This design comes from an exercise in tuning for small area on the open sky130 flow, not from production work.
Only simulation tests tie the RTL to the original design; equivalence was not proved.
Some runs may be left out. An edit can pass the tests and still lose a function that they never use.
In runs 10 to 12 the design's own scripts or RTL, not TritonCTS, make the clock network.
The clock port is modelled as an ideal driver, which makes a skipped or thinned clock tree look cheaper than it is; a real chip needs a root buffer or a tree.
Power and IR drop assume default switching activity.

### config.mk
export PLATFORM = sky130hd
export DESIGN_NAME = arkanoid_audio
export DESIGN_NICKNAME = arkanoid_audio
export VERILOG_FILES = /design/flow/design.v
export SDC_FILE = /design/flow/constraint.sdc
export NUM_CORES = 4
export LEC_CHECK = 0
export CAP_MARGIN = 20
export CORE_MARGIN = 2
export CORE_UTILIZATION = 40
export SLEW_MARGIN = 20
### constraint.sdc
create_clock -name core_clock -period 20.0 [get_ports {clk_48m}]
set_input_delay 4.0000 -clock core_clock [delete_from_list [all_inputs] [get_ports {clk_48m}]]
set_output_delay 4.0000 -clock core_clock [all_outputs]
set_load 0.01 [all_outputs]
### design.v
module jt49_dcrm2 #(parameter sw=8) (
    input                clk,
    input                cen,
    input                rst,
    input         [sw-1:0]  din,
    output signed [sw-1:0]  dout
);
localparam dw=10;  
reg  signed [sw+dw:0] integ, exact, error;
reg  signed [sw:0] pre_dout;
reg signed [sw:0] q;
always @(*) begin
    exact = integ+error;
    q = exact[sw+dw:dw];
    pre_dout  = { 1'b0, din } - q;
end
assign dout = pre_dout[sw-1:0];
always @(posedge clk)
    if( rst ) begin
        integ <= {sw+dw+1{1'b0}};
        error <= {sw+dw+1{1'b0}};
    end else if( cen ) begin
        integ <= integ + pre_dout;  
        error <= exact-{q, {dw{1'b0}}};
    end
endmodule
module iir_1st_order
#(
	parameter COEFF_WIDTH = 18,
	parameter COEFF_SCALE = 15,
	parameter DATA_WIDTH  = 16,
	parameter COUNT_BITS  = 10
)
(
	input clk,
	input reset,
	input [COUNT_BITS - 1 : 0] div,
	input signed [COEFF_WIDTH - 1 : 0] A2, B1, B2,
   input signed [DATA_WIDTH - 1 :0] in,
   output [DATA_WIDTH - 1:0] out
);
	reg signed [DATA_WIDTH-1:0] x0,x1,y0;
	reg signed [DATA_WIDTH + COEFF_WIDTH - 1 : 0] out32;
	reg [COUNT_BITS - 1:0] count;
	assign out = y0;
	always @ (*) begin
		out32 <= (B1*x0 + B2*x1) - A2*y0;  
	end
	always @ (posedge clk) begin
		if(reset) begin
			count <= 0;
			x0 <= 0;
			x1 <= 0;
			y0 <= 0;
		end
		else begin
			count <= count + 1'd1;
			if (count == div - 1) begin
					count <= 0;
					y0 <= {out32[DATA_WIDTH + COEFF_WIDTH - 1] , out32[COEFF_SCALE + DATA_WIDTH - 2 : COEFF_SCALE]};
					x1 <= x0;
					x0 <= in;
			end
		end
	end
endmodule  
module iir_2nd_order
#(
	parameter COEFF_WIDTH = 18,
	parameter COEFF_SCALE = 14,
	parameter DATA_WIDTH  = 16,
	parameter COUNT_BITS  = 10
)
(
	input clk,
	input reset,
	input [COUNT_BITS - 1 : 0] div,
	input signed [COEFF_WIDTH - 1 : 0] A2, A3, B1, B2, B3,
   input signed [DATA_WIDTH - 1 : 0] in,
   output [DATA_WIDTH - 1 : 0] out
);
	reg signed [DATA_WIDTH-1 : 0] x0,x1,x2;
	reg signed [DATA_WIDTH-1 : 0] y0,y1;
	reg signed [(DATA_WIDTH + COEFF_WIDTH - 1) : 0] out32;
	reg [COUNT_BITS : 0] count;
	assign out = y0;
	always @ (*) begin
		out32 <= (B1*x0 + B2*x1 + B3*x2) - (A2*y0 + A3*y1);  
	end
	always @ (posedge clk) begin
		if(reset) begin
			count <=  0;
			x0 <= 0;
			x1 <= 0;
			x2 <= 0;
			y0 <= 0;
			y1 <= 0; 
		end
		else begin
			count <= count + 1'd1;
			if (count == div - 1) begin
					count <= 0;
					y1 <= y0;
					y0 <= {out32[DATA_WIDTH + COEFF_WIDTH - 1] , out32[(DATA_WIDTH + COEFF_SCALE - 2) : COEFF_SCALE]};
					x2 <= x1;
					x1 <= x0;
					x0 <= in;
			end
		end
	end
endmodule  
module arkanoid_lpf(
	input clk,
	input reset,
	input signed [15:0] in,
	output signed [15:0] out);
	wire [9:0] div = 10'd256;  
	wire signed [17:0] A2;
	wire signed [17:0] B2;
	wire signed [17:0] B1;
	wire signed [15:0] audio_post_lpf1;
	assign A2 = -18'd18211;
	assign B1 = 18'd7278;
	assign B2 = 18'd7278;
	iir_1st_order lpf6db(.clk(clk),
								.reset(reset),
								.div(div),
								.A2(A2),
								.B1(B1),
								.B2(B2),
								.in(in),
								.out(audio_post_lpf1)); 
	assign out = audio_post_lpf1;
endmodule
module arkanoid_audio
(
	input                clk_48m,
	input                reset,       
	input          [9:0] sound_raw,   
	input                pause,
	input                vol_boost,
	output signed [15:0] sound
);
reg [8:0] div;
always @(posedge clk_48m) begin
	if(!reset)
		div <= 9'd0;
	else
		div <= div + 9'd1;
end
wire dcrm_cen = !div;
wire signed [15:0] sound_dcrm;
jt49_dcrm2 #(16) dcrm
(
	.clk(clk_48m),
	.cen(dcrm_cen),
	.rst(~reset),
	.din({5'd0, sound_raw}),
	.dout(sound_dcrm)
);
wire signed [15:0] sound_filtered;
arkanoid_lpf lpf
(
	.clk(clk_48m),
	.reset(~reset),
	.in(sound_dcrm),
	.out(sound_filtered)
);
assign sound = pause ? 16'd0 : vol_boost ? (sound_filtered <<< 16'd5) : (sound_filtered <<< 16'd4);
endmodule
### run.sh
#!/bin/bash
# synth_recipe.tcl (not shown) runs the flow's synth.tcl, then flattens the netlist and writes it again
# the make line also repeats each setting of config.mk as NAME=value (left out here)
make -C /OpenROAD-flow-scripts/flow DESIGN_CONFIG=/design/flow/config.mk WORK_HOME=/design/flow/orfs CLKGATE_MAP_FILE= SYNTH_SCRIPT=/design/flow/synth_recipe.tcl finish
### Cells by drive strength, run 1

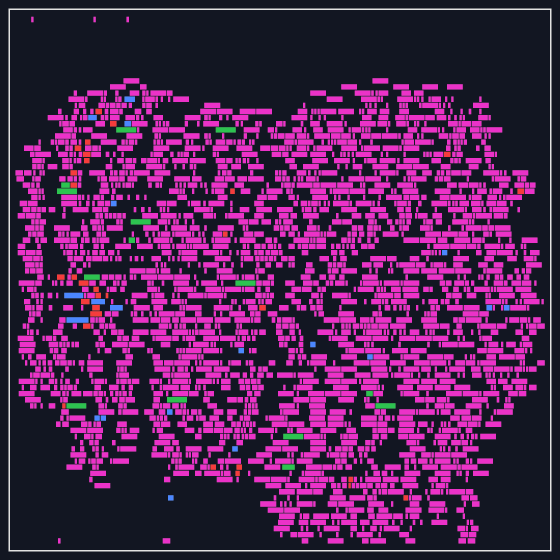
legend:
  magenta:
    size: x1 and smaller
    cells: 2,408
    share: 97%
  green:
    size: x6 and larger
    cells: 14
    share: 0.57%
  blue:
    size: x3 and x4
    cells: 19
    share: 0.77%
  red:
    size: x2
    cells: 30
    share: 1.2%
post-route cell area: 23,500 sq um
non-clock buffer count: 36

### Metal 1, run 1

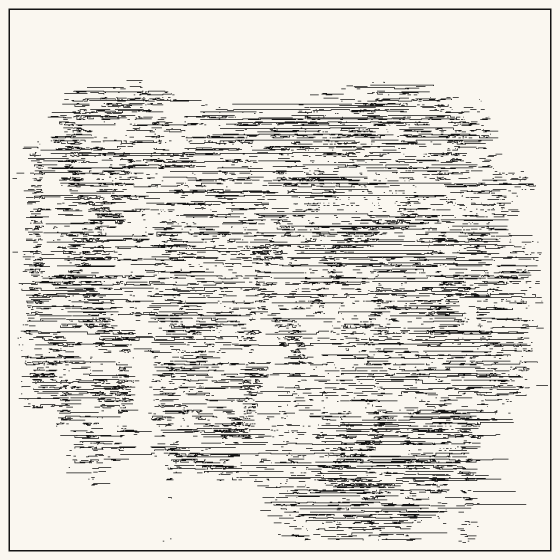
wire length on this layer: 24.0 mm
main direction: horizontal
share of all routed wire: 44%
wirelength, routed: 54.1 mm
vias: 16.1k
GR met1 Demand/Resource: 25.1%

==> summary.txt, run 1 <==
Leaving out fill and tap cells, the most frequent cell in the layout is sky130_fd_sc_hd__inv_1. Hold repair after CTS inserted 0 buffers. Net switching is 44.9% of the power. Summed over all failing endpoints, the final setup total negative slack is 0 ns.

The area of combinational cells with multiple inputs is 17,700 sq um, and the number of synthesized flops with an enable pin is 0. Setup repair after global routing left no endpoint under its margin. In this run the register-to-register setup slack is 9.87 ns.

Power of the sequential group: 0.269 mW. The detail route stage leaves a number of antenna-violating nets equal to 0. The commonest cells after synthesis are sky130_fd_sc_hd__inv_1 (575), sky130_fd_sc_hd__fa_1 (355), sky130_fd_sc_hd__ha_1 (336). The average size of a mapped cell came out at 9.01 sq um. The critical hold path startpoint is dcrm.error[7]. Among the stages of the critical path, the cell type that occurs most often is sky130_fd_sc_hd__fa_1. During I/O placement, the number of pins put on the boundary was 30.

The total global-route track usage is 19.8%, and the clock latency of the later-clocked register in the worst-skew pair is 0.40 ns. The remaining routing DRC violations is 0, and the internal portion of total power is 0.577 mW. For met2 alone, demand over resource in global routing was 34.3%. Buffers inserted during clock tree synthesis total 9. Across the run, the number of max-cap violations was 0. The H-tree was split into 3 levels. The non-clock buffer share of cell area works out to 1.42%. The tools report the power spent charging and discharging nets as 0.470 mW. The die height was 239 um. After synthesis the netlist holds a flip-flop and latch count of 104. The run gives 88.1 mm as the wire length of the first global-routing pass.

There are 104 flip-flops and latches. The synthesized netlist devotes 51.0% of its cell area to adder and majority cells. The flow ran to the end and the layout has no timing, DRC or antenna violations. Measured along the x axis, the die boundary spans 239 um. The share of cell area taken by muxes after synthesis came out at 0.903%. 0 antenna diodes ended up in the layout.

The worst min-delay path category is reg -> reg. In this run the critical register-to-register path is captured at lpf.lpf6db.y0[15]. The simple-gate area share of the yosys netlist came out at 10.1%. The tools report the critical path endpoint category as a flop. In the final layout, the share of cells above drive strength 1 is 2.55%. Post-synth design cell area: 22,200 sq um.

The design received a total of 748 well taps at floorplan. Relative to the synthesized area, the layout overhead comes to 5.96%. The final-report hold violation count was 0; the floorplan core area was 55,000 sq um.

The run gives 16.9k as the via count of the first global-routing pass. The root buffer cell chosen for the clock tree is sky130_fd_sc_hd__clkbuf_16. Of the total synthesized cell area, the portion taken by XOR and XNOR cells is 6.36%. For the setup clock skew after layout, the log shows 0.0190 ns.
### A small window of the routed layout, run 1

Bar = 20 um. Window x 95 to 145, y 95 to 145 um. Cells in grey, sequential cells in the stronger grey; small squares are vias.
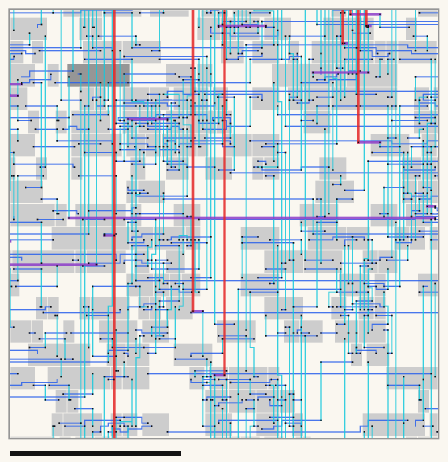
legend:
  blue:
    layer: M1
  cyan:
    layer: M2
  red:
    layer: M4
  purple:
    layer: M3
sequential cells in the window: 1
most frequent: inv_1 (32), ha_1 (25)
cells with their middle in the window: 165
netlist names of flops here include: `lpf.lpf6db.x1` (1)

## run 1: stage by stage
stage | instance area [sq um] | std cells | total power [mW] | hold slack, ns
final | 23500 | 3219 | 1.05 | 0.467
after global routing | 23500 | 3219 | 1.14 | 0.504
after CTS | 23500 | 3219 | 1.05 | 0.471
after detailed placement | 23200 | 3203 | 0.855 | 0.455
after global placement | 23200 | 3203 | 0.844 | 0.440
after floorplan | 22200 | 2466 | 0.737 | 0.430
## run 1: sequential cells by signal, summed over array words and instances (netlist names)
name              cells
dcrm.error           10
dcrm.integ           27
div                   9
lpf.lpf6db.count     10
lpf.lpf6db.x0        16
lpf.lpf6db.x1        16
lpf.lpf6db.y0        16
## run 1: worst max path at each step
stage,endpoint,slack (ns),cells after the start
floorplan,lpf.lpf6db.y0[15],10.54,37
global placement,lpf.lpf6db.y0[15],10.09,37
detailed placement,lpf.lpf6db.y0[15],9.91,37
CTS,lpf.lpf6db.y0[15],9.90,37
global route,lpf.lpf6db.y0[15],9.31,39
finish,lpf.lpf6db.y0[15],9.87,37
## run 1: routing by layer
metal | wire length [um] | vias up
met5 | 0 | -
met4 | 1780 | 0
met3 | 1870 | 79
met2 | 26500 | 243
met1 | 24000 | 7898
li1 | - | 7854
==> run 2: changes to the inputs <==
==> design.v (replaced) <==
module arkanoid_audio
(
	input                clk_48m,
	input                reset,       
	input          [9:0] sound_raw,   
	input                pause,
	input                vol_boost,
	output signed [15:0] sound
);
reg [8:0] div;
always @(posedge clk_48m) begin
	if(!reset)
		div <= 9'd0;
	else
		div <= div + 9'd1;
end
wire [7:0] t8 = div[7:0];
wire [3:0] mi = t8[3:0];           
wire [3:0] mk = t8[7:4];           
wire dw    = ~div[8] & (t8 >= 8'd1) & (t8 <= 8'd21);    
wire cw    = (t8 >= 8'd1) & (t8 <= 8'd12);              
wire mw    = t8[7] | t8[6];                             
wire j0    = (t8 == 8'd1);
wire jlt10 = (t8 >= 8'd1) & (t8 <= 8'd10);
wire jle10 = (t8 >= 8'd1) & (t8 <= 8'd11);
wire lpf_edge = (t8 == 8'd255);
reg vB;
always @(posedge clk_48m) begin
	if(!reset)
		vB <= 1'b0;
	else if(div == 9'd511)
		vB <= 1'b1;
end
wire vA = vB | div[8];
reg [31:0] er;      
reg [14:0] ar;      
reg [11:0] X;       
reg [11:0] S;       
reg [10:0] y;       
reg  [2:0] dc;      
reg        mc;      
reg        cc;      
reg        sc;      
wire eE = er[10] & vB;                
wire eR = eE & jlt10;
wire ee = er[0] & vB & jlt10;         
wire eq = er[20] & vB & jle10;        
wire es = S[0] & jlt10;               
wire [2:0] dcin = j0 ? 3'd2 : dc;
wire [3:0] dsum = eE + eR + !ee + es + !eq + dcin;
always @(posedge clk_48m) begin
	dc <= dsum[3:1];
	er[30:10] <= er[31:11];
	er[8:0] <= er[9:1];
	er[9] <= dw ? dsum[0] : er[10];
	er[31] <= (dw & jlt10) ? eE : er[0];
end
wire cs = ar[0] & jlt10;
wire cq = er[20] & jle10;
wire ccin = j0 | cc;
wire xbit = cs ^ !cq ^ ccin;
wire Xo = X[0] & vB;
wire scin = !j0 & sc;
wire sbit = xbit ^ Xo ^ scin;
always @(posedge clk_48m) begin
	cc <= (cs & !cq) | (cs & ccin) | (!cq & ccin);
	sc <= (xbit & Xo) | (xbit & scin) | (Xo & scin);
	if(cw)
		X <= {xbit, X[11:1]};
	if(div == 9'd0)
		S <= {2'b00, sound_raw};
	else if(cw | (mw & (mi == 4'd15)))
		S <= {sbit, S[11:1]};
end
reg yb;
always @(*) begin
	case(mk)
		4'd4:  yb = y[0];
		4'd5:  yb = y[1];
		4'd6:  yb = y[2];
		4'd7:  yb = y[3];
		4'd8:  yb = y[4];
		4'd9:  yb = y[5];
		4'd10: yb = y[6];
		4'd11: yb = y[7];
		4'd12: yb = y[8];
		4'd13: yb = y[9];
		default: yb = y[10];
	endcase
end
wire bs = S[0] & vA & mw;
wire by = yb & vA & mw;
wire [15:0] cpos = (bs ? 16'd7278 : 16'd0) + (by ? 16'd18211 : 16'd0);
wire [15:0] op16 = (mk == 4'd15) ? -cpos : cpos;
wire opb = op16[mi];
wire ma = ar[0];
wire mcin = (mi != 4'd0) & mc;
wire msum = ma ^ opb ^ mcin;
wire ain = mw & ((mi == 4'd0) ? mc : msum);
always @(posedge clk_48m) begin
	mc <= (ma & opb) | (ma & mcin) | (opb & mcin);
	ar[14] <= ain;
	ar[13:12] <= ar[14:13];
	ar[11] <= !lpf_edge & ar[12];
	ar[10:1] <= lpf_edge ? sound_raw : ar[11:2];
	ar[0] <= ar[1];
	if(lpf_edge)
		y <= ar[14:4];
end
wire en = vA & !pause;
assign sound = !en ? 16'd0 : vol_boost ? {y, 5'd0} : {y[10], y, 4'd0};
endmodule
--- a/config.mk
+++ b/config.mk
@@ -6,4 +6,5 @@
 export NUM_CORES = 4
 export LEC_CHECK = 0
+export ABC_AREA = 1
 export CAP_MARGIN = 20
 export CORE_MARGIN = 2
### Routing congestion map, run 2

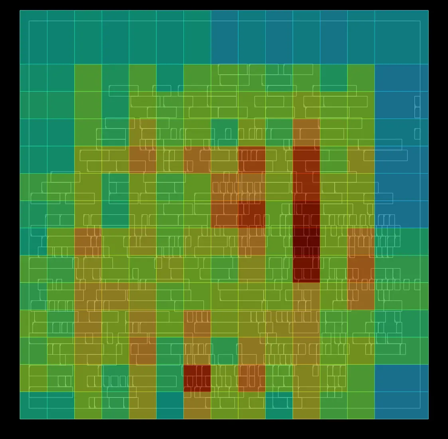
GRT Resource Usage Total: 14.4%
grt met3 use: 3.23%

### Metal 1, run 2

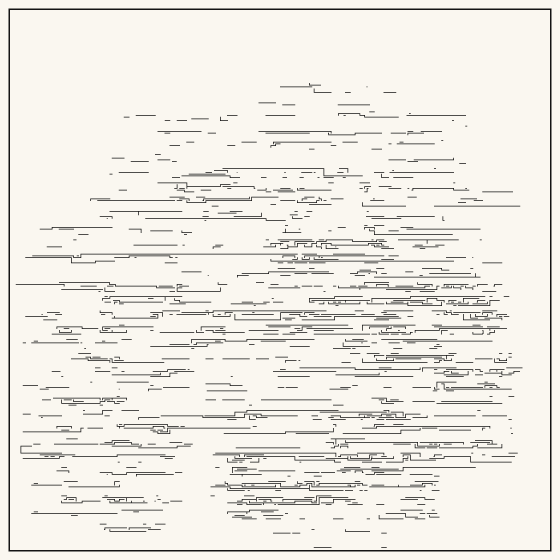
wire length on this layer: 3,400 um
longest straight run: 41.4 um
main direction: horizontal
vias: 2,618
GR met1 Demand/Resource: 19.2%
wirelength, routed: 6.73 mm

==> summary.txt, run 2 <==
Wire segments on met3 add up to 197 um in the final route. In this run, power in flip-flops and latches comes to 0.243 mW. The core region is 9680 sq um.

The post-detailed-route count of antenna-violating nets is 0. In the final layout, the registers with the most flip-flops are er x32, ar x15. Across the routed clock network, the largest skew measured is 0.0171 ns. The number of placed instances, taps included, is 566. The library cell used most frequently in the layout, excluding fill and tap cells, is sky130_fd_sc_hd__nand2_1. Critical hold path startpoint: er[13]. Of the total power, the share spent switching nets is 24.6%. The average instance in the mapped netlist occupies 9.41 sq um. Excluding fillers, the count of instances in the completed layout stands at 582. The tree built by TritonCTS fans out to 98 sinks. The number of antenna diodes in the final layout is 0. Across the run, the number of max-cap violations was 0. Measured along the x axis, the die boundary spans 103 um. Total of hold buffers inserted after clock tree synthesis: 0. The flow ran to the end and the layout has no timing, DRC or antenna violations. The logs give 0.36 ns for the clock latency of the later-clocked register in the worst-skew pair and 3 for the maximum level of the CTS H-tree. STA classifies the critical path endpoint as a primary output.

Global routing used 22.6% of the available met2 tracks. The run gives 0 as the remaining routing DRC violations. Clock tree root driver cell: sky130_fd_sc_hd__clkbuf_8.

Across all register-to-register paths, the minimum setup slack is 16.45 ns. Buffers inserted during clock tree synthesis total 9. Counting instances in the post-synthesis netlist gives the leading cell types as sky130_fd_sc_hd__nand2_1 (85), sky130_fd_sc_hd__dfxtp_1 (65), sky130_fd_sc_hd__inv_1 (65). In this run the critical register-to-register path is captured at dc[0]. Wire segments on met2 add up to 3.01 mm in the final route. Hold is met by 0.326 ns. Pin placement for this block handled 30 I/O pins. The synthesized design contains 33 enable-type register cells. The run gives 0 ns as the aggregate negative setup slack. In the final layout, the share of cells above drive strength 1 is 7.57%. The termination of the worst setup path is sound[6].

The worst min-delay path category is reg -> reg. The largest register by flop count is er. The logs give 2,610 for the via count of the first global-routing pass and 0 for the final-report hold violation count.

Routed signal wires occupy layers up through met4.
### IR drop map, run 2

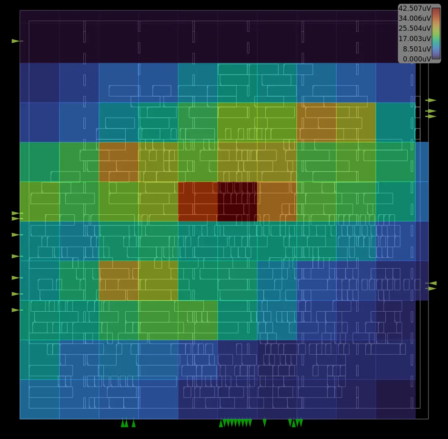
Total Power: 0.399 mW
Power Internal: 0.301 mW
Power Dens Cells: 89.0 nW/um^2
net switching component of the power: 0.0983 mW

### Cells by drive strength, run 2

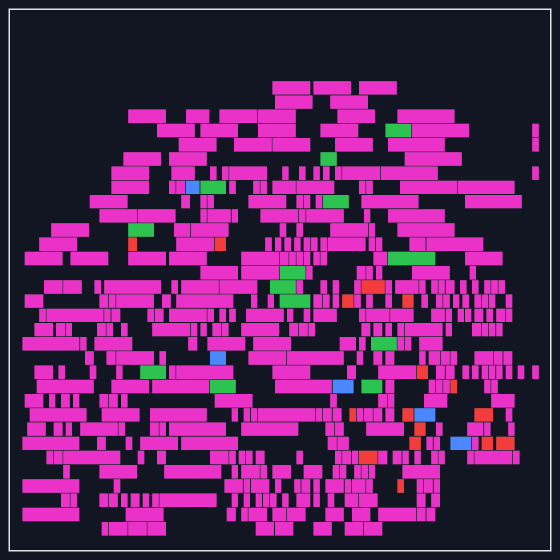
legend:
  green:
    size: x6 and larger
    cells: 13
    share: 2.9%
  magenta:
    size: x1 and smaller
    cells: 415
    share: 92%
  blue:
    size: x3 and x4
    cells: 5
    share: 1.1%
  red:
    size: x2
    cells: 16
    share: 3.6%
setup slack of the critical path after layout: 10.21 ns
post-route cell area: 4490 sq um
synth-to-layout area growth: 13.8%
non-clock buffer count: 25

-- run 2: cell types whose count changed after synthesis, sizes merged, moves of 39 or more --
cell	delta
ha	-325
dfxtp	-39
nand2	-83
a21oi	-152
a21o	-57
xor2	-51
fa	-349
xnor2	-107
nor2	-71
inv	-508
-- run 2: critical path, stage by stage --
cell and delay [ns]:
sky130_fd_sc_hd__clkdlybuf4s50_1 0.86, sky130_fd_sc_hd__nand2_1 0.12, sky130_fd_sc_hd__o21ai_0 0.13, sky130_fd_sc_hd__nand2_1 0.09, sky130_fd_sc_hd__inv_1 0.06, sky130_fd_sc_hd__clkdlybuf4s50_1 0.53
-- run 2: logic make-up after synthesis --
group | share of synthesized area (%)
and+or+nand+nor | 17.8
other | 0.0951
DFF | 58.1
AOI/OAI and AO/OA | 7.14
buffers and inverters | 8.91
muxes | 0.761
adders and majority gates | 6.54
xor gates and xnor gates | 0.666
-- run 2: area by class of cell --
class	instances	area [sq um]
Inverter	70	263
Clock buffer	10	149
Tap cell	133	166
Multi-Input combinational cell	240	1310
Timing Repair Buffer	25	250
Fill cell	930	5190
Sequential cell	98	2290
Clock inverter	6	57.6
==> run 3: changes to the inputs <==
--- a/config.mk
+++ b/config.mk
@@ -6,5 +6,4 @@
 export NUM_CORES = 4
 export LEC_CHECK = 0
-export ABC_AREA = 1
 export CAP_MARGIN = 20
 export CORE_MARGIN = 2
### Cells by drive strength, run 3

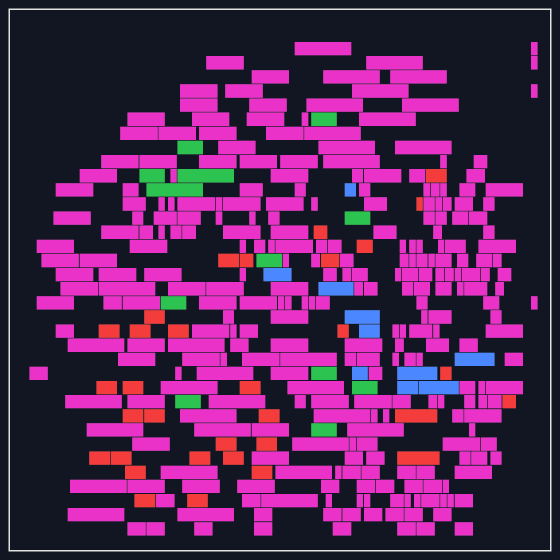
legend:
  magenta:
    size: x1 and smaller
    cells: 285
    share: 84%
  green:
    size: x6 and larger
    cells: 12
    share: 3.5%
  red:
    size: x2
    cells: 32
    share: 9.4%
  blue:
    size: x3 and x4
    cells: 10
    share: 2.9%
synth-to-layout area growth: 13.4%
setup slack of the critical path after layout: 10.33 ns
post-route cell area: 4540 sq um

### Routing congestion map, run 3

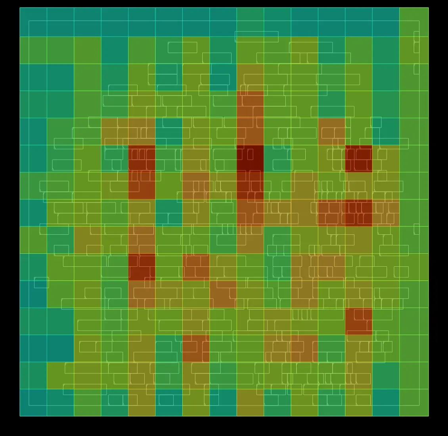
grt met3 use: 3.38%
routed wirelength normalized by instance count: 14.0 um

==> summary.txt, run 3 <==
The number of warnings reported in the yosys synthesis log is 1. The met1 usage is 18.3%. In this run, power in flip-flops and latches comes to 0.244 mW. The average size of a mapped cell was 12.9 sq um; the number of clock buffers inserted by TritonCTS was 9. In this run, placement finished with an instance count of 456.

Setup repair after global routing left no endpoint under its margin. Largest register by flop count: er. The share of cell area taken by muxes after synthesis came out at 12.2%. The tools report the area enclosed by the die boundary as 10,800 sq um. During placement, the flow inserted port buffers numbering 25.

Counting every sink on the clock net gives 98. The run gives 3.39 mm as the post-route met1 wirelength. The tools report the register area as 2290 sq um. Measured along the x axis, the die boundary spans 104 um. In the routed design, unresolved DRC markers number 0. Adding up every negative setup slack in the final design gives 0 ns.

The run gives 4000 sq um as the post-synth design cell area. The logs give 6.62 mm for the routed wire length and 0 for the setup fix buffers added after clock tree synthesis. The run gives 0.804 as the last weighted congestion value of the routability-driven placer.

Of the total synthesized cell area, the portion taken by XOR and XNOR cells is 1.53%. The logs give 2,233 for the via count of the first global-routing pass and 0.0119 ns for the setup clock skew after layout. Leaving out fill and tap cells, the most frequent cell in the layout is sky130_fd_sc_hd__dfxtp_1. Clock tree root driver cell: sky130_fd_sc_hd__clkbuf_8. The final-report hold violation count is 0, and the share of post-route cells with drive strength above 1 is 15.9%.

The clock passes through at most 2 buffers. In this run the tightest slew margin relative to its limit is 58.1%. In this run the cell area measured after placement is 4310 sq um. The count of cells in the finished layout, fillers not included, comes to 472. The time the worst path needs with I/O delays and setup is 9.67 ns, and the total global-route track usage is 13.0%. The number of cells on the worst reg-to-reg path was 13. Summing over every cut layer, the via total after detailed routing is 2,270. The multi-input combinational cells in the finished layout cover a total of 1550 sq um. The clock-pin slew on the worst setup and hold paths works out to 0.09 ns. In this run the top signal layer used is met4. The logs give 0.0899 mW for the power spent charging and discharging nets and 11.2 mm for the wire length of the first global-routing pass. The fill cell total of the finished layout was 910.

The tools report the final count of negative-setup-slack endpoints as 0. The largest single stage delay on the critical path is 0.84 ns. The flow ran to the end and the layout has no timing, DRC or antenna violations.

The die height is 104 um. met2 is the most crowded layer. Derived from the worst setup path, the maximum achievable clock frequency is 0.103 GHz.

Hold timing on the final database bottoms out at a slack of 0.318 ns. The commonest cells after synthesis are sky130_fd_sc_hd__dfxtp_1 (65), sky130_fd_sc_hd__edfxtp_1 (33), sky130_fd_sc_hd__nor2_1 (23). The post-detailed-route count of antenna-violating nets was 0.

Summed over all nets, wire length on met3 after detailed routing comes to 214 um. The register with the most flip-flops in the layout has 32 of them. Antenna diode instance count: 0.

The worst hold path belongs to the class reg -> reg. At the later pin of the worst-skew pair, clock insertion delay measures 0.35 ns. In the final layout, the registers with the most flip-flops are er x32, ar x15. Cell with the largest stage delay on the worst path: sky130_fd_sc_hd__clkdlybuf4s50_1.

In this run, post-CTS repair resized a total of 0 instances. The sort of element at the start of the critical path is an input port. In this run, post-CTS hold repair placed 0 buffers. The tool flagged a number of max-cap violations equal to 0. Net switching is 21.6% of the power. By area the synthesized netlist is led by sky130_fd_sc_hd__dfxtp_1 (33%), sky130_fd_sc_hd__edfxtp_1 (25%), sky130_fd_sc_hd__mux2_2 (6.2%). Yosys mapped a number of flops with a built-in enable equal to 33.

Main combinational cell family by area after synthesis: simple AND/OR/NAND/NOR gates. The signal on the critical path passes through clkdlybuf4s50_1 > mux2i_1 > nor2_1 > clkdlybuf4s50_1. For the floorplan core area, the log shows 9730 sq um.

For the met2 track demand over resource in global routing, the log shows 19.3%. The adder-cell area share of the yosys netlist came out at 6.44%. The tools report the maximum level of the CTS H-tree as 3. The internal portion of the total power is 0.326 mW. The synthesized netlist devotes 5.60% of its cell area to compound gates. The worst setup path is captured at a primary output. The simple-gate area share of the yosys netlist is 12.3%, and the flip-flop and latch count after synthesis is 98.

For this design the top-level I/O count stands at 30. After detailed routing, the met2 layer carries 2.91 mm of wire. Counting stages on the worst path, the most repeated cell is sky130_fd_sc_hd__clkdlybuf4s50_1. The share of total power dissipated in sequential elements is 58.7%.
### Clock network drawn from the DEF, run 3

Bar = 20 um.
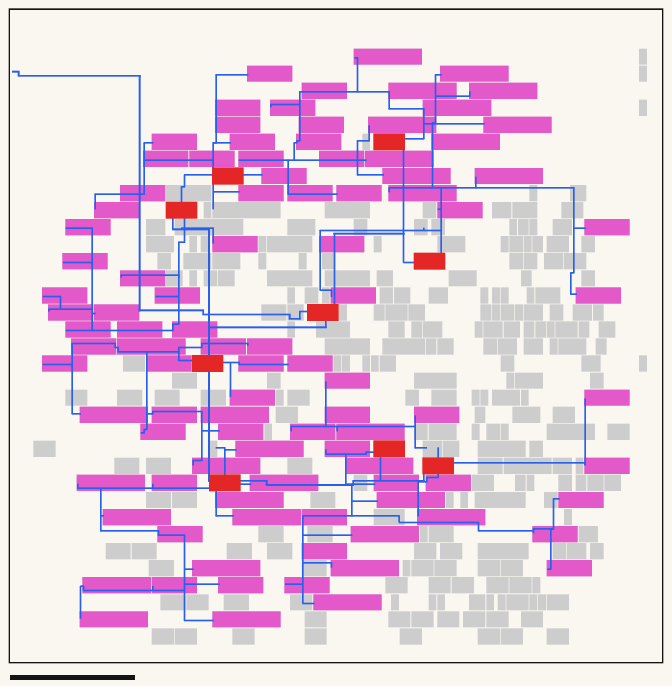
legend:
  magenta:
    item: flip-flops
    count: 98
  blue:
    item: clock wires
    length: 1,100 um
  red:
    item: clock-net drivers
    count: 9
routed clock nets: 10
clock network power: 0.139 mW
clock share of power: 33.5%

### IR drop map, run 3

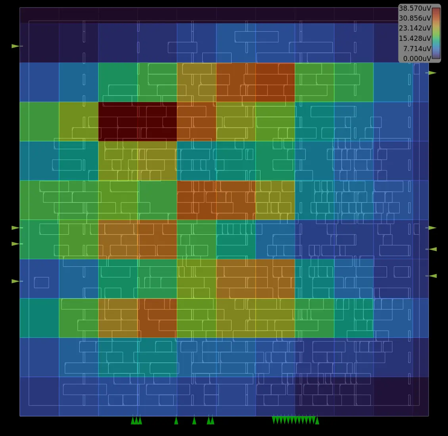
Total Power: 0.416 mW
Power Dens Cells: 91.6 nW/um^2

-- run 3: changes by cell type after synthesis, moves of 14 or more --
cell | previous run | this run
sky130_fd_sc_hd__nand3_1 | 18 | 4
sky130_fd_sc_hd__nor2_1 | 40 | 23
sky130_fd_sc_hd__inv_1 | 65 | 15
sky130_fd_sc_hd__mux2_2 | 0 | 22
sky130_fd_sc_hd__mux2i_1 | 3 | 17
sky130_fd_sc_hd__o21ai_0 | 31 | 7
sky130_fd_sc_hd__nand2_1 | 85 | 15
-- run 3: final timing paths --
kind,slack (ns),startpoint,to
setup reg to reg,16.06,div[0],dc[1]
setup / recovery,10.33,vol_boost,sound[10]
hold reg to reg,0.32,er[22],er[21]
hold / removal,0.32,er[22],er[21]
-- run 3: worst max-delay path: cells and delay by family --
kind	cells	cell delay (ns)
AND/OR/NAND/NOR	1	0.11
multiplexers	1	0.17
buffers and inverters	2	1.39
-- run 3: cell type report --
type | instances | area share, %
flip-flops and latches | 98 | 50.5
multi-input cells | 184 | 34.1
repair buffers | 25 | 5.52
well taps | 133 | 3.67
clock buffers | 12 | 3.20
clock inverters | 4 | 1.65
inverters | 16 | 1.32
==> run 4: changes to the inputs <==
--- a/config.mk
+++ b/config.mk
@@ -6,6 +6,8 @@
 export NUM_CORES = 4
 export LEC_CHECK = 0
+export ABC_AREA = 1
 export CAP_MARGIN = 20
 export CORE_MARGIN = 2
-export CORE_UTILIZATION = 40
+export CORE_UTILIZATION = 75
+export PLACE_DENSITY = 0.8
 export SLEW_MARGIN = 20
### Metal 1, run 4

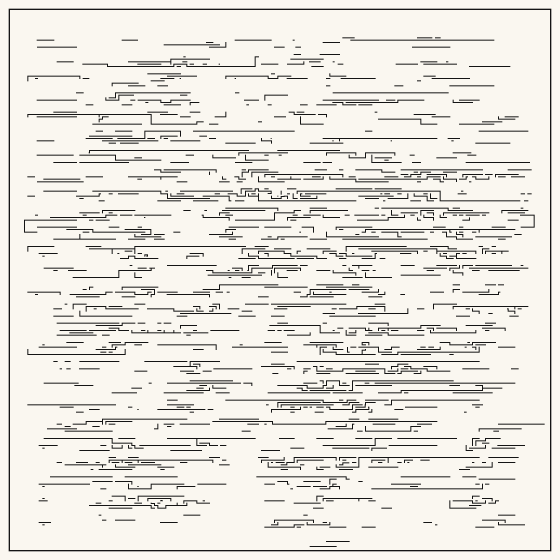
wire length on this layer: 3,020 um
longest straight run: 25.8 um
share of all routed wire: 41%
GR met1 Demand/Resource: 33.3%
wirelength, routed: 7.40 mm
vias: 2,809

### IR drop map, run 4

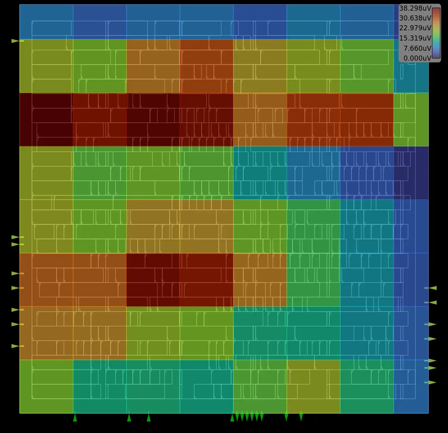
Power Dens Cells: 89.6 nW/um^2
Power Internal: 0.296 mW
Total Power: 0.393 mW
net switching component of the power: 0.0971 mW

==> summary.txt, run 4 <==
Maximum resistive drop on vdd: 0.0794 mV. The cell occurring most often along the worst timing path is sky130_fd_sc_hd__clkdlybuf4s50_1. The floorplan core area came out at 5070 sq um. The cell with the largest stage delay on the worst path is sky130_fd_sc_hd__clkdlybuf4s50_1. The path type of the worst setup path was in -> out. The share of final layout cell area taken by clock buffers and inverters works out to 4.19%. The number of logic inverters in the finished layout works out to 70. The run gives 0 as the post-detailed-route count of antenna-violating nets.

The largest registers in the layout are er x32, ar x15. The transition at the pin with the smallest max-transition slack was 0.665 ns; the setup fix buffers added after clock tree synthesis was 0. The area of placed instances was 4200 sq um; the fraction of power spent switching nets was 24.7%. The number of cells produced by synthesis is 419, and the aggregate global routing overflow is 0. The number of synthesized flops with an enable pin is 33, and the sequential cell area share is 52.2%. The average size of a mapped cell was 9.41 sq um.

In this design, the largest share of critical-path delay is due to buffers and inverters. The antenna diode instance count was 0; the post-synthesis to final-layout area growth was 11.3%. In the final design database the tool counted 475 nets. In this run, flip-flops and latches consume 62.4% of the power. For this floorplan the total number of well-tap instances is 70. The top power consumer group is sequential cells. The tools report the number of pins with negative max-slew slack in the final report as 0.

In the final design, more cell area goes to sequential cells than to any other class. Hold slack: 0.327 ns. Timing would allow up to 0.102 GHz. In the finished design, the share of the clock period the worst path needs comes to 49.0%. The most common library cell in the layout ignoring fill and taps is sky130_fd_sc_hd__nand2_1. The simple-gate area share of the yosys netlist is 17.8%.

The flip-flop and latch count after synthesis is 98. Area enclosed by the die boundary: 5850 sq um. Clock-pin slew on the worst setup and hold paths: 0.10 ns. The fill cell total of the finished layout was 260. Using the TritonRoute via totals, the vias-per-cell ratio works out to 5.41. The run gives 208 as the number of DRC markers after the initial detailed-route iteration.

The largest single stage delay on the critical path is 0.87 ns. The count of boundary I/O pins came out at 30. The tools report the final HPWL from detailed placement as 5.32 mm. The number of antenna violations at the first check in global routing was 0.

Buffers inserted to repair hold after CTS numbered 0. Across the run, the number of max-cap violations was 0. Of all the cell area in the finished design, non-clock buffers hold 5.70%.

The aggregate negative setup slack is 0 ns. The critical path goes through clkdlybuf4s50_1 > nor2_1 > a211oi_1 > clkdlybuf4s50_1. Count of buffers not belonging to the clock network in the layout: 25. The die is 76.5 um tall. The sort of element at the start of the critical path was an input port. Number of clock buffers inserted by TritonCTS: 9. Of the cells placed in the final design, the portion with a size suffix greater than 1 is 7.57%.

For the register area, the log shows 2290 sq um. The clock tree root driver cell is sky130_fd_sc_hd__clkbuf_8. After Yosys synthesis, XOR and XNOR cells account for 0.666% of the synthesized area.

The async set or reset register ratio after synthesis was 0%. The number of warnings reported in the yosys synthesis log is 1. The library cells used most frequently in the layout, excluding fill and tap cells, are sky130_fd_sc_hd__nand2_1 (85), sky130_fd_sc_hd__dfxtp_1 (65), sky130_fd_sc_hd__inv_1 (65). At the end of routability-driven placement, the weighted congestion stood at 0.905. Including well taps, the total number of placed cells is 503.

In the post-synthesis netlist, the cell with the most instances is sky130_fd_sc_hd__nand2_1. Once routing completed, OpenROAD measured the worst setup slack at 10.20 ns. Excluding fillers, the count of instances in the completed layout stands at 519.

Yosys attributes the largest share of cell area to sky130_fd_sc_hd__dfxtp_1 (33%), sky130_fd_sc_hd__edfxtp_1 (25%), sky130_fd_sc_hd__nand2_1 (8.1%). The run gives 3940 sq um as the post-synth design cell area. The number of clock sinks is 98, and the layout multi-input combinational cell count is 240. The multi-input logic portion of the cell area was 29.9%. Before CTS, the worst setup slack after placement is 10.20 ns. Summed over all sequential cells, the power is 0.245 mW. The time the worst path needs with I/O delays and setup is 9.80 ns. Summing all non-filler instances in the final layout gives an area of 4390 sq um. The reg-to-reg setup timing slack is 16.45 ns, and the number of cells upsized or downsized after cts is 0. The remaining routing DRC violations came out at 0. Combinational logic is responsible for 7.7% of the overall power. sky130_fd_sc_hd__dfxtp_1 takes more of the synthesized area than any other cell.

For this configuration, the core starts out at a cell density of 77.7%. The tools report the count of clock buffers in the final design as 10. The register with the most flip-flops in the layout has 32 of them.

Worst min-delay path category: reg -> reg. The synthesized netlist devotes 7.14% of its cell area to compound gates. Ranked by instance count, the synthesized netlist is headed by sky130_fd_sc_hd__nand2_1 (85), sky130_fd_sc_hd__dfxtp_1 (65), sky130_fd_sc_hd__inv_1 (65). The pre-antenna-repair detailed-routing pass consisted of 5 iterations. The tools report the total global-route track usage as 28.0%.

The share of cell area taken by muxes after synthesis is 0.761%, and the critical-path maximum fanout is 18. The layout sequential cell count is 98. TritonCTS built the clock tree. In the final layout, the multi-input gates occupy 1310 sq um. The sequential cell area fraction in the yosys report was 58.1%.

The critical path contains buffers and inverters numbering 2 combined. The adder-cell area share of the yosys netlist is 6.54%, and the final count of negative-setup-slack endpoints is 0. At the worst endpoint, the required time is 16.00 ns. The run gives 12.6 mm as the wire length of the first global-routing pass. The count of input and output buffers works out to 25.

The leakage power of the design is 1.93 nW, and the normalized max-slew margin is 55.3%. The via count of the first global-routing pass was 2,832. Measured along the x axis, the die boundary spans 76.5 um. The flow ran to the end and the layout has no timing, DRC or antenna violations. Setup repair after global routing left no endpoint under its margin. The worst setup path is captured at a primary output.

The H-tree generated during clock tree synthesis spans 3 levels. The run gives 0 as the final-report hold violation count. By area, the combinational part of the netlist is dominated by simple AND/OR/NAND/NOR gates.

Number of buffers on the longest clock path: 2. More flip-flops sit in one register than any other, and that register is er.
### Clock network drawn from the DEF, run 4

Bar = 20 um.
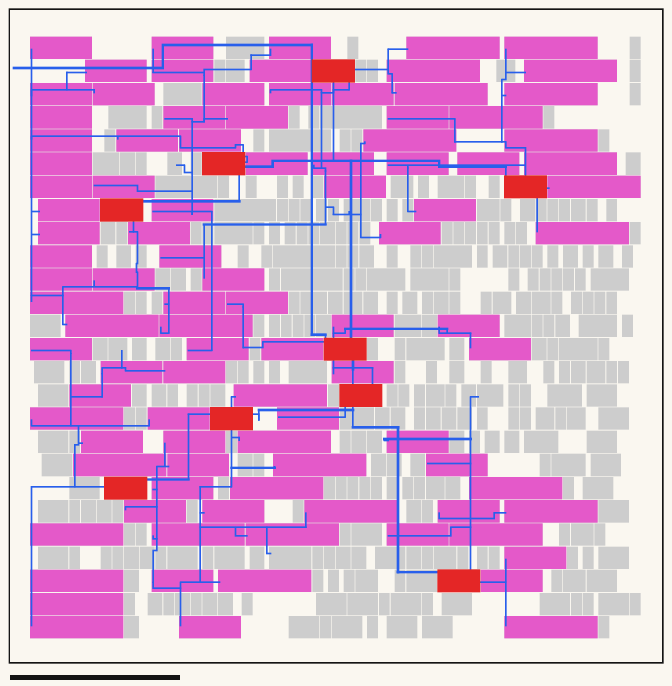
legend:
  red:
    item: clock-net drivers
    count: 9
  magenta:
    item: flip-flops
    count: 98
  blue:
    item: clock wires
    length: 914 um
flops lie: spread over the die
clock network power: 0.118 mW
clock share of power: 30.0%
clock latency of the later-clocked register in the worst-skew pair: 0.36 ns
Worst Skew: 0.0114 ns

### Routing congestion map, run 4

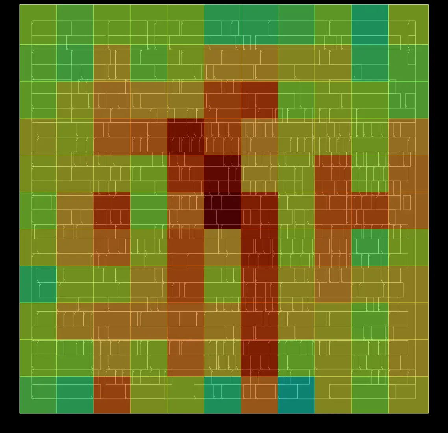
utilization after layout: 86.5%
routed wirelength normalized by instance count: 14.3 um
GRT busiest layer: met2

-- run 4: changes by cell type after synthesis, moves of 4 or more --
cell                      previous run  this run
sky130_fd_sc_hd__nor2_1             23        40
sky130_fd_sc_hd__and2_1             12         0
sky130_fd_sc_hd__inv_1              15        65
sky130_fd_sc_hd__mux2i_1            17         3
sky130_fd_sc_hd__nor3b_1             4         0
sky130_fd_sc_hd__mux2_2             22         0
sky130_fd_sc_hd__o21ai_1             0         4
sky130_fd_sc_hd__xnor2_1             6         2
sky130_fd_sc_hd__o21ai_0             7        31
sky130_fd_sc_hd__nand2_1            15        85
sky130_fd_sc_hd__nand3_1             4        18
sky130_fd_sc_hd__a21oi_1             3         8
-- run 4: per-layer routing --
metal	wire, um	share of wire (%)	GRT usage [%]
met1	3020	41	33.3
met2	3800	51	47.9
met3	419	5.7	8.89
met4	160	2.2	10.5
met5	0	0	0
-- run 4: worst paths after layout --
kind	start	endpoint	cells after the start
setup reg to reg	div[0]	dc[0]	15
hold reg to reg	er[19]	er[18]	0
hold / removal	er[19]	er[18]	0
setup / recovery	vol_boost	sound[7]	4
==> run 5: changes to the inputs <==
==> flow/run.sh (new file) <==
#!/bin/bash
# Standard ORFS layout with smaller port buffers and no CTS dummy loads.
set -euo pipefail
cd "$(dirname "${BASH_SOURCE[0]}")/.."
export BUFFER_PORTS_ARGS="-buffer_cell sky130_fd_sc_hd__buf_1"
export CTS_ARGS="-sink_clustering_enable -repair_clock_nets -dont_use_dummy_load"
bash standard.sh finish > flow_standard.log 2>&1
==> standard.sh (new file) <==
#!/bin/bash
# synth_recipe.tcl (not shown) runs the flow's synth.tcl, then flattens the netlist and writes it again
# the make line also repeats each setting of config.mk as NAME=value (left out here)
make -C /OpenROAD-flow-scripts/flow DESIGN_CONFIG=/design/flow/config.mk WORK_HOME=/design/flow/orfs CLKGATE_MAP_FILE= SYNTH_SCRIPT=/design/flow/synth_recipe.tcl "${@:-finish}"
--- a/config.mk
+++ b/config.mk
@@ -9,5 +9,5 @@
 export CAP_MARGIN = 20
 export CORE_MARGIN = 2
-export CORE_UTILIZATION = 75
-export PLACE_DENSITY = 0.8
+export CORE_UTILIZATION = 70
+export PLACE_DENSITY = 0.75
 export SLEW_MARGIN = 20
removed: run.sh
### Routing congestion map, run 5

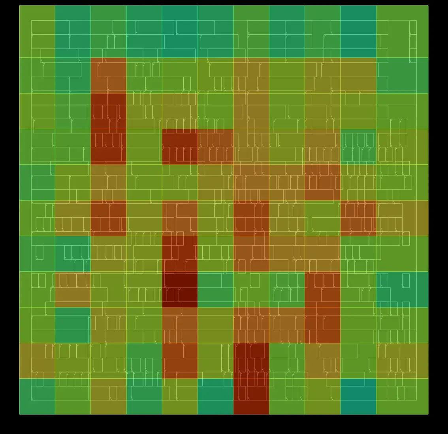
GR met1 Demand/Resource: 30.1%
GRT Resource Usage Total: 22.6%
utilization after layout: 76.3%
grt met3 use: 3.41%
met2 global-route usage: 37.3%

### IR drop map, run 5

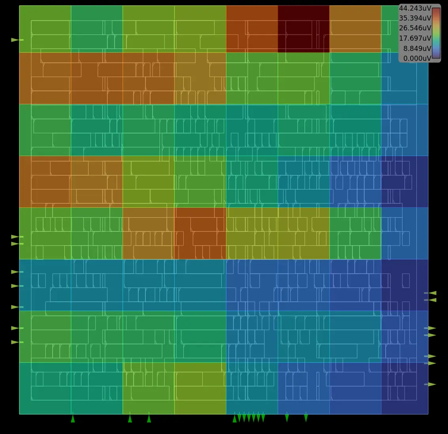
Total Power: 0.369 mW
Power Dens Cells: 88.3 nW/um^2
net switching component of the power: 0.0837 mW

==> summary.txt, run 5 <==
The flow ran to the end and the layout has no timing, DRC or antenna violations. The die covers 6250 sq um. The synthesized netlist devotes 6.54% of its cell area to adder and majority cells. Power of the sequential group: 0.244 mW. The flip-flop count of the largest register, all copies and words added was 32; the instance count after placement with tap cells included was 505.

The synthesized netlist devotes 7.14% of its cell area to compound gates. The internal portion of the total power is 0.285 mW. The top achievable clock speed was 0.110 GHz; the share of post-route cells with drive strength above 1 was 6.11%. Summing the sequential cell areas from Yosys gives 58.1% of the chip area. The tools report the relative contribution of the clock network to total power as 26.1%. In the layout the commonest cells are sky130_fd_sc_hd__nand2_1 (85), sky130_fd_sc_hd__dfxtp_1 (65), sky130_fd_sc_hd__inv_1 (65).

Measured against the total synthesized area, the mux share comes to 0.761%. Synthesis handed over a netlist of 419 instances. Main combinational cell family by area after synthesis: simple AND/OR/NAND/NOR gates. For the worst setup path, the data required time is 16.00 ns. Counting flops per register, the top entry is er. Clock-pin slew was measured on the worst setup and hold paths at 0.11 ns. Once detail routing completed, the nets flagged for antenna violations numbered 0. The final cycle utilization of the critical path came out at 45.4%. After floorplanning, the core was sized to cover 5470 sq um. The critical path goes through buf_1 > nor2_1 > a211oi_1 > buf_1.

The via count of the first global-routing pass came out at 2,446. Hold is met by 0.316 ns. The worst-case IR drop observed on VDD is 0.0769 mV.

The run gives 2 as the number of buffers on the longest clock path. The count of input and output buffers was 25. In this run the clock root is driven by a sky130_fd_sc_hd__clkbuf_8. The finished layout holds 514 standard cells, fillers aside.

In this run, power in the clock network comes to 0.0962 mW. Counting cells, the worst reg-to-reg path comes to 15. The critical hold path startpoint is er[3]. After layout, the minimum clock period comes to 9.08 ns. For the total of hold buffers inserted after clock tree synthesis, the log shows 0. For this run, design rule violations remaining after detail routing come to 0. The worst setup path is launched from an input port.

The floorplan step set the die width to 79.1 um. Yosys instantiated no cell more often than sky130_fd_sc_hd__nand2_1. The first global-routing pass estimated 10.8 mm of wire.

The first element of the critical path was vol_boost. The worst hold path endpoint is er[2]. The tools report the final net count as 475. The slack of the critical path is 10.92 ns.

In this run, CTS created clock tree buffers numbering 9. The tools report the number of pins with negative max-slew slack in the final report as 0. Dividing the synthesized area by the synthesized cell count gives 9.41 sq um.

Combinational cells account for 7.6% of the total power. Counting instances, the worst hold path has a depth of 0. Leaving out fill and tap cells, the most frequent cell in the layout is sky130_fd_sc_hd__nand2_1.

In this run, synthesis produced a sequential element count of 98. For this design the top-level I/O count stands at 30. The number of setup buffers added after CTS is 0.

The logs give 4 for the number of detailed-route iterations in the first pass and 0.36 ns for the clock latency of the later-clocked register in the worst-skew pair. Dividing the detail-routed wire length by the instance count gives 12.5 um. In the final timing run, aggregate negative setup slack is 0 ns. TritonCTS built the clock tree. The most numerous cell type found on the critical path is sky130_fd_sc_hd__buf_1. The number of warnings reported in the yosys synthesis log was 1; the fraction of power spent switching nets was 22.7%. The antenna diode instance count was 0. The run gives 0 as the final-report hold violation count.

Ranked by instance count, the synthesized netlist is headed by sky130_fd_sc_hd__nand2_1 (85), sky130_fd_sc_hd__dfxtp_1 (65), sky130_fd_sc_hd__inv_1 (65). For this run the aggregate overflow at the end of global routing stands at 0. Among cell families on the critical path, the largest total delay comes from buffers and inverters. Number of clock sinks: 98. Top power consumer group: sequential cells.

The final HPWL from detailed placement came out at 4.75 mm. Library cell occupying the most area in the post-synthesis netlist: sky130_fd_sc_hd__dfxtp_1. For flop-to-flop paths, the worst setup slack is 16.52 ns. The path type of the worst setup path was in -> out.

The post-synthesis to final-layout area growth works out to 5.84%. Clock skew on the completed layout was measured at 0.0401 ns. The die height is 79.1 um, and the last weighted congestion value of the routability-driven placer is 0.857. The largest registers in the layout are er x32, ar x15.

The async set or reset register ratio after synthesis is 0%. Gates resized during post-CTS repair numbered 0. The total of max-cap violations was 0; the number of DRC markers after the initial detailed-route iteration was 191. The maximum level of the CTS H-tree is 3. The placed instances occupy a cell area of 4050 sq um. Once layout is done, the placed cells without fillers occupy 4170 sq um.

Summed over all cells, the static leakage comes to 1.83 nW. The detailed-route vias per instance was 5.05. The synthesized netlist occupies a cell area of 3940 sq um.

Number of antenna violations at the first check in global routing: 0. After synthesis, the cell types taking the most area are sky130_fd_sc_hd__dfxtp_1 (33%), sky130_fd_sc_hd__edfxtp_1 (25%), sky130_fd_sc_hd__nand2_1 (8.1%). For the normalized max-slew margin, the log shows 51.3%. For the initial core utilization, the log shows 72.1%.

The endpoint identified for the worst register-to-register timing path is dc[0]. Of the total synthesized cell area, the portion taken by AND, OR, NAND and NOR gates is 17.8%. The critical-path maximum fanout is 18. The highest cell delay on the worst timing path was 0.54 ns.

The worst min-delay path category is reg -> reg.
### Metal 1, run 5

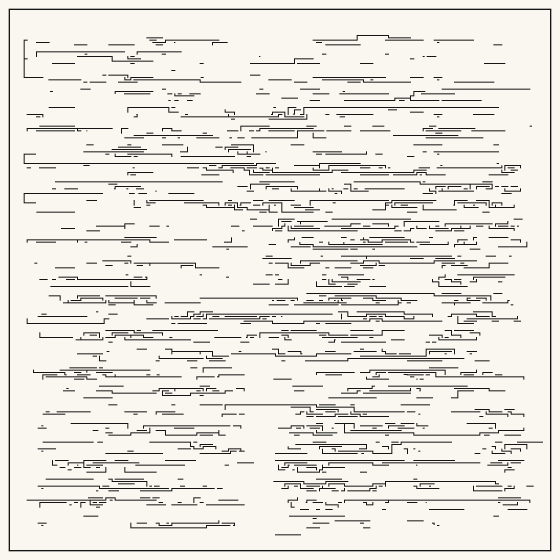
longest straight run: 33.6 um
main direction: horizontal
share of all routed wire: 48%
wire length on this layer: 3,080 um
wirelength, routed: 6.45 mm
vias: 2,598

### A small window of the routed layout, run 5

Bar = 20 um. Window x 15 to 65, y 15 to 65 um. Cells in grey, sequential cells in the stronger grey; small squares are vias.
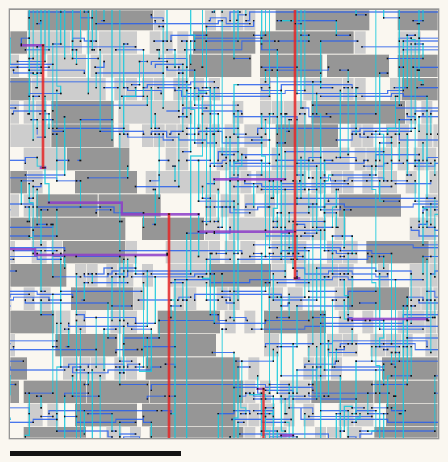
legend:
  purple:
    layer: M3
  cyan:
    layer: M2
  blue:
    layer: M1
  red:
    layer: M4
cells with their middle in the window: 221
netlist names of flops here include: `ar` (9), `div` (9), `y` (6)
sequential cells in the window: 40
most frequent: nand2_1 (50), inv_1 (39), dfxtp_1 (30)

[run 5: cell families after synthesis]
family | after synthesis
flip-flops | 98
AND/OR/NAND/NOR | 162
other | 1
adder cells (fa/ha/maj) | 17
XOR/XNOR | 3
AO/OA/AOI/OAI | 51
buffers and inverters | 84
multiplexers | 3
[run 5: area by class of cell]
type	count	area, sq um
multi-input combinational	240	1310
sequential	98	2290
clock buffer	9	124
tap	72	90.1
timing repair buffer	25	93.8
fill	395	1300
inverter	70	263
[run 5: metal layers]
layer / vias up / global-route usage (%) / wire [um]
li1: 1352 / - / -
met1: 1194 / 30.1 / 3080
met2: 41 / 37.3 / 3050
met3: 11 / 3.41 / 179
met4: 0 / 9.83 / 135
met5: - / 0 / 0
[run 5: worst max-delay path by stage]
stage	endpoint	slack (ns)	cells after the start
floorplan	sound[11]	11.25	3
global placement	sound[7]	10.99	4
detailed placement	sound[7]	10.94	4
CTS	sound[14]	10.94	4
global route	sound[11]	10.78	4
finish	sound[14]	10.92	4
==> run 6: changes to the inputs <==
--- a/design.v
+++ b/design.v
@@ -35,6 +35,7 @@
 reg [31:0] er;      
 reg [14:0] ar;      
-reg [11:0] X;       
-reg [11:0] S;       
+reg [15:0] X;       
+reg [14:0] S;       
+reg        bsl;     
 reg [10:0] y;       
 reg  [2:0] dc;      
@@ -66,10 +67,10 @@
 	cc <= (cs & !cq) | (cs & ccin) | (!cq & ccin);
 	sc <= (xbit & Xo) | (xbit & scin) | (Xo & scin);
-	if(cw)
-		X <= {xbit, X[11:1]};
-	if(div == 9'd0)
-		S <= {2'b00, sound_raw};
-	else if(cw | (mw & (mi == 4'd15)))
-		S <= {sbit, S[11:1]};
+	X <= {cw ? xbit : X[0], X[15:1]};
+	S[14] <= cw ? sbit : S[0];
+	S[13:10] <= S[14:11];
+	S[9:0] <= (div == 9'd0) ? sound_raw : S[10:1];
+	if(mi == 4'd15)
+		bsl <= S[13];
 end
 reg yb;
@@ -89,11 +90,12 @@
 	endcase
 end
-wire bs = S[0] & vA & mw;
-wire by = yb & vA & mw;
+wire mg = vA & mw;
+wire bs = bsl & mg;
+wire by = yb & mg;
+wire last = (mk == 4'd15);        
 wire [15:0] cpos = (bs ? 16'd7278 : 16'd0) + (by ? 16'd18211 : 16'd0);
-wire [15:0] op16 = (mk == 4'd15) ? -cpos : cpos;
-wire opb = op16[mi];
+wire opb = cpos[mi] ^ last;
 wire ma = ar[0];
-wire mcin = (mi != 4'd0) & mc;
+wire mcin = (mi == 4'd0) ? last : mc;
 wire msum = ma ^ opb ^ mcin;
 wire ain = mw & ((mi == 4'd0) ? mc : msum);
### Clock network drawn from the DEF, run 6

Bar = 20 um.
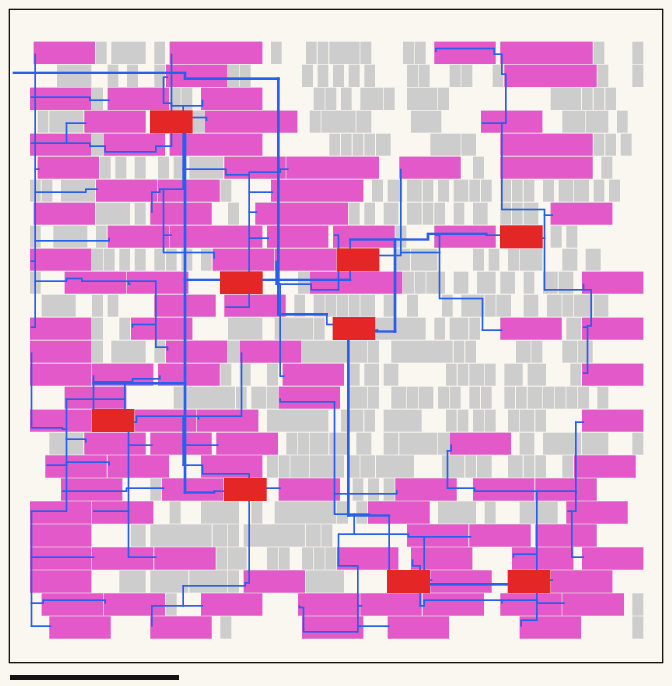
legend:
  red:
    item: clock-net drivers
    count: 9
  magenta:
    item: flip-flops
    count: 106
  blue:
    item: clock wires
    length: 973 um
routed clock nets: 10
clock share of power: 25.7%
Worst Skew: 0.0347 ns

### Cells by drive strength, run 6

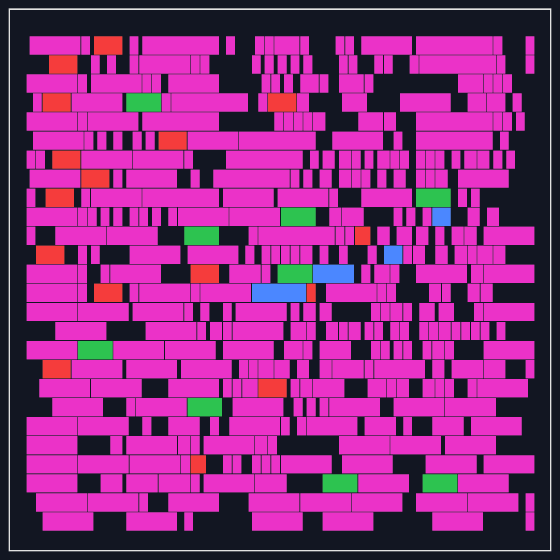
legend:
  blue:
    size: x3 and x4
    cells: 4
    share: 0.99%
  magenta:
    size: x1 and smaller
    cells: 377
    share: 93%
  red:
    size: x2
    cells: 16
    share: 3.9%
  green:
    size: x6 and larger
    cells: 9
    share: 2.2%
non-clock buffer count: 27
setup slack of the critical path after layout: 10.86 ns

==> summary.txt, run 6 <==
The run finished with no timing, DRC or antenna violations. The clock drives 106 sinks. Leaving out fill and tap cells, the most frequent cells in the layout are sky130_fd_sc_hd__dfxtp_1 (94), sky130_fd_sc_hd__nand2_1 (79), sky130_fd_sc_hd__inv_1 (45). Summed over all layers, the global routing overflow is 0.

The count of boundary I/O pins is 30. The wire length of the first global-routing pass was 11.0 mm. Sequential cell area fraction in the yosys report: 59.9%.

After technology mapping, the gate count stands at 376. Critical path data required time: 16.00 ns. Ranked by total cell area, the synthesized netlist is headed by sky130_fd_sc_hd__dfxtp_1 (50%), sky130_fd_sc_hd__edfxtp_1 (9.6%), sky130_fd_sc_hd__nand2_1 (7.9%).

The register area was 2240 sq um; the aggregate negative setup slack was 0 ns. Measured along the y axis, the die boundary spans 77.1 um. The maximum resistive drop on vdd was 0.0880 mV. Remaining routing DRC violations: 0.

Setup repair after global routing left no endpoint under its margin. The number of antenna violations at the first check in global routing was 0; the horizontal die dimension was 77.1 um. The clock tree synthesis step divided the H-tree into 3 levels. Routability-driven placement finished with a final weighted congestion of 0.885. By count the netlist is led by sky130_fd_sc_hd__dfxtp_1 (94), sky130_fd_sc_hd__nand2_1 (79), sky130_fd_sc_hd__inv_1 (45). The number of clock buffers added by TritonCTS is 9.

The total of hold buffers inserted after clock tree synthesis is 0, and the share of post-route cells with drive strength above 1 is 7.14%. The tools report the post-detailed-route count of antenna-violating nets as 0. sky130_fd_sc_hd__dfxtp_1 takes more of the synthesized area than any other cell.

The internal portion of total power was 0.304 mW; the area of combinational cells with multiple inputs was 1280 sq um. The tools report the initial core utilization as 72.9%. The final-report hold violation count was 0. The total power density per cell area is 96.3 nW/um^2, and the number of detailed-route iterations in the first pass is 4. Most common library cell in the layout ignoring fill and taps: sky130_fd_sc_hd__dfxtp_1. The logs give 350 for the fill cell total of the finished layout and 2,540 for the via count of the first global-routing pass. The worst path needs 9.14 ns of the cycle, external delays included. Registers are responsible for 67.5% of the overall power.

The register with the most flip-flops in the layout has 32 of them. Power attributed to the clock group is 0.0994 mW. The leakage power of the design came out at 1.80 nW. Yosys instantiated no cell more often than sky130_fd_sc_hd__dfxtp_1.

In the detailed route, the total length drawn on met3 is 314 um. The hold slack is 0.317 ns, and the met2 track demand over resource in global routing is 38.8%. Along the worst hold path, the cell count comes to 0.

For the area enclosed by the die boundary, the log shows 5950 sq um. The largest registers in the layout are er x32, X x16. The count of input and output buffers works out to 25. Before CTS, the worst setup slack after placement is 10.87 ns.

The setup fix buffers added after clock tree synthesis is 0, and the number of warnings reported in the yosys synthesis log is 1. The post-synth design cell area came out at 3740 sq um. The buffer and inverter count on the worst path works out to 3. The cell occurring most often along the worst timing path is sky130_fd_sc_hd__buf_1. For the final count of negative-setup-slack endpoints, the log shows 0. Dividing the detail-routed via count by the number of cells gives 5.14. The number of stages on the worst setup path is 5, and the number of cells on the worst reg-to-reg path is 20.

The total length of routed met2 wires came out at 2.90 mm. The longest clock path from root to sink contains 2 buffers. Of all flip-flops after synthesis, the portion carrying an async set or reset was 0%.

The analysis attributes to net switching a power of 0.0836 mW. The finished layout holds 476 standard cells, fillers aside. The repair_antennas step left the layout with diodes totalling 0. In the final design database the tool counted 439 nets.

The global routing stage identified its most utilized layer as met2. The total of max-cap violations was 0. Cell with the largest stage delay on the worst path: sky130_fd_sc_hd__buf_1. The number of pins with negative max-slew slack in the final report was 0. The fraction of power spent switching nets was 21.6%; the post-route met1 wirelength was 2.86 mm. Detailed placement finished with a half-perimeter wire length of 4.52 mm.

Per report_power, the Sequential row totals 0.262 mW. Largest delay contributor family on the critical path: buffers and inverters. The core region is 5140 sq um. The combinational fraction of design power is 6.8%. Counting flops per register, the top entry is er. The number of DRC markers after the initial detailed-route iteration is 157.
### Routing congestion map, run 6

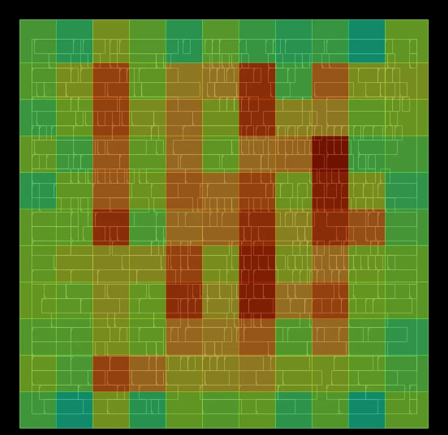
GRT Resource Usage Total: 23.9%
grt met3 use: 6.71%
utilization after layout: 78.3%
GR met1 Demand/Resource: 29.7%
routed wirelength normalized by instance count: 13.1 um

### Metal 1, run 6

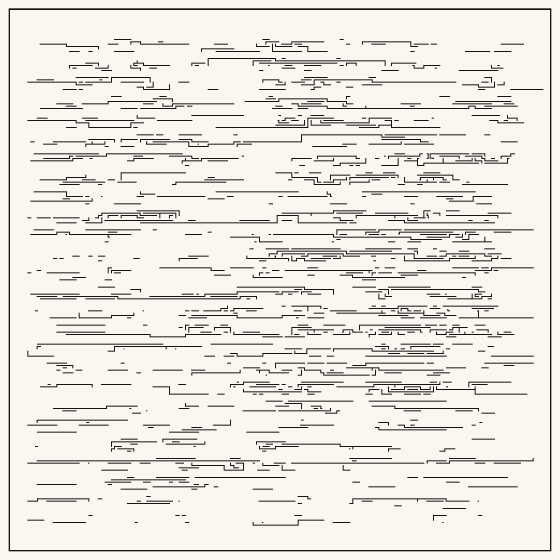
share of all routed wire: 46%
longest straight run: 31.8 um
main direction: horizontal
nets with wire on the layer: 405
vias: 2,449
wirelength, routed: 6.21 mm

[run 6: area by class of cell]
cell class / count / share of cell area, %
Inverter: 49 / 4.57
Clock buffer: 9 / 3.08
Timing Repair Buffer: 27 / 2.71
Multi-Input combinational cell: 215 / 31.7
Sequential cell: 106 / 55.7
Tap cell: 70 / 2.18
[run 6: per-stage QoR]
| stage | util, % | power [mW] | area, sq um |
|---|---|---|---|
| 2_1_floorplan | - | 0.283 | 3760 |
| 4_1_cts | 78.3 | 0.391 | 4020 |
| 6_report | 78.3 | 0.388 | 4020 |
| 5_1_grt | 78.3 | 0.404 | 4020 |
| 3_5_place_dp | 75.9 | 0.293 | 3900 |
| 3_3_place_gp | 75.9 | 0.290 | 3900 |
[run 6: worst paths after layout]
check / startpoint / end / slack, ns
max: vol_boost / sound[5] / 10.86
min: er[16] / er[15] / 0.32
max reg2reg: div[5] / ar[14] / 16.41
min reg2reg: er[16] / er[15] / 0.32
[run 6: kinds of logic after synthesis]
group	count (synthesis)	share of synthesized area [%]
buffers and inverters	58	6.31
AOI/OAI and AO/OA	27	4.04
other	1	0.100
and+or+nand+nor	147	17.1
xor gates and xnor gates	2	0.468
DFF	106	59.9
adders and majority gates	17	6.88
muxes	18	5.25
==> run 7: changes to the inputs <==
==> flow/run.sh (replaced) <==
#!/bin/bash
set -euo pipefail
cd "$(dirname "${BASH_SOURCE[0]}")/.."
export BUFFER_PORTS_ARGS="-buffer_cell sky130_fd_sc_hd__buf_1"
export CTS_ARGS="-sink_clustering_enable -repair_clock_nets -dont_use_dummy_load -sink_clustering_size 30 -sink_clustering_max_diameter 100 -buf_list sky130_fd_sc_hd__clkbuf_8"
bash standard.sh finish > flow_standard.log 2>&1
### IR drop map, run 7

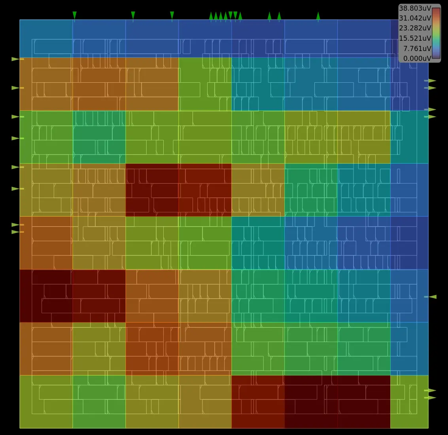
net switching component of the power: 0.0836 mW
Power Internal: 0.304 mW
Power Dens Cells: 96.3 nW/um^2

==> summary.txt, run 7 <==
The flip-flop count of the largest register, all copies and words added was 32. In the layout the commonest cells are sky130_fd_sc_hd__dfxtp_1 (94), sky130_fd_sc_hd__nand2_1 (79), sky130_fd_sc_hd__inv_1 (45). Setup repair after global routing left no endpoint under its margin. The tools report the initial core utilization as 72.9%. Async set or reset register ratio after synthesis: 0%. Synthesis handed over a netlist of 376 instances. Grouping stages by cell kind, the critical path spends the most delay in buffers and inverters.

The top achievable clock speed is 0.109 GHz, and the simple-gate area share of the yosys netlist is 17.1%. After synthesis, the cell types taking the most area are sky130_fd_sc_hd__dfxtp_1 (50%), sky130_fd_sc_hd__edfxtp_1 (9.6%), sky130_fd_sc_hd__nand2_1 (7.9%). After synthesis, the share of cell area in mux cells is 5.25%.

Critical path data required time: 16.00 ns. Leaving out fill and tap cells, the most frequent cell in the layout is sky130_fd_sc_hd__dfxtp_1. Clock latency of the later-clocked register in the worst-skew pair: 0.37 ns. The largest registers in the layout are er x32, X x16. For the slack of the critical path, the log shows 10.86 ns. The run gives 25.7% as the relative contribution of the clock network to total power.

The final cycle utilization of the critical path was 45.7%; the final count of negative-setup-slack endpoints was 0. The highest cell delay on the worst timing path is 0.53 ns. The sum of met3 wire segment lengths after detailed routing is 314 um.

The worst hold path terminates at er[15]. For flop-to-flop paths, the worst setup slack is 16.41 ns. 0 antenna diodes ended up in the layout. The worst hold path begins at er[16]. Counting flops per register, the top entry is er. The horizontal die dimension came out at 77.1 um. Post-route met1 wirelength: 2.86 mm.

Last weighted congestion value of the routability-driven placer: 0.885. For the clock group, total power comes out at 0.0994 mW. The longest clock path from root to sink contains 2 buffers. The commonest cells after synthesis are sky130_fd_sc_hd__dfxtp_1 (94), sky130_fd_sc_hd__nand2_1 (79), sky130_fd_sc_hd__inv_1 (45). The setup fix buffers added after clock tree synthesis is 0. The critical-path maximum fanout works out to 15. The worst setup path is of the in -> out kind.

The worst slack after detailed placement is 10.87 ns. Of the total power, the share spent switching nets is 21.6%. In the global route stage, overall resource usage came out at 23.9%. The number of clock buffers added by TritonCTS is 9. The die is 77.1 um tall. The flow ran to the end and the layout has no timing, DRC or antenna violations. The synthesized design contains 12 enable-type register cells.
### A small window of the routed layout, run 7

Bar = 20 um. Window x 14 to 64, y 14 to 64 um. Cells in grey, sequential cells in the stronger grey; small squares are vias.
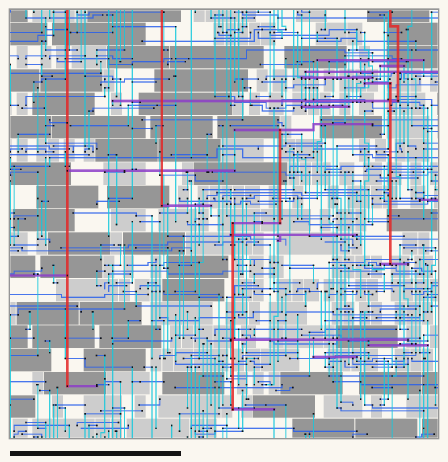
legend:
  blue:
    layer: M1
  purple:
    layer: M3
  red:
    layer: M4
  cyan:
    layer: M2
cells with their middle in the window: 227
most frequent: nand2_1 (53), dfxtp_1 (36), inv_1 (30)
netlist names of flops here include: `ar` (11), `y` (8), `er` (6)
sequential cells in the window: 45

run 7: cell counts after synthesis:
No cell type changed its count.
run 7: layout make-up:
class | instances | area [sq um]
fill | 350 | 1120
clock buffer | 9 | 124
inverter | 49 | 184
timing repair buffer | 27 | 109
multi-input combinational | 215 | 1280
tap | 70 | 87.6
sequential | 106 | 2240
run 7: how the worst max path moves through the flow:
stage | cells past startpoint | slack [ns] | end
2_1_floorplan | 4 | 11.02 | sound[13]
3_3_place_gp | 5 | 10.90 | sound[5]
3_5_place_dp | 5 | 10.87 | sound[5]
4_1_cts | 5 | 10.88 | sound[5]
5_1_grt | 5 | 10.76 | sound[5]
6_report | 5 | 10.86 | sound[5]
run 7: through the flow:
stage	instances	hold WS [ns]	area, sq um
after global routing	476	0.318	4020
final	476	0.317	4020
after global placement	467	0.310	3900
after CTS	476	0.315	4020
after detailed placement	467	0.312	3900
after floorplan	379	0.310	3760
run 7: routing by layer:
layer	track usage (%)	up-vias
met5	0	-
met3	6.71	14
met1	29.7	1128
met4	10.5	0
li1	-	1249
met2	38.8	58
==> run 8: changes to the inputs <==
==> flow/run.sh (replaced) <==
#!/bin/bash
set -euo pipefail
cd "$(dirname "${BASH_SOURCE[0]}")/.."
export BUFFER_PORTS_ARGS="-buffer_cell sky130_fd_sc_hd__buf_1"
export CTS_ARGS="-sink_clustering_enable -repair_clock_nets -dont_use_dummy_load -sink_clustering_size 10 -sink_clustering_max_diameter 40 -root_buf sky130_fd_sc_hd__clkbuf_8 -buf_list sky130_fd_sc_hd__clkbuf_4"
bash standard.sh finish > flow_standard.log 2>&1
==> summary.txt, run 8 <==
The flow ran to the end and the layout has no timing, DRC or antenna violations. The final-report hold violation count came out at 0. The library cell occupying the most area in the post-synthesis netlist is sky130_fd_sc_hd__dfxtp_1.

The largest registers in the layout are er x32, X x16. The top cell types in the final layout, fill and taps aside, are sky130_fd_sc_hd__dfxtp_1 (94), sky130_fd_sc_hd__nand2_1 (79), sky130_fd_sc_hd__inv_1 (45). In the final design database the tool counted 439 nets. For this run, the slowest stage of the critical path takes 0.53 ns. The die height is 77.1 um, and the number of warnings reported in the yosys synthesis log is 1. A synthesized cell averages 9.96 sq um. Across all hold checks on the routed design, the worst slack comes to 0.317 ns. The most common library cell in the layout ignoring fill and taps is sky130_fd_sc_hd__dfxtp_1.

After synthesis, the most frequently instantiated cells are sky130_fd_sc_hd__dfxtp_1 (94), sky130_fd_sc_hd__nand2_1 (79), sky130_fd_sc_hd__inv_1 (45). Global routing used 29.7% of the available met1 tracks. In this run the post-CTS setup repair buffer count came out at 0. The run gives 2.86 mm as the post-route met1 wirelength.

For the final routed database, the setup TNS stands at 0 ns. The number of clock buffers added by TritonCTS is 9. For this design the static power due to leakage is 1.80 nW.

The min-delay analysis places its worst path in the category reg -> reg. After detailed routing, the met3 layer carries 314 um of wire. The first global-routing pass estimated 11.0 mm of wire.

Internal power comes to 0.304 mW. Global routing used 6.71% of the available met3 tracks. Final count of negative-setup-slack endpoints: 0.

The routed wire length per instance was 13.1 um; the aggregate global routing overflow was 0. The clock network is responsible for 25.7% of the overall power. Total power for the finished layout comes to 0.388 mW. Cell with the largest stage delay on the worst path: sky130_fd_sc_hd__buf_1.

Net switching is 21.6% of the power. The sequential cell area fraction in the yosys report is 59.9%, and the floorplan core area is 5140 sq um. The critical path data required time is 16.00 ns. TritonCTS built the clock tree. In this run the power density over the cells is 96.3 nW/um^2. The run gives 2.90 mm as the total length of routed met2 wires. The count of boundary I/O pins was 30; the number of buffers on the longest clock path was 2. The register with the most flip-flops in the layout has 32 of them. During placement, the flow inserted port buffers numbering 25.

Hold repair after CTS inserted 0 buffers. By area the synthesized netlist is led by sky130_fd_sc_hd__dfxtp_1 (50%), sky130_fd_sc_hd__edfxtp_1 (9.6%), sky130_fd_sc_hd__nand2_1 (7.9%). The most used routing layer was met2. The tools report the number of antenna violations at the first check in global routing as 0. The detailed router finished its first iteration with 157 violations.

The met2 track demand over resource in global routing is 38.8%. The worst-case IR drop observed on VDD is 0.0880 mV. Of all flip-flops after synthesis, the portion carrying an async set or reset was 0%. The via count of the first global-routing pass was 2,540. The dominant cell by count in the synthesized netlist is sky130_fd_sc_hd__dfxtp_1. The clock tree root driver cell was sky130_fd_sc_hd__clkbuf_8.

Once layout is complete, the cells apart from fillers number 476. Setup repair after global routing left no endpoint under its margin. The number of pins with negative max-slew slack in the final report is 0.

The via total after detailed routing came out at 2,449. The logs give 0 for the number of cells upsized or downsized after cts and 5950 sq um for the area enclosed by the die boundary. The critical path goes through buf_1 > mux2_2 > nand2_1 > inv_1 > buf_1. The remaining routing DRC violations is 0.

The total of max-cap violations was 0. Using the TritonRoute via totals, the vias-per-cell ratio works out to 5.14. The tools report the critical path endpoint category as a primary output. In this run, synthesis inferred 12 flip-flops with an integrated enable.

The worst path uses 45.7% of the clock period. The run gives 3740 sq um as the post-synth design cell area. The run gives 106 as the number of clock sinks. The dominant power group in this design is sequential cells. The path type of the worst setup path is in -> out.

er holds more flip-flops than any other register. Across the routed clock network, the largest skew measured is 0.0347 ns. The flip-flop and latch count after synthesis works out to 106. Sequential group share of total power: 67.5%.

The share of post-route cells with drive strength above 1 works out to 7.14%. Based on the critical path, the design can be clocked at up to 0.109 GHz. In this run, power in flip-flops and latches comes to 0.262 mW.

The buffer and inverter count on the worst path is 3, and the time the worst path needs with I/O delays and setup is 9.14 ns. Routed signal wires occupy layers up through met4. The post-synthesis to final-layout area growth was 7.45%. The congestion estimate from routability-driven global placement came to 0.885. Along the worst path, the maximum fanout reaches 15. The transition at the pin with the smallest max-transition slack is 0.746 ns, and the number of detailed-route iterations in the first pass is 4.
## run 8: kinds of logic (layout without fill, tap and decap cells)
group,Yosys count,count (layout),synth area share (%)
AND/OR/NAND/NOR,147,147,17.1
flip-flops,106,106,59.9
buffers and inverters,58,85,6.31
AO/OA/AOI/OAI,27,27,4.04
multiplexers,18,18,5.25
adder cells (fa/ha/maj),17,17,6.88
XOR/XNOR,2,2,0.468
other,1,4,0.100
## run 8: final timing paths
check | from | endpoint | depth (start not counted) | slack [ns]
worst max-delay path | vol_boost | sound[5] | 5 | 10.86
worst min-delay path | er[16] | er[15] | 0 | 0.32
worst max register to register | div[5] | ar[14] | 20 | 16.41
worst min register to register | er[16] | er[15] | 0 | 0.32
## run 8: cell type report
class	count	area, sq um
inverter	49	184
fill	350	1120
sequential	106	2240
clock buffer	9	124
tap	70	87.6
timing repair buffer	27	109
multi-input combinational	215	1280
## run 8: metrics by stage
step	worst slack, ns	cell area (sq um)
2_1_floorplan	11.02	3760
3_3_place_gp	10.90	3900
3_5_place_dp	10.87	3900
4_1_cts	10.88	4020
5_1_grt	10.76	4020
6_report	10.86	4020
==> run 9: changes to the inputs <==
==> flow/run.sh (replaced) <==
#!/bin/bash
# Own layout flow: the standard ORFS flow (standard.sh) with three changes:
#  - synthesis without the full-adder extraction step and with the ABC area
#    script in flow/abc_area.script (registers are untouched by both);
#  - port buffers are sky130_fd_sc_hd__buf_1;
#  - CTS without dummy loads.
# The make output goes to flow_standard.log, each ORFS step to orfs/logs/.
set -euo pipefail
cd "$(dirname "${BASH_SOURCE[0]}")/.."
rm -rf scripts_custom
cp -r "$FLOW_HOME/scripts" scripts_custom
cp flow/abc_area.script scripts_custom/abc_area.script
export BUFFER_PORTS_ARGS="-buffer_cell sky130_fd_sc_hd__buf_1"
export CTS_ARGS="-sink_clustering_enable -repair_clock_nets -dont_use_dummy_load"
bash standard.sh "SCRIPTS_DIR=$PWD/scripts_custom" "ADDER_MAP_FILE=" finish > flow_standard.log 2>&1
==> flow/abc_area.script (new file) <==
strash
&get -n
&deepsyn -T 30
&dch -f
&nf -R 1000 -p
&put
topo
dnsize -c
### Clock network drawn from the DEF, run 9

Bar = 20 um.
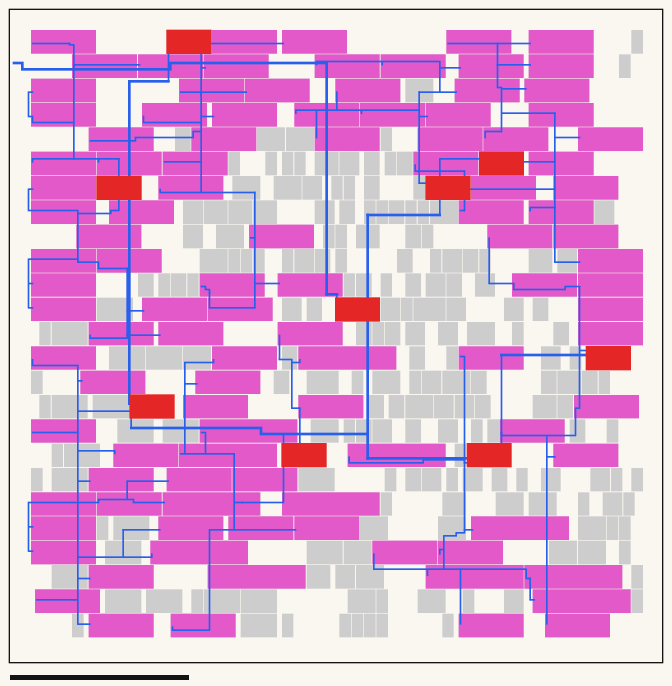
legend:
  blue:
    item: clock wires
    length: 919 um
  magenta:
    item: flip-flops
    count: 106
  red:
    item: clock-net drivers
    count: 9
flops lie: spread over the die
routed clock nets: 10
Worst Skew: 0.0258 ns
clock latency of the later-clocked register in the worst-skew pair: 0.35 ns
clock network power: 0.0978 mW
clock share of power: 25.9%

### Routed metal, one colour a layer, run 9

Two of the layers only.
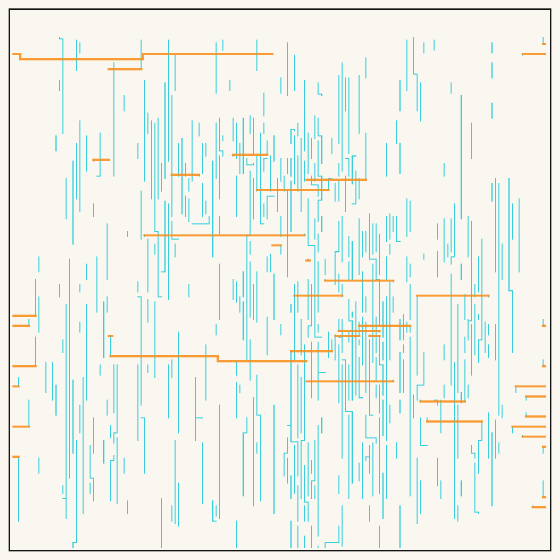
legend:
  cyan:
    layer: M2
    wire_length: 2,320 um
  orange:
    layer: M3
    wire_length: 226 um
routed wirelength normalized by instance count: 14.2 um
vias: 2,073
wirelength, routed: 5.15 mm
GRT Resource Usage Total: 22.3%

==> summary.txt, run 9 <==
The xor/xnor share of the synthesized area works out to 2.37%. The critical path is of the in -> out type. The top achievable clock speed is 0.107 GHz. The time the worst path needs with I/O delays and setup is 9.31 ns. Along the worst path, the maximum fanout reaches 10. The total of hold buffers inserted after clock tree synthesis is 0. The share of cell area taken by muxes after synthesis is 6.77%, and the number of cells on the worst reg-to-reg path is 12. In this run the cell area of the synthesized design comes to 3330 sq um.

The first global-routing pass estimated 8.76 mm of wire. The critical hold path startpoint was er[27]. For the number of buffers on the longest clock path, the log shows 2. The leakage power of the design was 1.39 nW. Among cell families on the critical path, the largest total delay comes from simple AND/OR/NAND/NOR gates. The total area inside the core boundary comes to 4660 sq um.

The logs give 0 for the number of pins with negative max-slew slack in the final report and 68.5% for the sequential group share of total power. 30 I/O pins were placed. The adder-cell area share of the yosys netlist was 0.301%; the sum of met3 wire segment lengths after detailed routing was 225 um. From left edge to right edge, the die measures 72.9 um. The tightest min-delay check is of the reg -> reg type. The hold slack was 0.310 ns. The top cell types in the final layout, fill and taps aside, are sky130_fd_sc_hd__dfxtp_1 (94), sky130_fd_sc_hd__buf_1 (25), sky130_fd_sc_hd__nand2_1 (20), sky130_fd_sc_hd__mux2_1 (20), sky130_fd_sc_hd__nor2_1 (17).

The critical path crosses 5 cells after its start point. The number of cells upsized or downsized after cts was 0; the combinational fraction of design power was 5.6%. In the final layout, the registers with the most flip-flops are er x32, X x16. Counting the buffers created by CTS gives 9. Via count of the first global-routing pass: 1,889. The run finished with no timing, DRC or antenna violations.

In this run switching power makes up 21.2% of total power. The startpoint identified for the worst register-to-register timing path is div[1]. The die is 72.9 um tall. STA classifies the critical path startpoint as an input port. The sequential cell area fraction in the yosys report came out at 67.4%.

Headroom to the max-slew limit came out at 53.4%. Total length of routed met2 wires: 2.32 mm. The run gives 106 as the number of clock sinks. IR analysis of the VDD net gives a maximum drop of 0.0902 mV. The highest cell delay on the worst timing path was 0.55 ns; the worst slack after detailed placement was 10.71 ns. During placement, the flow inserted port buffers numbering 25.

The maximum level of the CTS H-tree is 3, and the post-detailed-route count of antenna-violating nets is 0. The first element of the critical path is pause. The initial utilization of the core area, before any placement, comes to 71.4%.

Summing the areas of all and, or, nand and nor instances in the mapped netlist gives 10.5% of the synthesized area. After synthesis, the share of flip-flops with an asynchronous set or reset is 0%. The register with the most flip-flops in the layout has 32 of them. Largest register by flop count: er.
### Metal 1, run 9

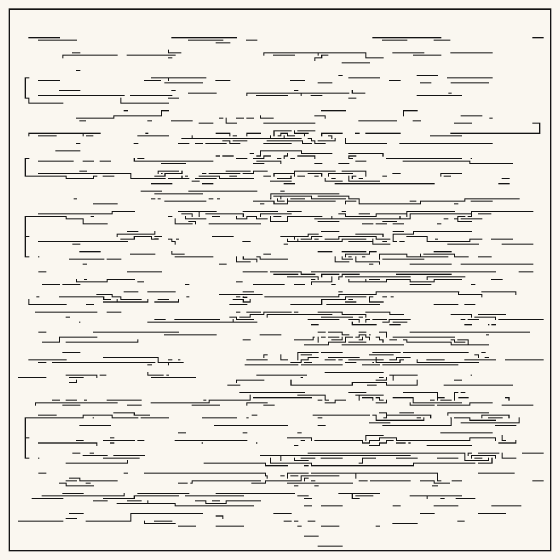
nets with wire on the layer: 300
wire length on this layer: 2,510 um
GR met1 Demand/Resource: 29.8%

### IR drop map, run 9

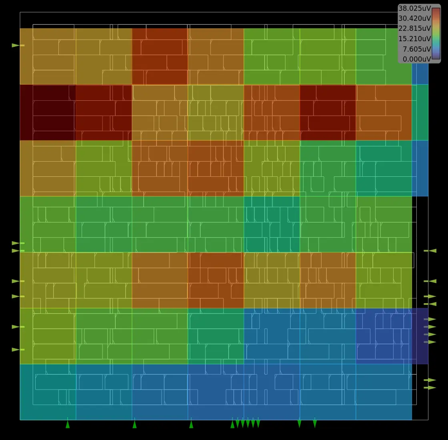
Total Power: 0.378 mW
Power Dens Cells: 105 nW/um^2
Power Internal: 0.298 mW
net switching component of the power: 0.0801 mW

-- run 9: cell count changes after synthesis, moves of 7 or more --
| cell | before | now |
|---|---|---|
| sky130_fd_sc_hd__a21oi_1 | 8 | 15 |
| sky130_fd_sc_hd__nor2_1 | 31 | 18 |
| sky130_fd_sc_hd__inv_1 | 45 | 0 |
| sky130_fd_sc_hd__mux2_2 | 13 | 0 |
| sky130_fd_sc_hd__ha_1 | 11 | 0 |
| sky130_fd_sc_hd__nand2_1 | 79 | 20 |
| sky130_fd_sc_hd__mux2_1 | 0 | 20 |
| sky130_fd_sc_hd__nand3_1 | 17 | 5 |
| sky130_fd_sc_hd__a22o_1 | 0 | 10 |
-- run 9: stage by stage --
stage	std cells	power, mW	util, %	instance area [sq um]
2_1_floorplan	277	0.276	-	3340
4_1_cts	362	0.382	77.3	3600
6_report	362	0.378	77.3	3600
3_3_place_gp	353	0.283	74.6	3480
3_5_place_dp	353	0.285	74.6	3480
5_1_grt	362	0.396	77.3	3600
-- run 9: final cells by class --
class	instances	area, sq um	share of cell area (%)
inverter	5	18.8	0.521
multi-input combinational	162	1050	29.1
clock buffer	9	124	3.44
sequential	106	2240	62.2
timing repair buffer	26	101	2.81
tap	54	67.6	1.88
==> run 10: changes to the inputs <==
==> flow/run.sh (replaced) <==
#!/bin/bash
# Own layout flow: the standard ORFS flow (standard.sh) with these changes:
#  - synthesis without the full-adder extraction step and with the ABC area
#    script in flow/abc_area.script (registers are untouched by both);
#  - port buffers are sky130_fd_sc_hd__buf_1;
#  - clock tree: instead of TritonCTS, flow/manual_cts.tcl makes
#    MANUAL_CTS_K leaf buffers driven by the clock port, one per cluster of
#    flip-flops; the rest of the CTS step (legalisation, timing repair) is kept.
# The make output goes to flow_standard.log, each ORFS step to orfs/logs/.
set -euo pipefail
cd "$(dirname "${BASH_SOURCE[0]}")/.."
K=${MANUAL_CTS_K:-3}
B=${MANUAL_CTS_BUF:-sky130_fd_sc_hd__clkbuf_16}
rm -rf scripts_custom
cp -r "$FLOW_HOME/scripts" scripts_custom
cp flow/abc_area.script scripts_custom/abc_area.script
cp flow/manual_cts.tcl scripts_custom/manual_cts.tcl
sed -i "s|^log_cmd clock_tree_synthesis {\*}\$cts_args|source \$::env(SCRIPTS_DIR)/manual_cts.tcl; manual_cts $K $B|" scripts_custom/cts.tcl
grep -q "manual_cts $K" scripts_custom/cts.tcl
export BUFFER_PORTS_ARGS="-buffer_cell sky130_fd_sc_hd__buf_1"
bash standard.sh "SCRIPTS_DIR=$PWD/scripts_custom" "ADDER_MAP_FILE=" finish > flow_standard.log 2>&1
==> flow/manual_cts.tcl (new file) <==
# Manual clock tree: the clock port drives MANUAL_CTS_K leaf buffers
# (MANUAL_CTS_BUF), each placed at the centroid of a cluster of flip-flops
# (k-means on the flip-flop locations) and driving that cluster's clock pins.
proc manual_cts { k bufname } {
  set block [ord::get_db_block]
  set db [ord::get_db]
  set port [$block findBTerm clk_48m]
  set clknet [$port getNet]
  set sinks {}
  foreach it [$clknet getITerms] {
    set inst [$it getInst]
    lassign [$inst getLocation] x y
    set m [$inst getMaster]
    set x [expr {$x + [$m getWidth] / 2}]
    set y [expr {$y + [$m getHeight] / 2}]
    lappend sinks [list $it $x $y]
  }
  set n [llength $sinks]
  # initial centers: spread along the sorted x+y order
  set sorted [lsort -real -index 1 $sinks]
  set centers {}
  for {set c 0} {$c < $k} {incr c} {
    set s [lindex $sorted [expr {int(($c + 0.5) * $n / $k)}]]
    lappend centers [list [lindex $s 1] [lindex $s 2]]
  }
  set cap [expr {int(ceil(double($n) / $k)) + 2}]
  for {set iter 0} {$iter < 30} {incr iter} {
    # capacity-limited assignment: nearest center with room, sinks in order of best distance
    set order {}
    foreach s $sinks {
      set best 1e18
      foreach c $centers { set d [expr {abs([lindex $s 1]-[lindex $c 0]) + abs([lindex $s 2]-[lindex $c 1])}]; if {$d < $best} {set best $d} }
      lappend order [list $s $best]
    }
    set order [lsort -real -index 1 $order]
    for {set c 0} {$c < $k} {incr c} { set cnt($c) 0; set grp($c) {} }
    foreach o $order {
      set s [lindex $o 0]
      set bc -1; set bd 1e18
      for {set c 0} {$c < $k} {incr c} {
        if {$cnt($c) >= $cap} continue
        set cc [lindex $centers $c]
        set d [expr {abs([lindex $s 1]-[lindex $cc 0]) + abs([lindex $s 2]-[lindex $cc 1])}]
        if {$d < $bd} {set bd $d; set bc $c}
      }
      incr cnt($bc); lappend grp($bc) $s
    }
    set centers {}
    for {set c 0} {$c < $k} {incr c} {
      set sx 0; set sy 0
      foreach s $grp($c) { set sx [expr {$sx + [lindex $s 1]}]; set sy [expr {$sy + [lindex $s 2]}] }
      set m [llength $grp($c)]
      if {$m == 0} {set m 1}
      lappend centers [list [expr {$sx / $m}] [expr {$sy / $m}]]
    }
  }
  set master [$db findMaster $bufname]
  for {set c 0} {$c < $k} {incr c} {
    set inst [odb::dbInst_create $block $master "clkbuf_manual_$c"]
    set net [odb::dbNet_create $block "clknet_manual_$c"]
    $net setSigType CLOCK
    set cc [lindex $centers $c]
    $inst setLocation [expr {int([lindex $cc 0] - [$master getWidth] / 2)}] [expr {int([lindex $cc 1] - [$master getHeight] / 2)}]
    $inst setPlacementStatus PLACED
    foreach s $grp($c) {
      set it [lindex $s 0]
      $it disconnect
      $it connect $net
    }
    [$inst findITerm A] connect $clknet
    [$inst findITerm X] connect $net
    puts "manual_cts: $bufname clkbuf_manual_$c drives [llength $grp($c)] sinks"
  }
  set_propagated_clock [all_clocks]
}
### Clock network drawn from the DEF, run 10

Bar = 20 um.
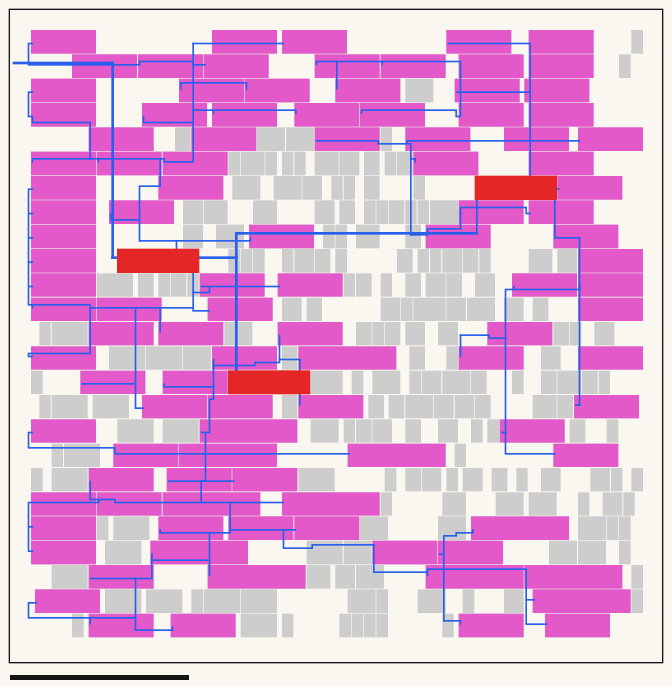
legend:
  red:
    item: clock-net drivers
    count: 3
  blue:
    item: clock wires
    length: 769 um
  magenta:
    item: flip-flops
    count: 106
routed clock nets: 4
flops lie: spread over the die
clock latency of the later-clocked register in the worst-skew pair: 0.18 ns
clock share of power: 21.2%
clock network power: 0.0755 mW

### Routed metal, one colour a layer, run 10

Two of the layers only.
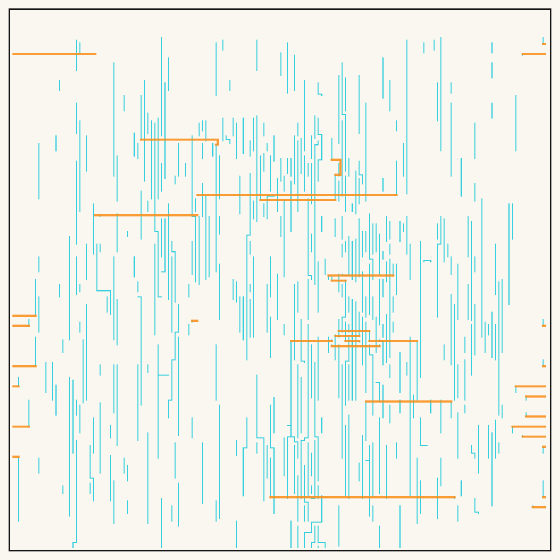
legend:
  orange:
    layer: M3
    wire_length: 186 um
  cyan:
    layer: M2
    wire_length: 2,250 um
vias: 2,003
routed wirelength normalized by instance count: 14.2 um
wirelength, routed: 5.06 mm
GRT Resource Usage Total: 19.9%

==> summary.txt, run 10 <==
Once the floorplan was initialized, standard cells occupied 71.4% of the core. Setup repair after global routing left no endpoint under its margin. In this run, flip-flops and latches consume 72.7% of the power. Once detail routing completed, the nets flagged for antenna violations numbered 0. In this run the biggest area consumer among cell types represents 56.6% of the synthesized area. The area growth from synthesis to layout is 6.85%. At the pin with the least slew margin, the transition time is 0.689 ns. 30 I/O pins were placed.

Tap insertion was completed with 54 tapcells. The number of antenna violations at the first check in global routing came out at 0. Leaving out fill and tap cells, the most frequent cell in the layout is sky130_fd_sc_hd__dfxtp_1.

Along the worst path, the maximum fanout reaches 10. For the worst setup path, the data required time is 16.00 ns. Setup clock skew after layout: 0.0171 ns. The worst setup path is launched from an input port. In this run the cell area measured after placement is 3480 sq um. Clock-pin slew was measured on the worst setup and hold paths at 0.12 ns.

Among all cell classes, the greatest summed area belongs to sequential cells. The path class of the tightest hold or removal check is reg -> reg. Counting instances, the worst hold path has a depth of 0.

In the final timing run, aggregate negative setup slack is 0 ns. Setup violations remaining at the end of the flow were counted as 0. Of the cells placed in the final design, the portion with a size suffix greater than 1 is 1.66%. Worst hold path endpoint: ar[0].

After layout, the design draws a total of 0.356 mW. The top cell types in the final layout, fill and taps aside, are sky130_fd_sc_hd__dfxtp_1 (94), sky130_fd_sc_hd__buf_1 (25), sky130_fd_sc_hd__nand2_1 (20), sky130_fd_sc_hd__mux2_1 (20), sky130_fd_sc_hd__nor2_1 (17). The top achievable clock speed was 0.108 GHz; the floorplan core area was 4660 sq um. The final cycle utilization of the critical path works out to 46.5%. STA classifies the critical path endpoint as a primary output. The tools report the final HPWL from detailed placement as 3.56 mm. In the final routing, the length of wire on met1 measures 2.58 mm. The fraction of power spent switching nets is 19.9%. Counting stages on the worst path, the most repeated cell is sky130_fd_sc_hd__buf_1. Hold repair after CTS inserted 0 buffers. For the hold slack, the log shows 0.332 ns.

The buffer and inverter count on the worst path is 2. At the end of routability-driven placement, the weighted congestion stood at 0.868. The highest cell delay on the worst timing path was 0.55 ns. The flip-flop and latch count after synthesis came out at 106.

The horizontal die dimension was 72.9 um. The wire length of the first global-routing pass was 8.62 mm; the post-synth design cell area was 3330 sq um. Largest delay contributor family on the critical path: simple AND/OR/NAND/NOR gates. Across the VDD grid, the largest voltage drop is 0.111 mV. The layout sequential cell count came out at 106. By area the synthesized netlist is led by sky130_fd_sc_hd__dfxtp_1 (57%), sky130_fd_sc_hd__edfxtp_1 (11%), sky130_fd_sc_hd__mux2_1 (6.8%). Dominant cell by count in the synthesized netlist: sky130_fd_sc_hd__dfxtp_1. Internal power comes to 0.285 mW. Max-cap violations in this run came to 0. Library cell occupying the most area in the post-synthesis netlist: sky130_fd_sc_hd__dfxtp_1. The tools report the remaining routing DRC violations as 0. The run finished with no timing, DRC or antenna violations. The time the worst path needs with I/O delays and setup is 9.30 ns, and the number of pins with negative max-slew slack in the final report is 0. The run gives 17.04 ns as the reg-to-reg setup timing slack. The largest register by flop count was er.

The analysis attributes to cell leakage a power of 1.36 nW. For this design the total switching power over the nets is 0.0708 mW. Dividing total power by cell area gives a power density of 100 nW/um^2. Fill cells in the final layout number 306.

The critical path goes through buf_1 > or2_0 > nor2b_1 > a22o_1 > buf_1. Async set or reset register ratio after synthesis: 0%. Number of cells upsized or downsized after cts: 0. The tools report the combinational fraction of design power as 6.1%. The layer flagged by global routing as most heavily used is met2. For this design, the slowest cell found on the critical path is sky130_fd_sc_hd__nor2b_1.

The highest metal layer carrying signal wires in the routed design is met4. Multi-input logic gates represent a cell area share of 29.5%. The total overflow left after global routing is 0. Ranked by instance count, the synthesized netlist is headed by sky130_fd_sc_hd__dfxtp_1 (94), sky130_fd_sc_hd__mux2_1 (20), sky130_fd_sc_hd__nand2_1 (20).

The number of setup buffers added after CTS is 0. The register area came out at 2240 sq um. The floorplan step defined a die boundary enclosing 5320 sq um.

The critical hold path startpoint was ar[1]. The die is 72.9 um tall. The first element of the critical path was pause.

Counting flops with a built-in enable in the synthesized netlist gives 12. Summing all multi-input logic gate instances after layout gives 1050 sq um. The worst register-to-register path ends at dc[1]. The tools report the final-report hold violation count as 0. In this run the critical register-to-register path is launched from div[3]. The tools report the sum of met3 wire segment lengths after detailed routing as 185 um. The number of DRC markers after the initial detailed-route iteration was 143; the antenna diode instance count was 0.

After the last flow step, the layout net total stands at 318. The worst setup path is of the in -> out kind. Of the total standard cell area in the layout, the sequential portion is 63.1%. For the number of warnings reported in the yosys synthesis log, the log shows 1.
### Cells by drive strength, run 10

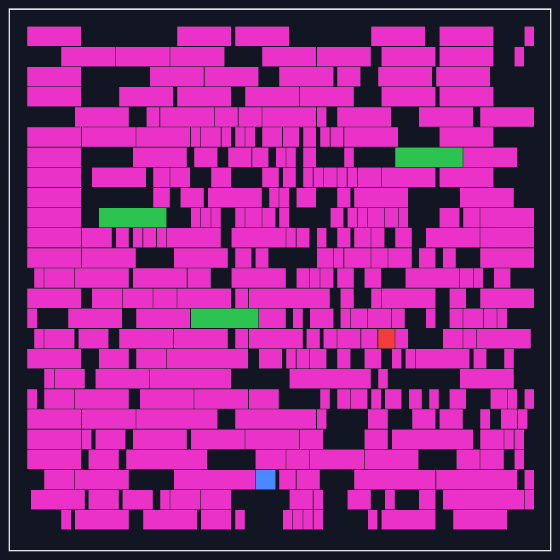
legend:
  magenta:
    size: x1 and smaller
    cells: 297
    share: 98%
  red:
    size: x2
    cells: 1
    share: 0.33%
  blue:
    size: x3 and x4
    cells: 1
    share: 0.33%
  green:
    size: x6 and larger
    cells: 3
    share: 0.99%
setup slack of the critical path after layout: 10.70 ns
post-route cell area: 3550 sq um

### Routing congestion map, run 10

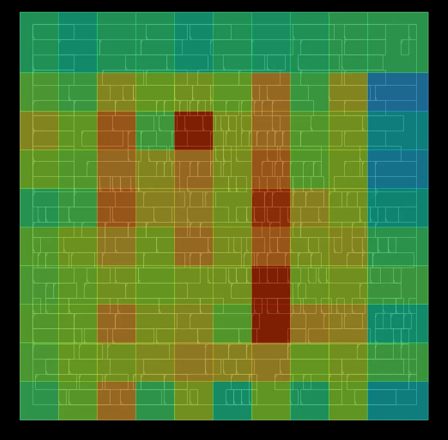
grt met3 use: 1.38%
GR met1 Demand/Resource: 30.8%
utilization after layout: 76.2%

-- run 10: through the flow --
stage | std cells | setup WS [ns]
after floorplan | 277 | 11.09
after global routing | 356 | 10.60
after global placement | 353 | 10.81
after CTS | 356 | 10.71
final | 356 | 10.70
after detailed placement | 353 | 10.71
-- run 10: logic make-up (layout without fill, tap and decap cells) --
group	count (synthesis)	in the layout	synth area share, %
flops	106	106	67.4
compound gates	56	56	11.0
xor+xnor	9	9	2.37
buf+inv	9	34	1.47
other cells	1	4	0.113
simple gates	72	72	10.5
fa+ha+maj	1	1	0.301
mux	20	20	6.77
-- run 10: worst max-delay path by stage --
stage / slack (ns) / depth (start not counted) / endpoint
2_1_floorplan: 11.09 / 3 / sound[10]
6_report: 10.70 / 5 / sound[5]
3_5_place_dp: 10.71 / 5 / sound[5]
5_1_grt: 10.60 / 5 / sound[5]
3_3_place_gp: 10.81 / 5 / sound[5]
4_1_cts: 10.71 / 5 / sound[5]
-- run 10: power groups by stage --
stage	Combinational, mW	Clock, mW	Sequential, mW
after CTS	0.0218	0.0767	0.260
after global routing	0.0248	0.0840	0.263
after detailed placement	0.0213	0	0.264
after floorplan	0.0173	0	0.259
final	0.0216	0.0755	0.259
after global placement	0.0205	0	0.263
==> run 11: changes to the inputs <==
--- a/design.v
+++ b/design.v
@@ -37,10 +37,8 @@
 reg [15:0] X;       
 reg [14:0] S;       
-reg        bsl;     
+reg        sb;      
 reg [10:0] y;       
 reg  [2:0] dc;      
-reg        mc;      
 reg        cc;      
-reg        sc;      
 wire eE = er[10] & vB;                
 wire eR = eE & jlt10;
@@ -62,15 +60,17 @@
 wire xbit = cs ^ !cq ^ ccin;
 wire Xo = X[0] & vB;
-wire scin = !j0 & sc;
+wire scin = !j0 & sb;
 wire sbit = xbit ^ Xo ^ scin;
 always @(posedge clk_48m) begin
-	cc <= (cs & !cq) | (cs & ccin) | (!cq & ccin);
-	sc <= (xbit & Xo) | (xbit & scin) | (Xo & scin);
+	cc <= cw ? ((cs & !cq) | (cs & ccin) | (!cq & ccin))
+	         : ((ma & opb) | (ma & mcin) | (opb & mcin));
+	if(cw)
+		sb <= (xbit & Xo) | (xbit & scin) | (Xo & scin);
+	else if(mi == 4'd15)
+		sb <= S[13];
 	X <= {cw ? xbit : X[0], X[15:1]};
 	S[14] <= cw ? sbit : S[0];
 	S[13:10] <= S[14:11];
 	S[9:0] <= (div == 9'd0) ? sound_raw : S[10:1];
-	if(mi == 4'd15)
-		bsl <= S[13];
 end
 reg yb;
@@ -91,5 +91,5 @@
 end
 wire mg = vA & mw;
-wire bs = bsl & mg;
+wire bs = sb & mg;
 wire by = yb & mg;
 wire last = (mk == 4'd15);        
@@ -97,9 +97,8 @@
 wire opb = cpos[mi] ^ last;
 wire ma = ar[0];
-wire mcin = (mi == 4'd0) ? last : mc;
+wire mcin = (mi == 4'd0) ? last : cc;
 wire msum = ma ^ opb ^ mcin;
-wire ain = mw & ((mi == 4'd0) ? mc : msum);
+wire ain = mw & ((mi == 4'd0) ? cc : msum);
 always @(posedge clk_48m) begin
-	mc <= (ma & opb) | (ma & mcin) | (opb & mcin);
 	ar[14] <= ain;
 	ar[13:12] <= ar[14:13];
--- a/config.mk
+++ b/config.mk
@@ -7,7 +7,7 @@
 export LEC_CHECK = 0
 export ABC_AREA = 1
-export CAP_MARGIN = 20
+export CAP_MARGIN = 0
 export CORE_MARGIN = 2
 export CORE_UTILIZATION = 70
 export PLACE_DENSITY = 0.75
-export SLEW_MARGIN = 20
+export SLEW_MARGIN = 0
### Routing congestion map, run 11

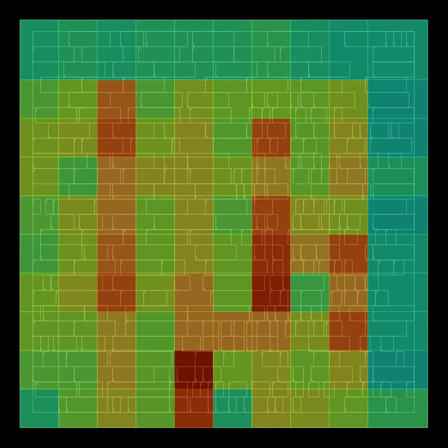
GR met1 Demand/Resource: 28.5%
routed wirelength normalized by instance count: 14.6 um
GRT Resource Usage Total: 19.9%
utilization after layout: 76.6%
met2 global-route usage: 33.9%

### Routed metal, one colour a layer, run 11

Two of the layers only.
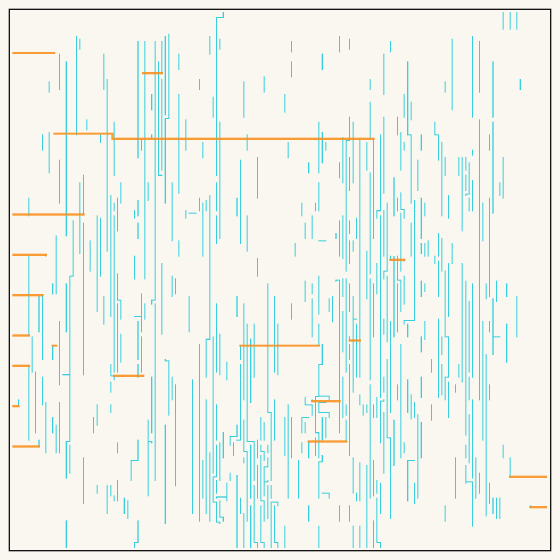
legend:
  orange:
    layer: M3
    wire_length: 111 um
  cyan:
    layer: M2
    wire_length: 2,450 um
wirelength, routed: 5.18 mm
vias: 1,968

==> summary.txt, run 11 <==
The flow ran to the end and the layout has no timing, DRC or antenna violations. For this run, design rule violations remaining after detail routing come to 0. The sum of internal, switching and leakage power was 0.378 mW; the count of placed standard cells in the final layout, fillers left out was 355. The first global-routing pass estimated 8.42 mm of wire. The number of cells on the worst reg-to-reg path came out at 13. The number of synthesized flops with an enable pin came out at 12. After clock tree synthesis, the repair step resized 0 gates. STA classifies the critical path startpoint as an input port. For the sequential group share of total power, the log shows 71.9%. The tool flagged a number of max-cap violations equal to 0.

The tools report the final HPWL from detailed placement as 3.56 mm. Among all stages on the critical path, the largest delay is contributed by sky130_fd_sc_hd__nor3b_1. The path type of the worst setup path was in -> out.

Detailed routing placed a total of 111 um of wire on met3. The horizontal die dimension came out at 72.8 um. In this run, post-CTS hold repair placed 0 buffers. By area the synthesized netlist is led by sky130_fd_sc_hd__dfxtp_1 (56%), sky130_fd_sc_hd__edfxtp_1 (11%), sky130_fd_sc_hd__mux2_1 (6.8%).

The worst path uses 46.8% of the clock period. The area enclosed by the die boundary came out at 5300 sq um. The hold slack is 0.338 ns, and the sequential cell area fraction in the yosys report is 66.5%. The tools report the final-report hold violation count as 0. The buffer and inverter count on the worst path works out to 2. The maximum resistive drop on vdd was 0.129 mV. The reg-to-reg startpoint is div[1].

Setup repair after global routing left no endpoint under its margin. The leakage power of the design came out at 1.37 nW. The via count of the first global-routing pass is 1,817, and the number of stages on the worst setup path is 4. The total power density per cell area works out to 107 nW/um^2. Setup violations remaining at the end of the flow were counted as 0. The synthesized design spends more area on one cell type than any other, namely sky130_fd_sc_hd__dfxtp_1. In this run the standard cell core region covers 4630 sq um.

In this run, the number of DRC markers left after iteration 0 of detailed routing was 80. The number of pins with negative max-slew slack in the final report is 0. The tools report the combinational fraction of design power as 7.9%.

The first detailed-routing pass took 4 iterations. For the number of warnings reported in the yosys synthesis log, the log shows 1. The flip-flop count of the largest register, all copies and words added was 32; the top achievable clock speed was 0.107 GHz. For the worst setup path, the data required time is 16.00 ns.

In this run the cell area of the synthesized design comes to 3310 sq um. Of the total power, the share spent switching nets is 21.0%. The later pin in the worst-skew pair is clocked with a latency of 0.18 ns. Counting flops per register, the top entry is er. Walking the worst path, the cells encountered are buf_1 > nor3b_1 > a22o_1 > buf_1. In this run the critical register-to-register path is captured at dc[2].

After detailed placement, the design holds a cell count of 352. In this run the most used layer during global routing was met2. The tools report the normalized max-slew margin as 28.4%. In this design, the critical path's most frequently occurring cell is sky130_fd_sc_hd__buf_1. The post-route met1 wirelength was 2.54 mm.

In this run, synthesis produced a sequential element count of 104. After synthesis, the share of flip-flops with an asynchronous set or reset is 0%. Summed over all nets, wire length on met2 after detailed routing comes to 2.45 mm.

The highest metal layer carrying signal wires in the routed design is met4. After clock tree synthesis, the clock-pin slew on the worst setup and hold paths is 0.11 ns. In the final layout, the registers with the most flip-flops are er x32, X x16. Worst hold path endpoint: er[18]. Most common library cell in the layout ignoring fill and taps: sky130_fd_sc_hd__dfxtp_1. Cell internal power was estimated by the tool at 0.298 mW. The number of cells produced by synthesis is 272, and the antenna diode instance count is 0. For this design the total switching power over the nets is 0.0794 mW. The congestion estimate from routability-driven global placement came to 0.877. The count of input and output buffers is 25, and the power drawn by the combinational cells is 0.0300 mW. Counting instances in the post-synthesis netlist gives the leading cell types as sky130_fd_sc_hd__dfxtp_1 (92), sky130_fd_sc_hd__mux2_1 (20), sky130_fd_sc_hd__a21oi_1 (19).

The critical path ends at sound[10]. In this design, the largest share of critical-path delay is due to simple AND/OR/NAND/NOR gates. For this run, global-route usage on met3 was measured as 1.38%. The run gives 0 as the number of antenna violations at the first check in global routing. The average size of a mapped cell was 12.2 sq um; the cell count of the worst hold path was 0.

Aggregate negative setup slack: 0 ns. Critical hold path startpoint: er[19]. For this run, the post-layout net count is 317. The die height is 72.8 um. The area share of the leading cell type in the synthesized netlist was 55.6%. The initial core utilization is 71.5%. Along the worst path, the maximum fanout reaches 10. In the layout the commonest cells are sky130_fd_sc_hd__dfxtp_1 (92), sky130_fd_sc_hd__buf_1 (25), sky130_fd_sc_hd__mux2_1 (20). On the worst path, the slowest cell contributes a delay of 0.84 ns. Dominant cell by count in the synthesized netlist: sky130_fd_sc_hd__dfxtp_1. OpenSTA, run right after detailed placement, puts the worst setup slack at 10.65 ns.

The run gives 0 as the setup fix buffers added after clock tree synthesis. The aggregate global routing overflow was 0. The post-route netlist has 1.99% of its cells at a drive strength greater than 1. The layout has 308 filler cells. Once detail routing completed, the nets flagged for antenna violations numbered 0. In this run the worst hold path is classified as reg -> reg. First element of the critical path: pause.

The smallest clock period supported by the final layout is computed as 9.36 ns. Top power consumer group: sequential cells. The run gives 30 as the count of boundary I/O pins. Sequential cells consume a total of 0.272 mW. Setup clock skew after layout: 0.0113 ns.

STA classifies the critical path endpoint as a primary output. The detailed-route vias per instance came out at 5.54.
### Cells by drive strength, run 11

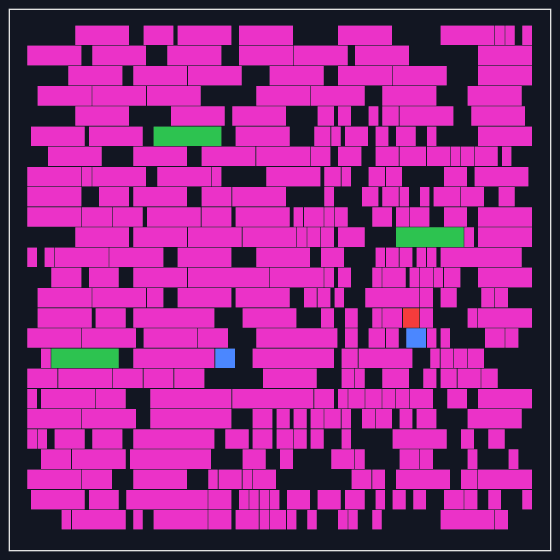
legend:
  green:
    size: x6 and larger
    cells: 3
    share: 1.0%
  magenta:
    size: x1 and smaller
    cells: 295
    share: 98%
  red:
    size: x2
    cells: 1
    share: 0.33%
  blue:
    size: x3 and x4
    cells: 2
    share: 0.66%
setup slack of the critical path after layout: 10.64 ns
synth-to-layout area growth: 7.11%
post-route cell area: 3550 sq um

### Clock network drawn from the DEF, run 11

Bar = 20 um.
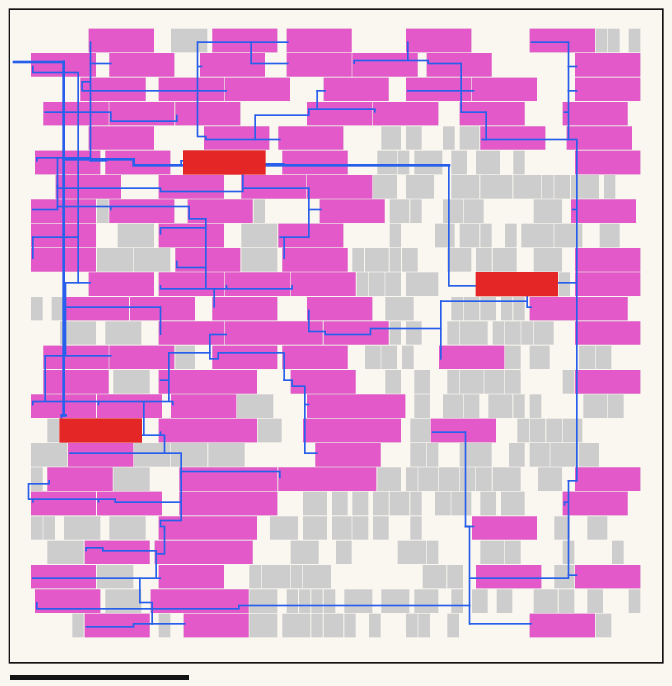
legend:
  blue:
    item: clock wires
    length: 825 um
  magenta:
    item: flip-flops
    count: 104
  red:
    item: clock-net drivers
    count: 3
flops lie: spread over the die
clock share of power: 20.2%
clock network power: 0.0762 mW

run 11: through the flow:
| step | area [sq um] | utilization, % |
|---|---|---|
| 2_1_floorplan | 3320 | - |
| 3_3_place_gp | 3470 | 75.0 |
| 3_5_place_dp | 3470 | 75.0 |
| 4_1_cts | 3550 | 76.6 |
| 5_1_grt | 3550 | 76.6 |
| 6_report | 3550 | 76.6 |
run 11: cell type report:
| cell class | count | area, sq um | area share (%) |
|---|---|---|---|
| tap | 54 | 67.6 | 1.91 |
| buffer | 3 | 75.1 | 2.12 |
| timing repair buffer | 27 | 109 | 3.07 |
| sequential | 104 | 2200 | 62.1 |
| inverter | 3 | 11.3 | 0.318 |
| multi-input combinational | 164 | 1080 | 30.5 |
run 11: logic make-up (layout without fill, tap and decap cells):
kind of cell / count (synthesis) / count (layout) / synth area share (%)
buffers and inverters: 7 / 33 / 1.25
multiplexers: 21 / 21 / 7.11
AO/OA/AOI/OAI: 55 / 55 / 10.5
AND/OR/NAND/NOR: 72 / 72 / 11.2
flip-flops: 104 / 104 / 66.5
other: 1 / 4 / 0.113
XOR/XNOR: 10 / 10 / 2.65
adder cells (fa/ha/maj): 2 / 2 / 0.605
==> run 12: changes to the inputs <==
--- a/config.mk
+++ b/config.mk
@@ -7,7 +7,7 @@
 export LEC_CHECK = 0
 export ABC_AREA = 1
-export CAP_MARGIN = 0
+export CAP_MARGIN = 20
 export CORE_MARGIN = 2
 export CORE_UTILIZATION = 70
 export PLACE_DENSITY = 0.75
-export SLEW_MARGIN = 0
+export SLEW_MARGIN = 20
### Metal 1, run 12

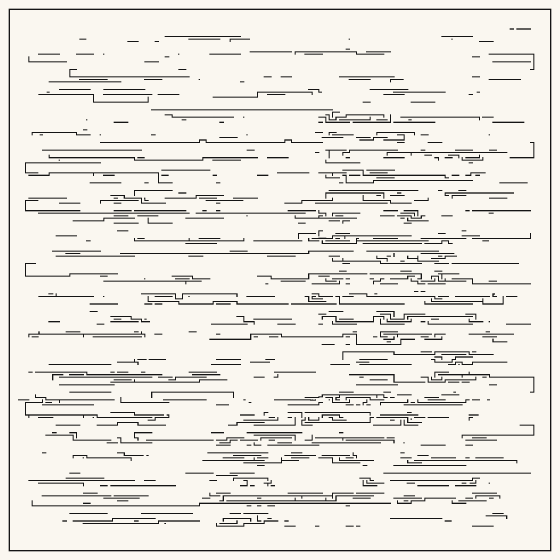
wire length on this layer: 2,540 um
main direction: horizontal
share of all routed wire: 49%
longest straight run: 25.8 um
nets with wire on the layer: 299

==> summary.txt, run 12 <==
The run finished with no timing, DRC or antenna violations. For the worst-skew pair, the clock arrives at the later sink with an insertion delay of 0.18 ns. VDD sags by at most 0.129 mV. The top cell types in the final layout, fill and taps aside, are sky130_fd_sc_hd__dfxtp_1 (92), sky130_fd_sc_hd__buf_1 (25), sky130_fd_sc_hd__mux2_1 (20).

The critical-path maximum fanout was 10. The horizontal die dimension works out to 72.8 um. By count the netlist is led by sky130_fd_sc_hd__dfxtp_1 (92), sky130_fd_sc_hd__mux2_1 (20), sky130_fd_sc_hd__a21oi_1 (19). In the final design database the tool counted 317 nets. In this design, the stage delay of the slowest critical-path cell is 0.84 ns. The routed design uses 2.45 mm of met2 wire.

For hold timing, the worst endpoint is er[18]. The reg-to-reg startpoint was div[1]. Counting flops with an async set or reset pin after synthesis yields a share of 0%.

The time the worst path needs with I/O delays and setup is 9.36 ns, and the final-report hold violation count is 0. The register with the most flip-flops in the layout has 32 of them. The die height is 72.8 um.

The highest metal layer used by the detailed router is met4. Derived from the worst setup path, the maximum achievable clock frequency is 0.107 GHz. The final HPWL from detailed placement is 3.56 mm. The combinational fraction of design power came out at 7.9%.

Walking the worst path, the cells encountered are buf_1 > nor3b_1 > a22o_1 > buf_1. Dominant cell by count in the synthesized netlist: sky130_fd_sc_hd__dfxtp_1. Setup repair after global routing left no endpoint under its margin. Setup slack on the critical path of the routed design comes to 10.64 ns. For this block, the routed nets add up to 5.18 mm of wire.

The clock-pin slew on the worst setup and hold paths was 0.11 ns. Summed over all nets, wire length on met3 after detailed routing comes to 111 um. After technology mapping, the gate count stands at 272.

Post-detailed-route count of antenna-violating nets: 0. The count of input and output buffers works out to 25. In this run the mean area of a mapped cell was 12.2 sq um. The tools report the routing usage on met3 as 1.38%. Measured against its own limit, the worst slew margin works out to 28.4%.

The logs give 1080 sq um for the area of combinational cells with multiple inputs and 16.74 ns for the reg-to-reg setup timing slack. The worst setup path is of the in -> out kind. The worst hold path belongs to the class reg -> reg. The number of cells on the worst reg-to-reg path is 13, and the sequential group share of total power is 71.9%.

The finished layout holds 355 standard cells, fillers aside. The tools report the via total after detailed routing as 1,968.
### IR drop map, run 12

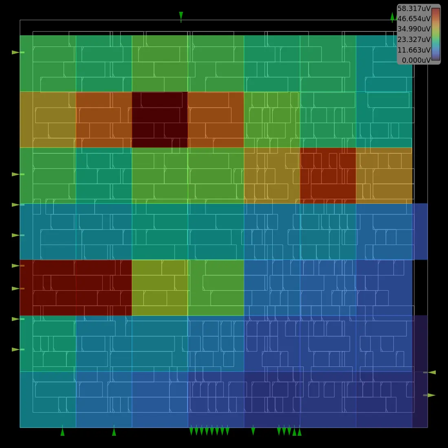
net switching component of the power: 0.0794 mW
Total Power: 0.378 mW
Power Dens Cells: 107 nW/um^2
Power Internal: 0.298 mW

==> run 12: cell counts in the layout (fill, tap and decap cells not counted) <==
Identical to the previous run, type by type.
==> run 12: power groups by stage <==
stage	Combinational [mW]	Sequential, mW	Clock [mW]
after floorplan	0.0236	0.270	0
after global placement	0.0294	0.275	0
after detailed placement	0.0297	0.276	0
after CTS	0.0302	0.273	0.0771
after global routing	0.0341	0.276	0.0839
final	0.0300	0.272	0.0762
==> run 12: logic make-up (layout without fill, tap and decap cells) <==
logic type | after synthesis | after routing | synth area share, %
adder cells (fa/ha/maj) | 2 | 2 | 0.605
buffers and inverters | 7 | 33 | 1.25
multiplexers | 21 | 21 | 7.11
AND/OR/NAND/NOR | 72 | 72 | 11.2
AO/OA/AOI/OAI | 55 | 55 | 10.5
other | 1 | 4 | 0.113
XOR/XNOR | 10 | 10 | 2.65
flip-flops | 104 | 104 | 66.5
==> run 12: final cells by class <==
cell class / instances / area share [%]
Buffer: 3 / 2.12
Tap cell: 54 / 1.91
Inverter: 3 / 0.318
Timing Repair Buffer: 27 / 3.07
Multi-Input combinational cell: 164 / 30.5
Sequential cell: 104 / 62.1

## Gallery

Cells by drive strength.
shot_01.png
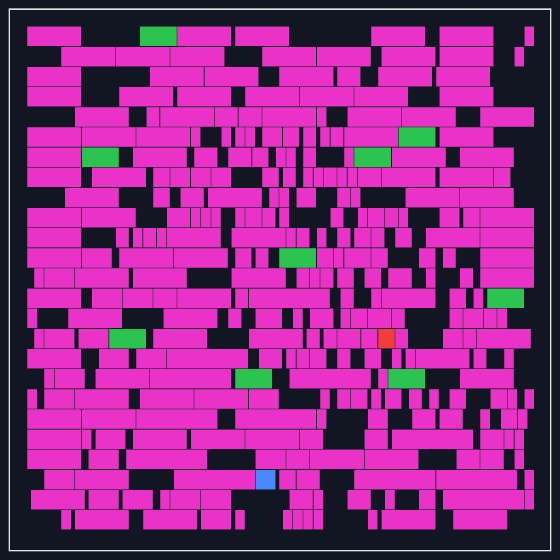
shot_02.png
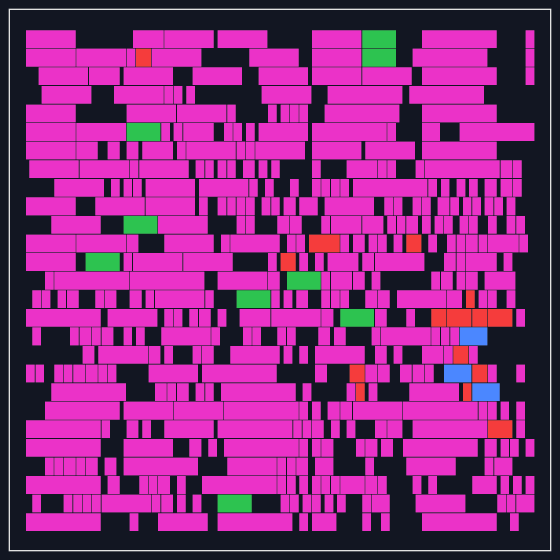
shot_03.png
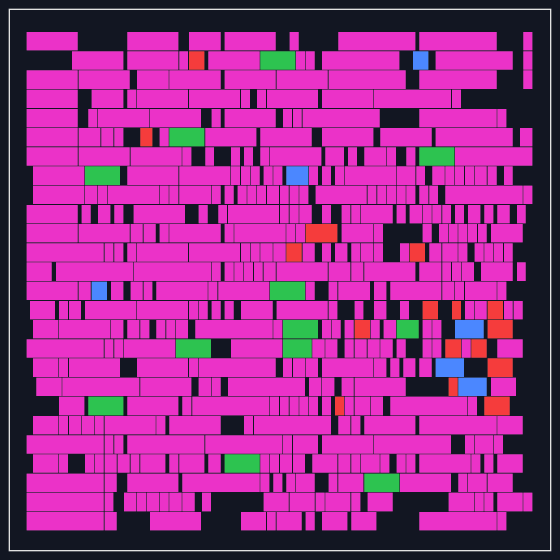
Run 4 is shot_03.png.
Run 5 is shot_02.png.
Run 9 is shot_01.png.


==> gallery <==
Clock network drawn from the DEF.
panel A
Bar = 20 um.
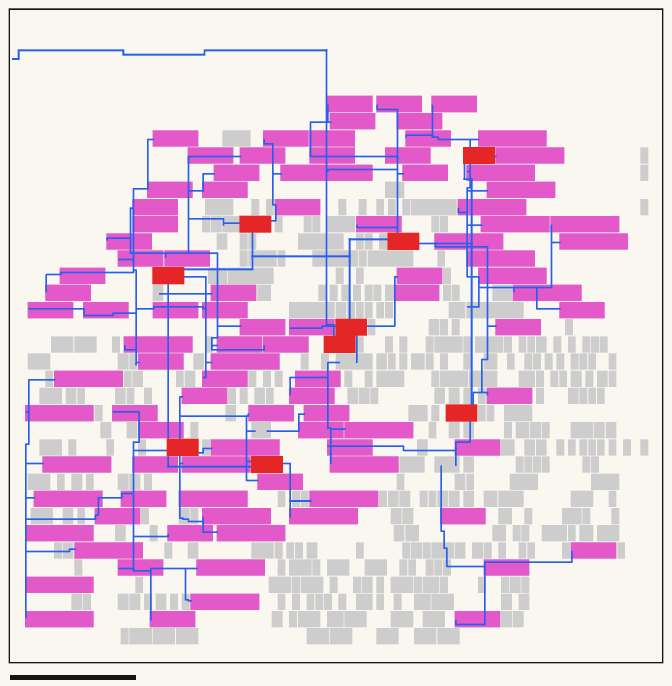
panel B
Bar = 50 um.
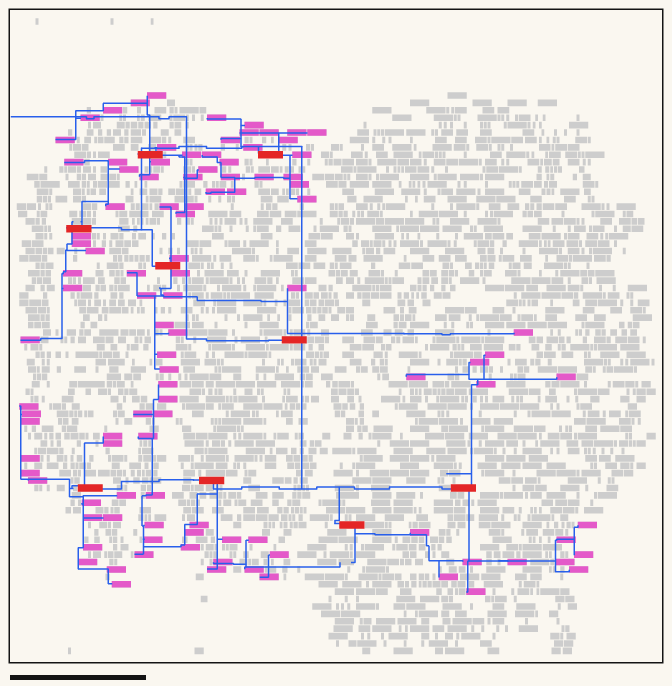
panel C
Bar = 20 um.
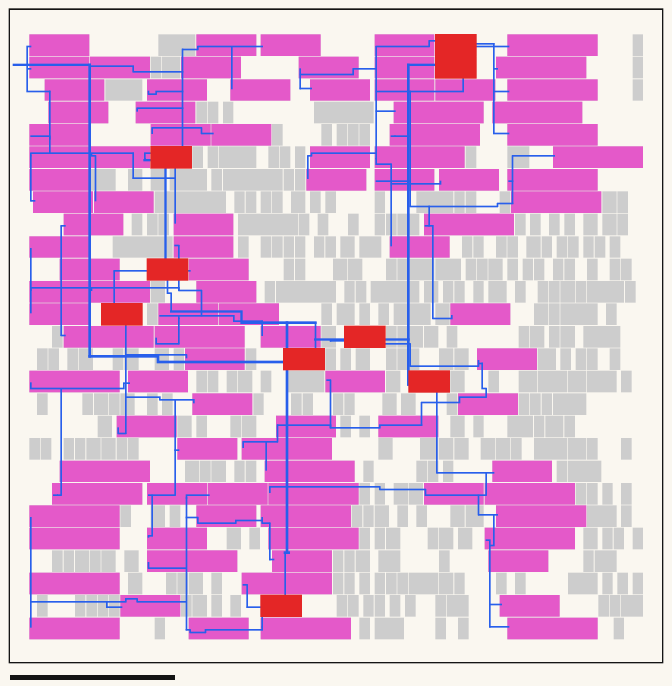
Of these, largest die: panel B
For run 2, see panel A.
For run 1, see panel B.
For run 5, see panel C.

Key to panel A:
legend:
  blue:
    item: clock wires
    length: 1,100 um
  magenta:
    item: flip-flops
    count: 98
  red:
    item: clock-net drivers
    count: 9
routed clock nets: 10

-- separate check: timing with driven ports --
How much do the figures lean on ideal ports? The routed layouts below were timed once more, with nothing changed but the port constraints.
Step 1, drivers: a clkbuf_16 drives clk_48m and a buf_2 each remaining input, both assumed.
Step 2 adds t to the input delays and takes it off the output delays; t is the mean of the earliest and latest rising clock arrival at the registers after step 1. Input paths then give back, and output paths get back, about the clock's delay inside the block.
Slacks: no drivers / after step 1 / after step 2; pairs: no drivers / after step 1.
run	t (ns)	setup slack, ns	cell pins on the clock port's net
run 1	0.443	9.867 / 9.867 / 9.867	1
run 2	0.388	10.209 / 10.184 / 10.184	1
run 3	0.378	10.325 / 10.302 / 10.302	1
run 4	0.387	10.199 / 10.173 / 10.173	1
run 5	0.373	10.917 / 10.891 / 10.891	1
run 6	0.380	10.863 / 10.837 / 10.837	1
run 7	0.380	10.863 / 10.837 / 10.837	1
run 8	0.380	10.863 / 10.837 / 10.837	1
run 9	0.368	10.695 / 10.674 / 10.674	1
run 10	0.229	10.700 / 10.679 / 10.679	3
run 11	0.230	10.638 / 10.616 / 10.616	3
run 12	0.230	10.638 / 10.616 / 10.616	3
After both steps every run listed still meets setup and hold.
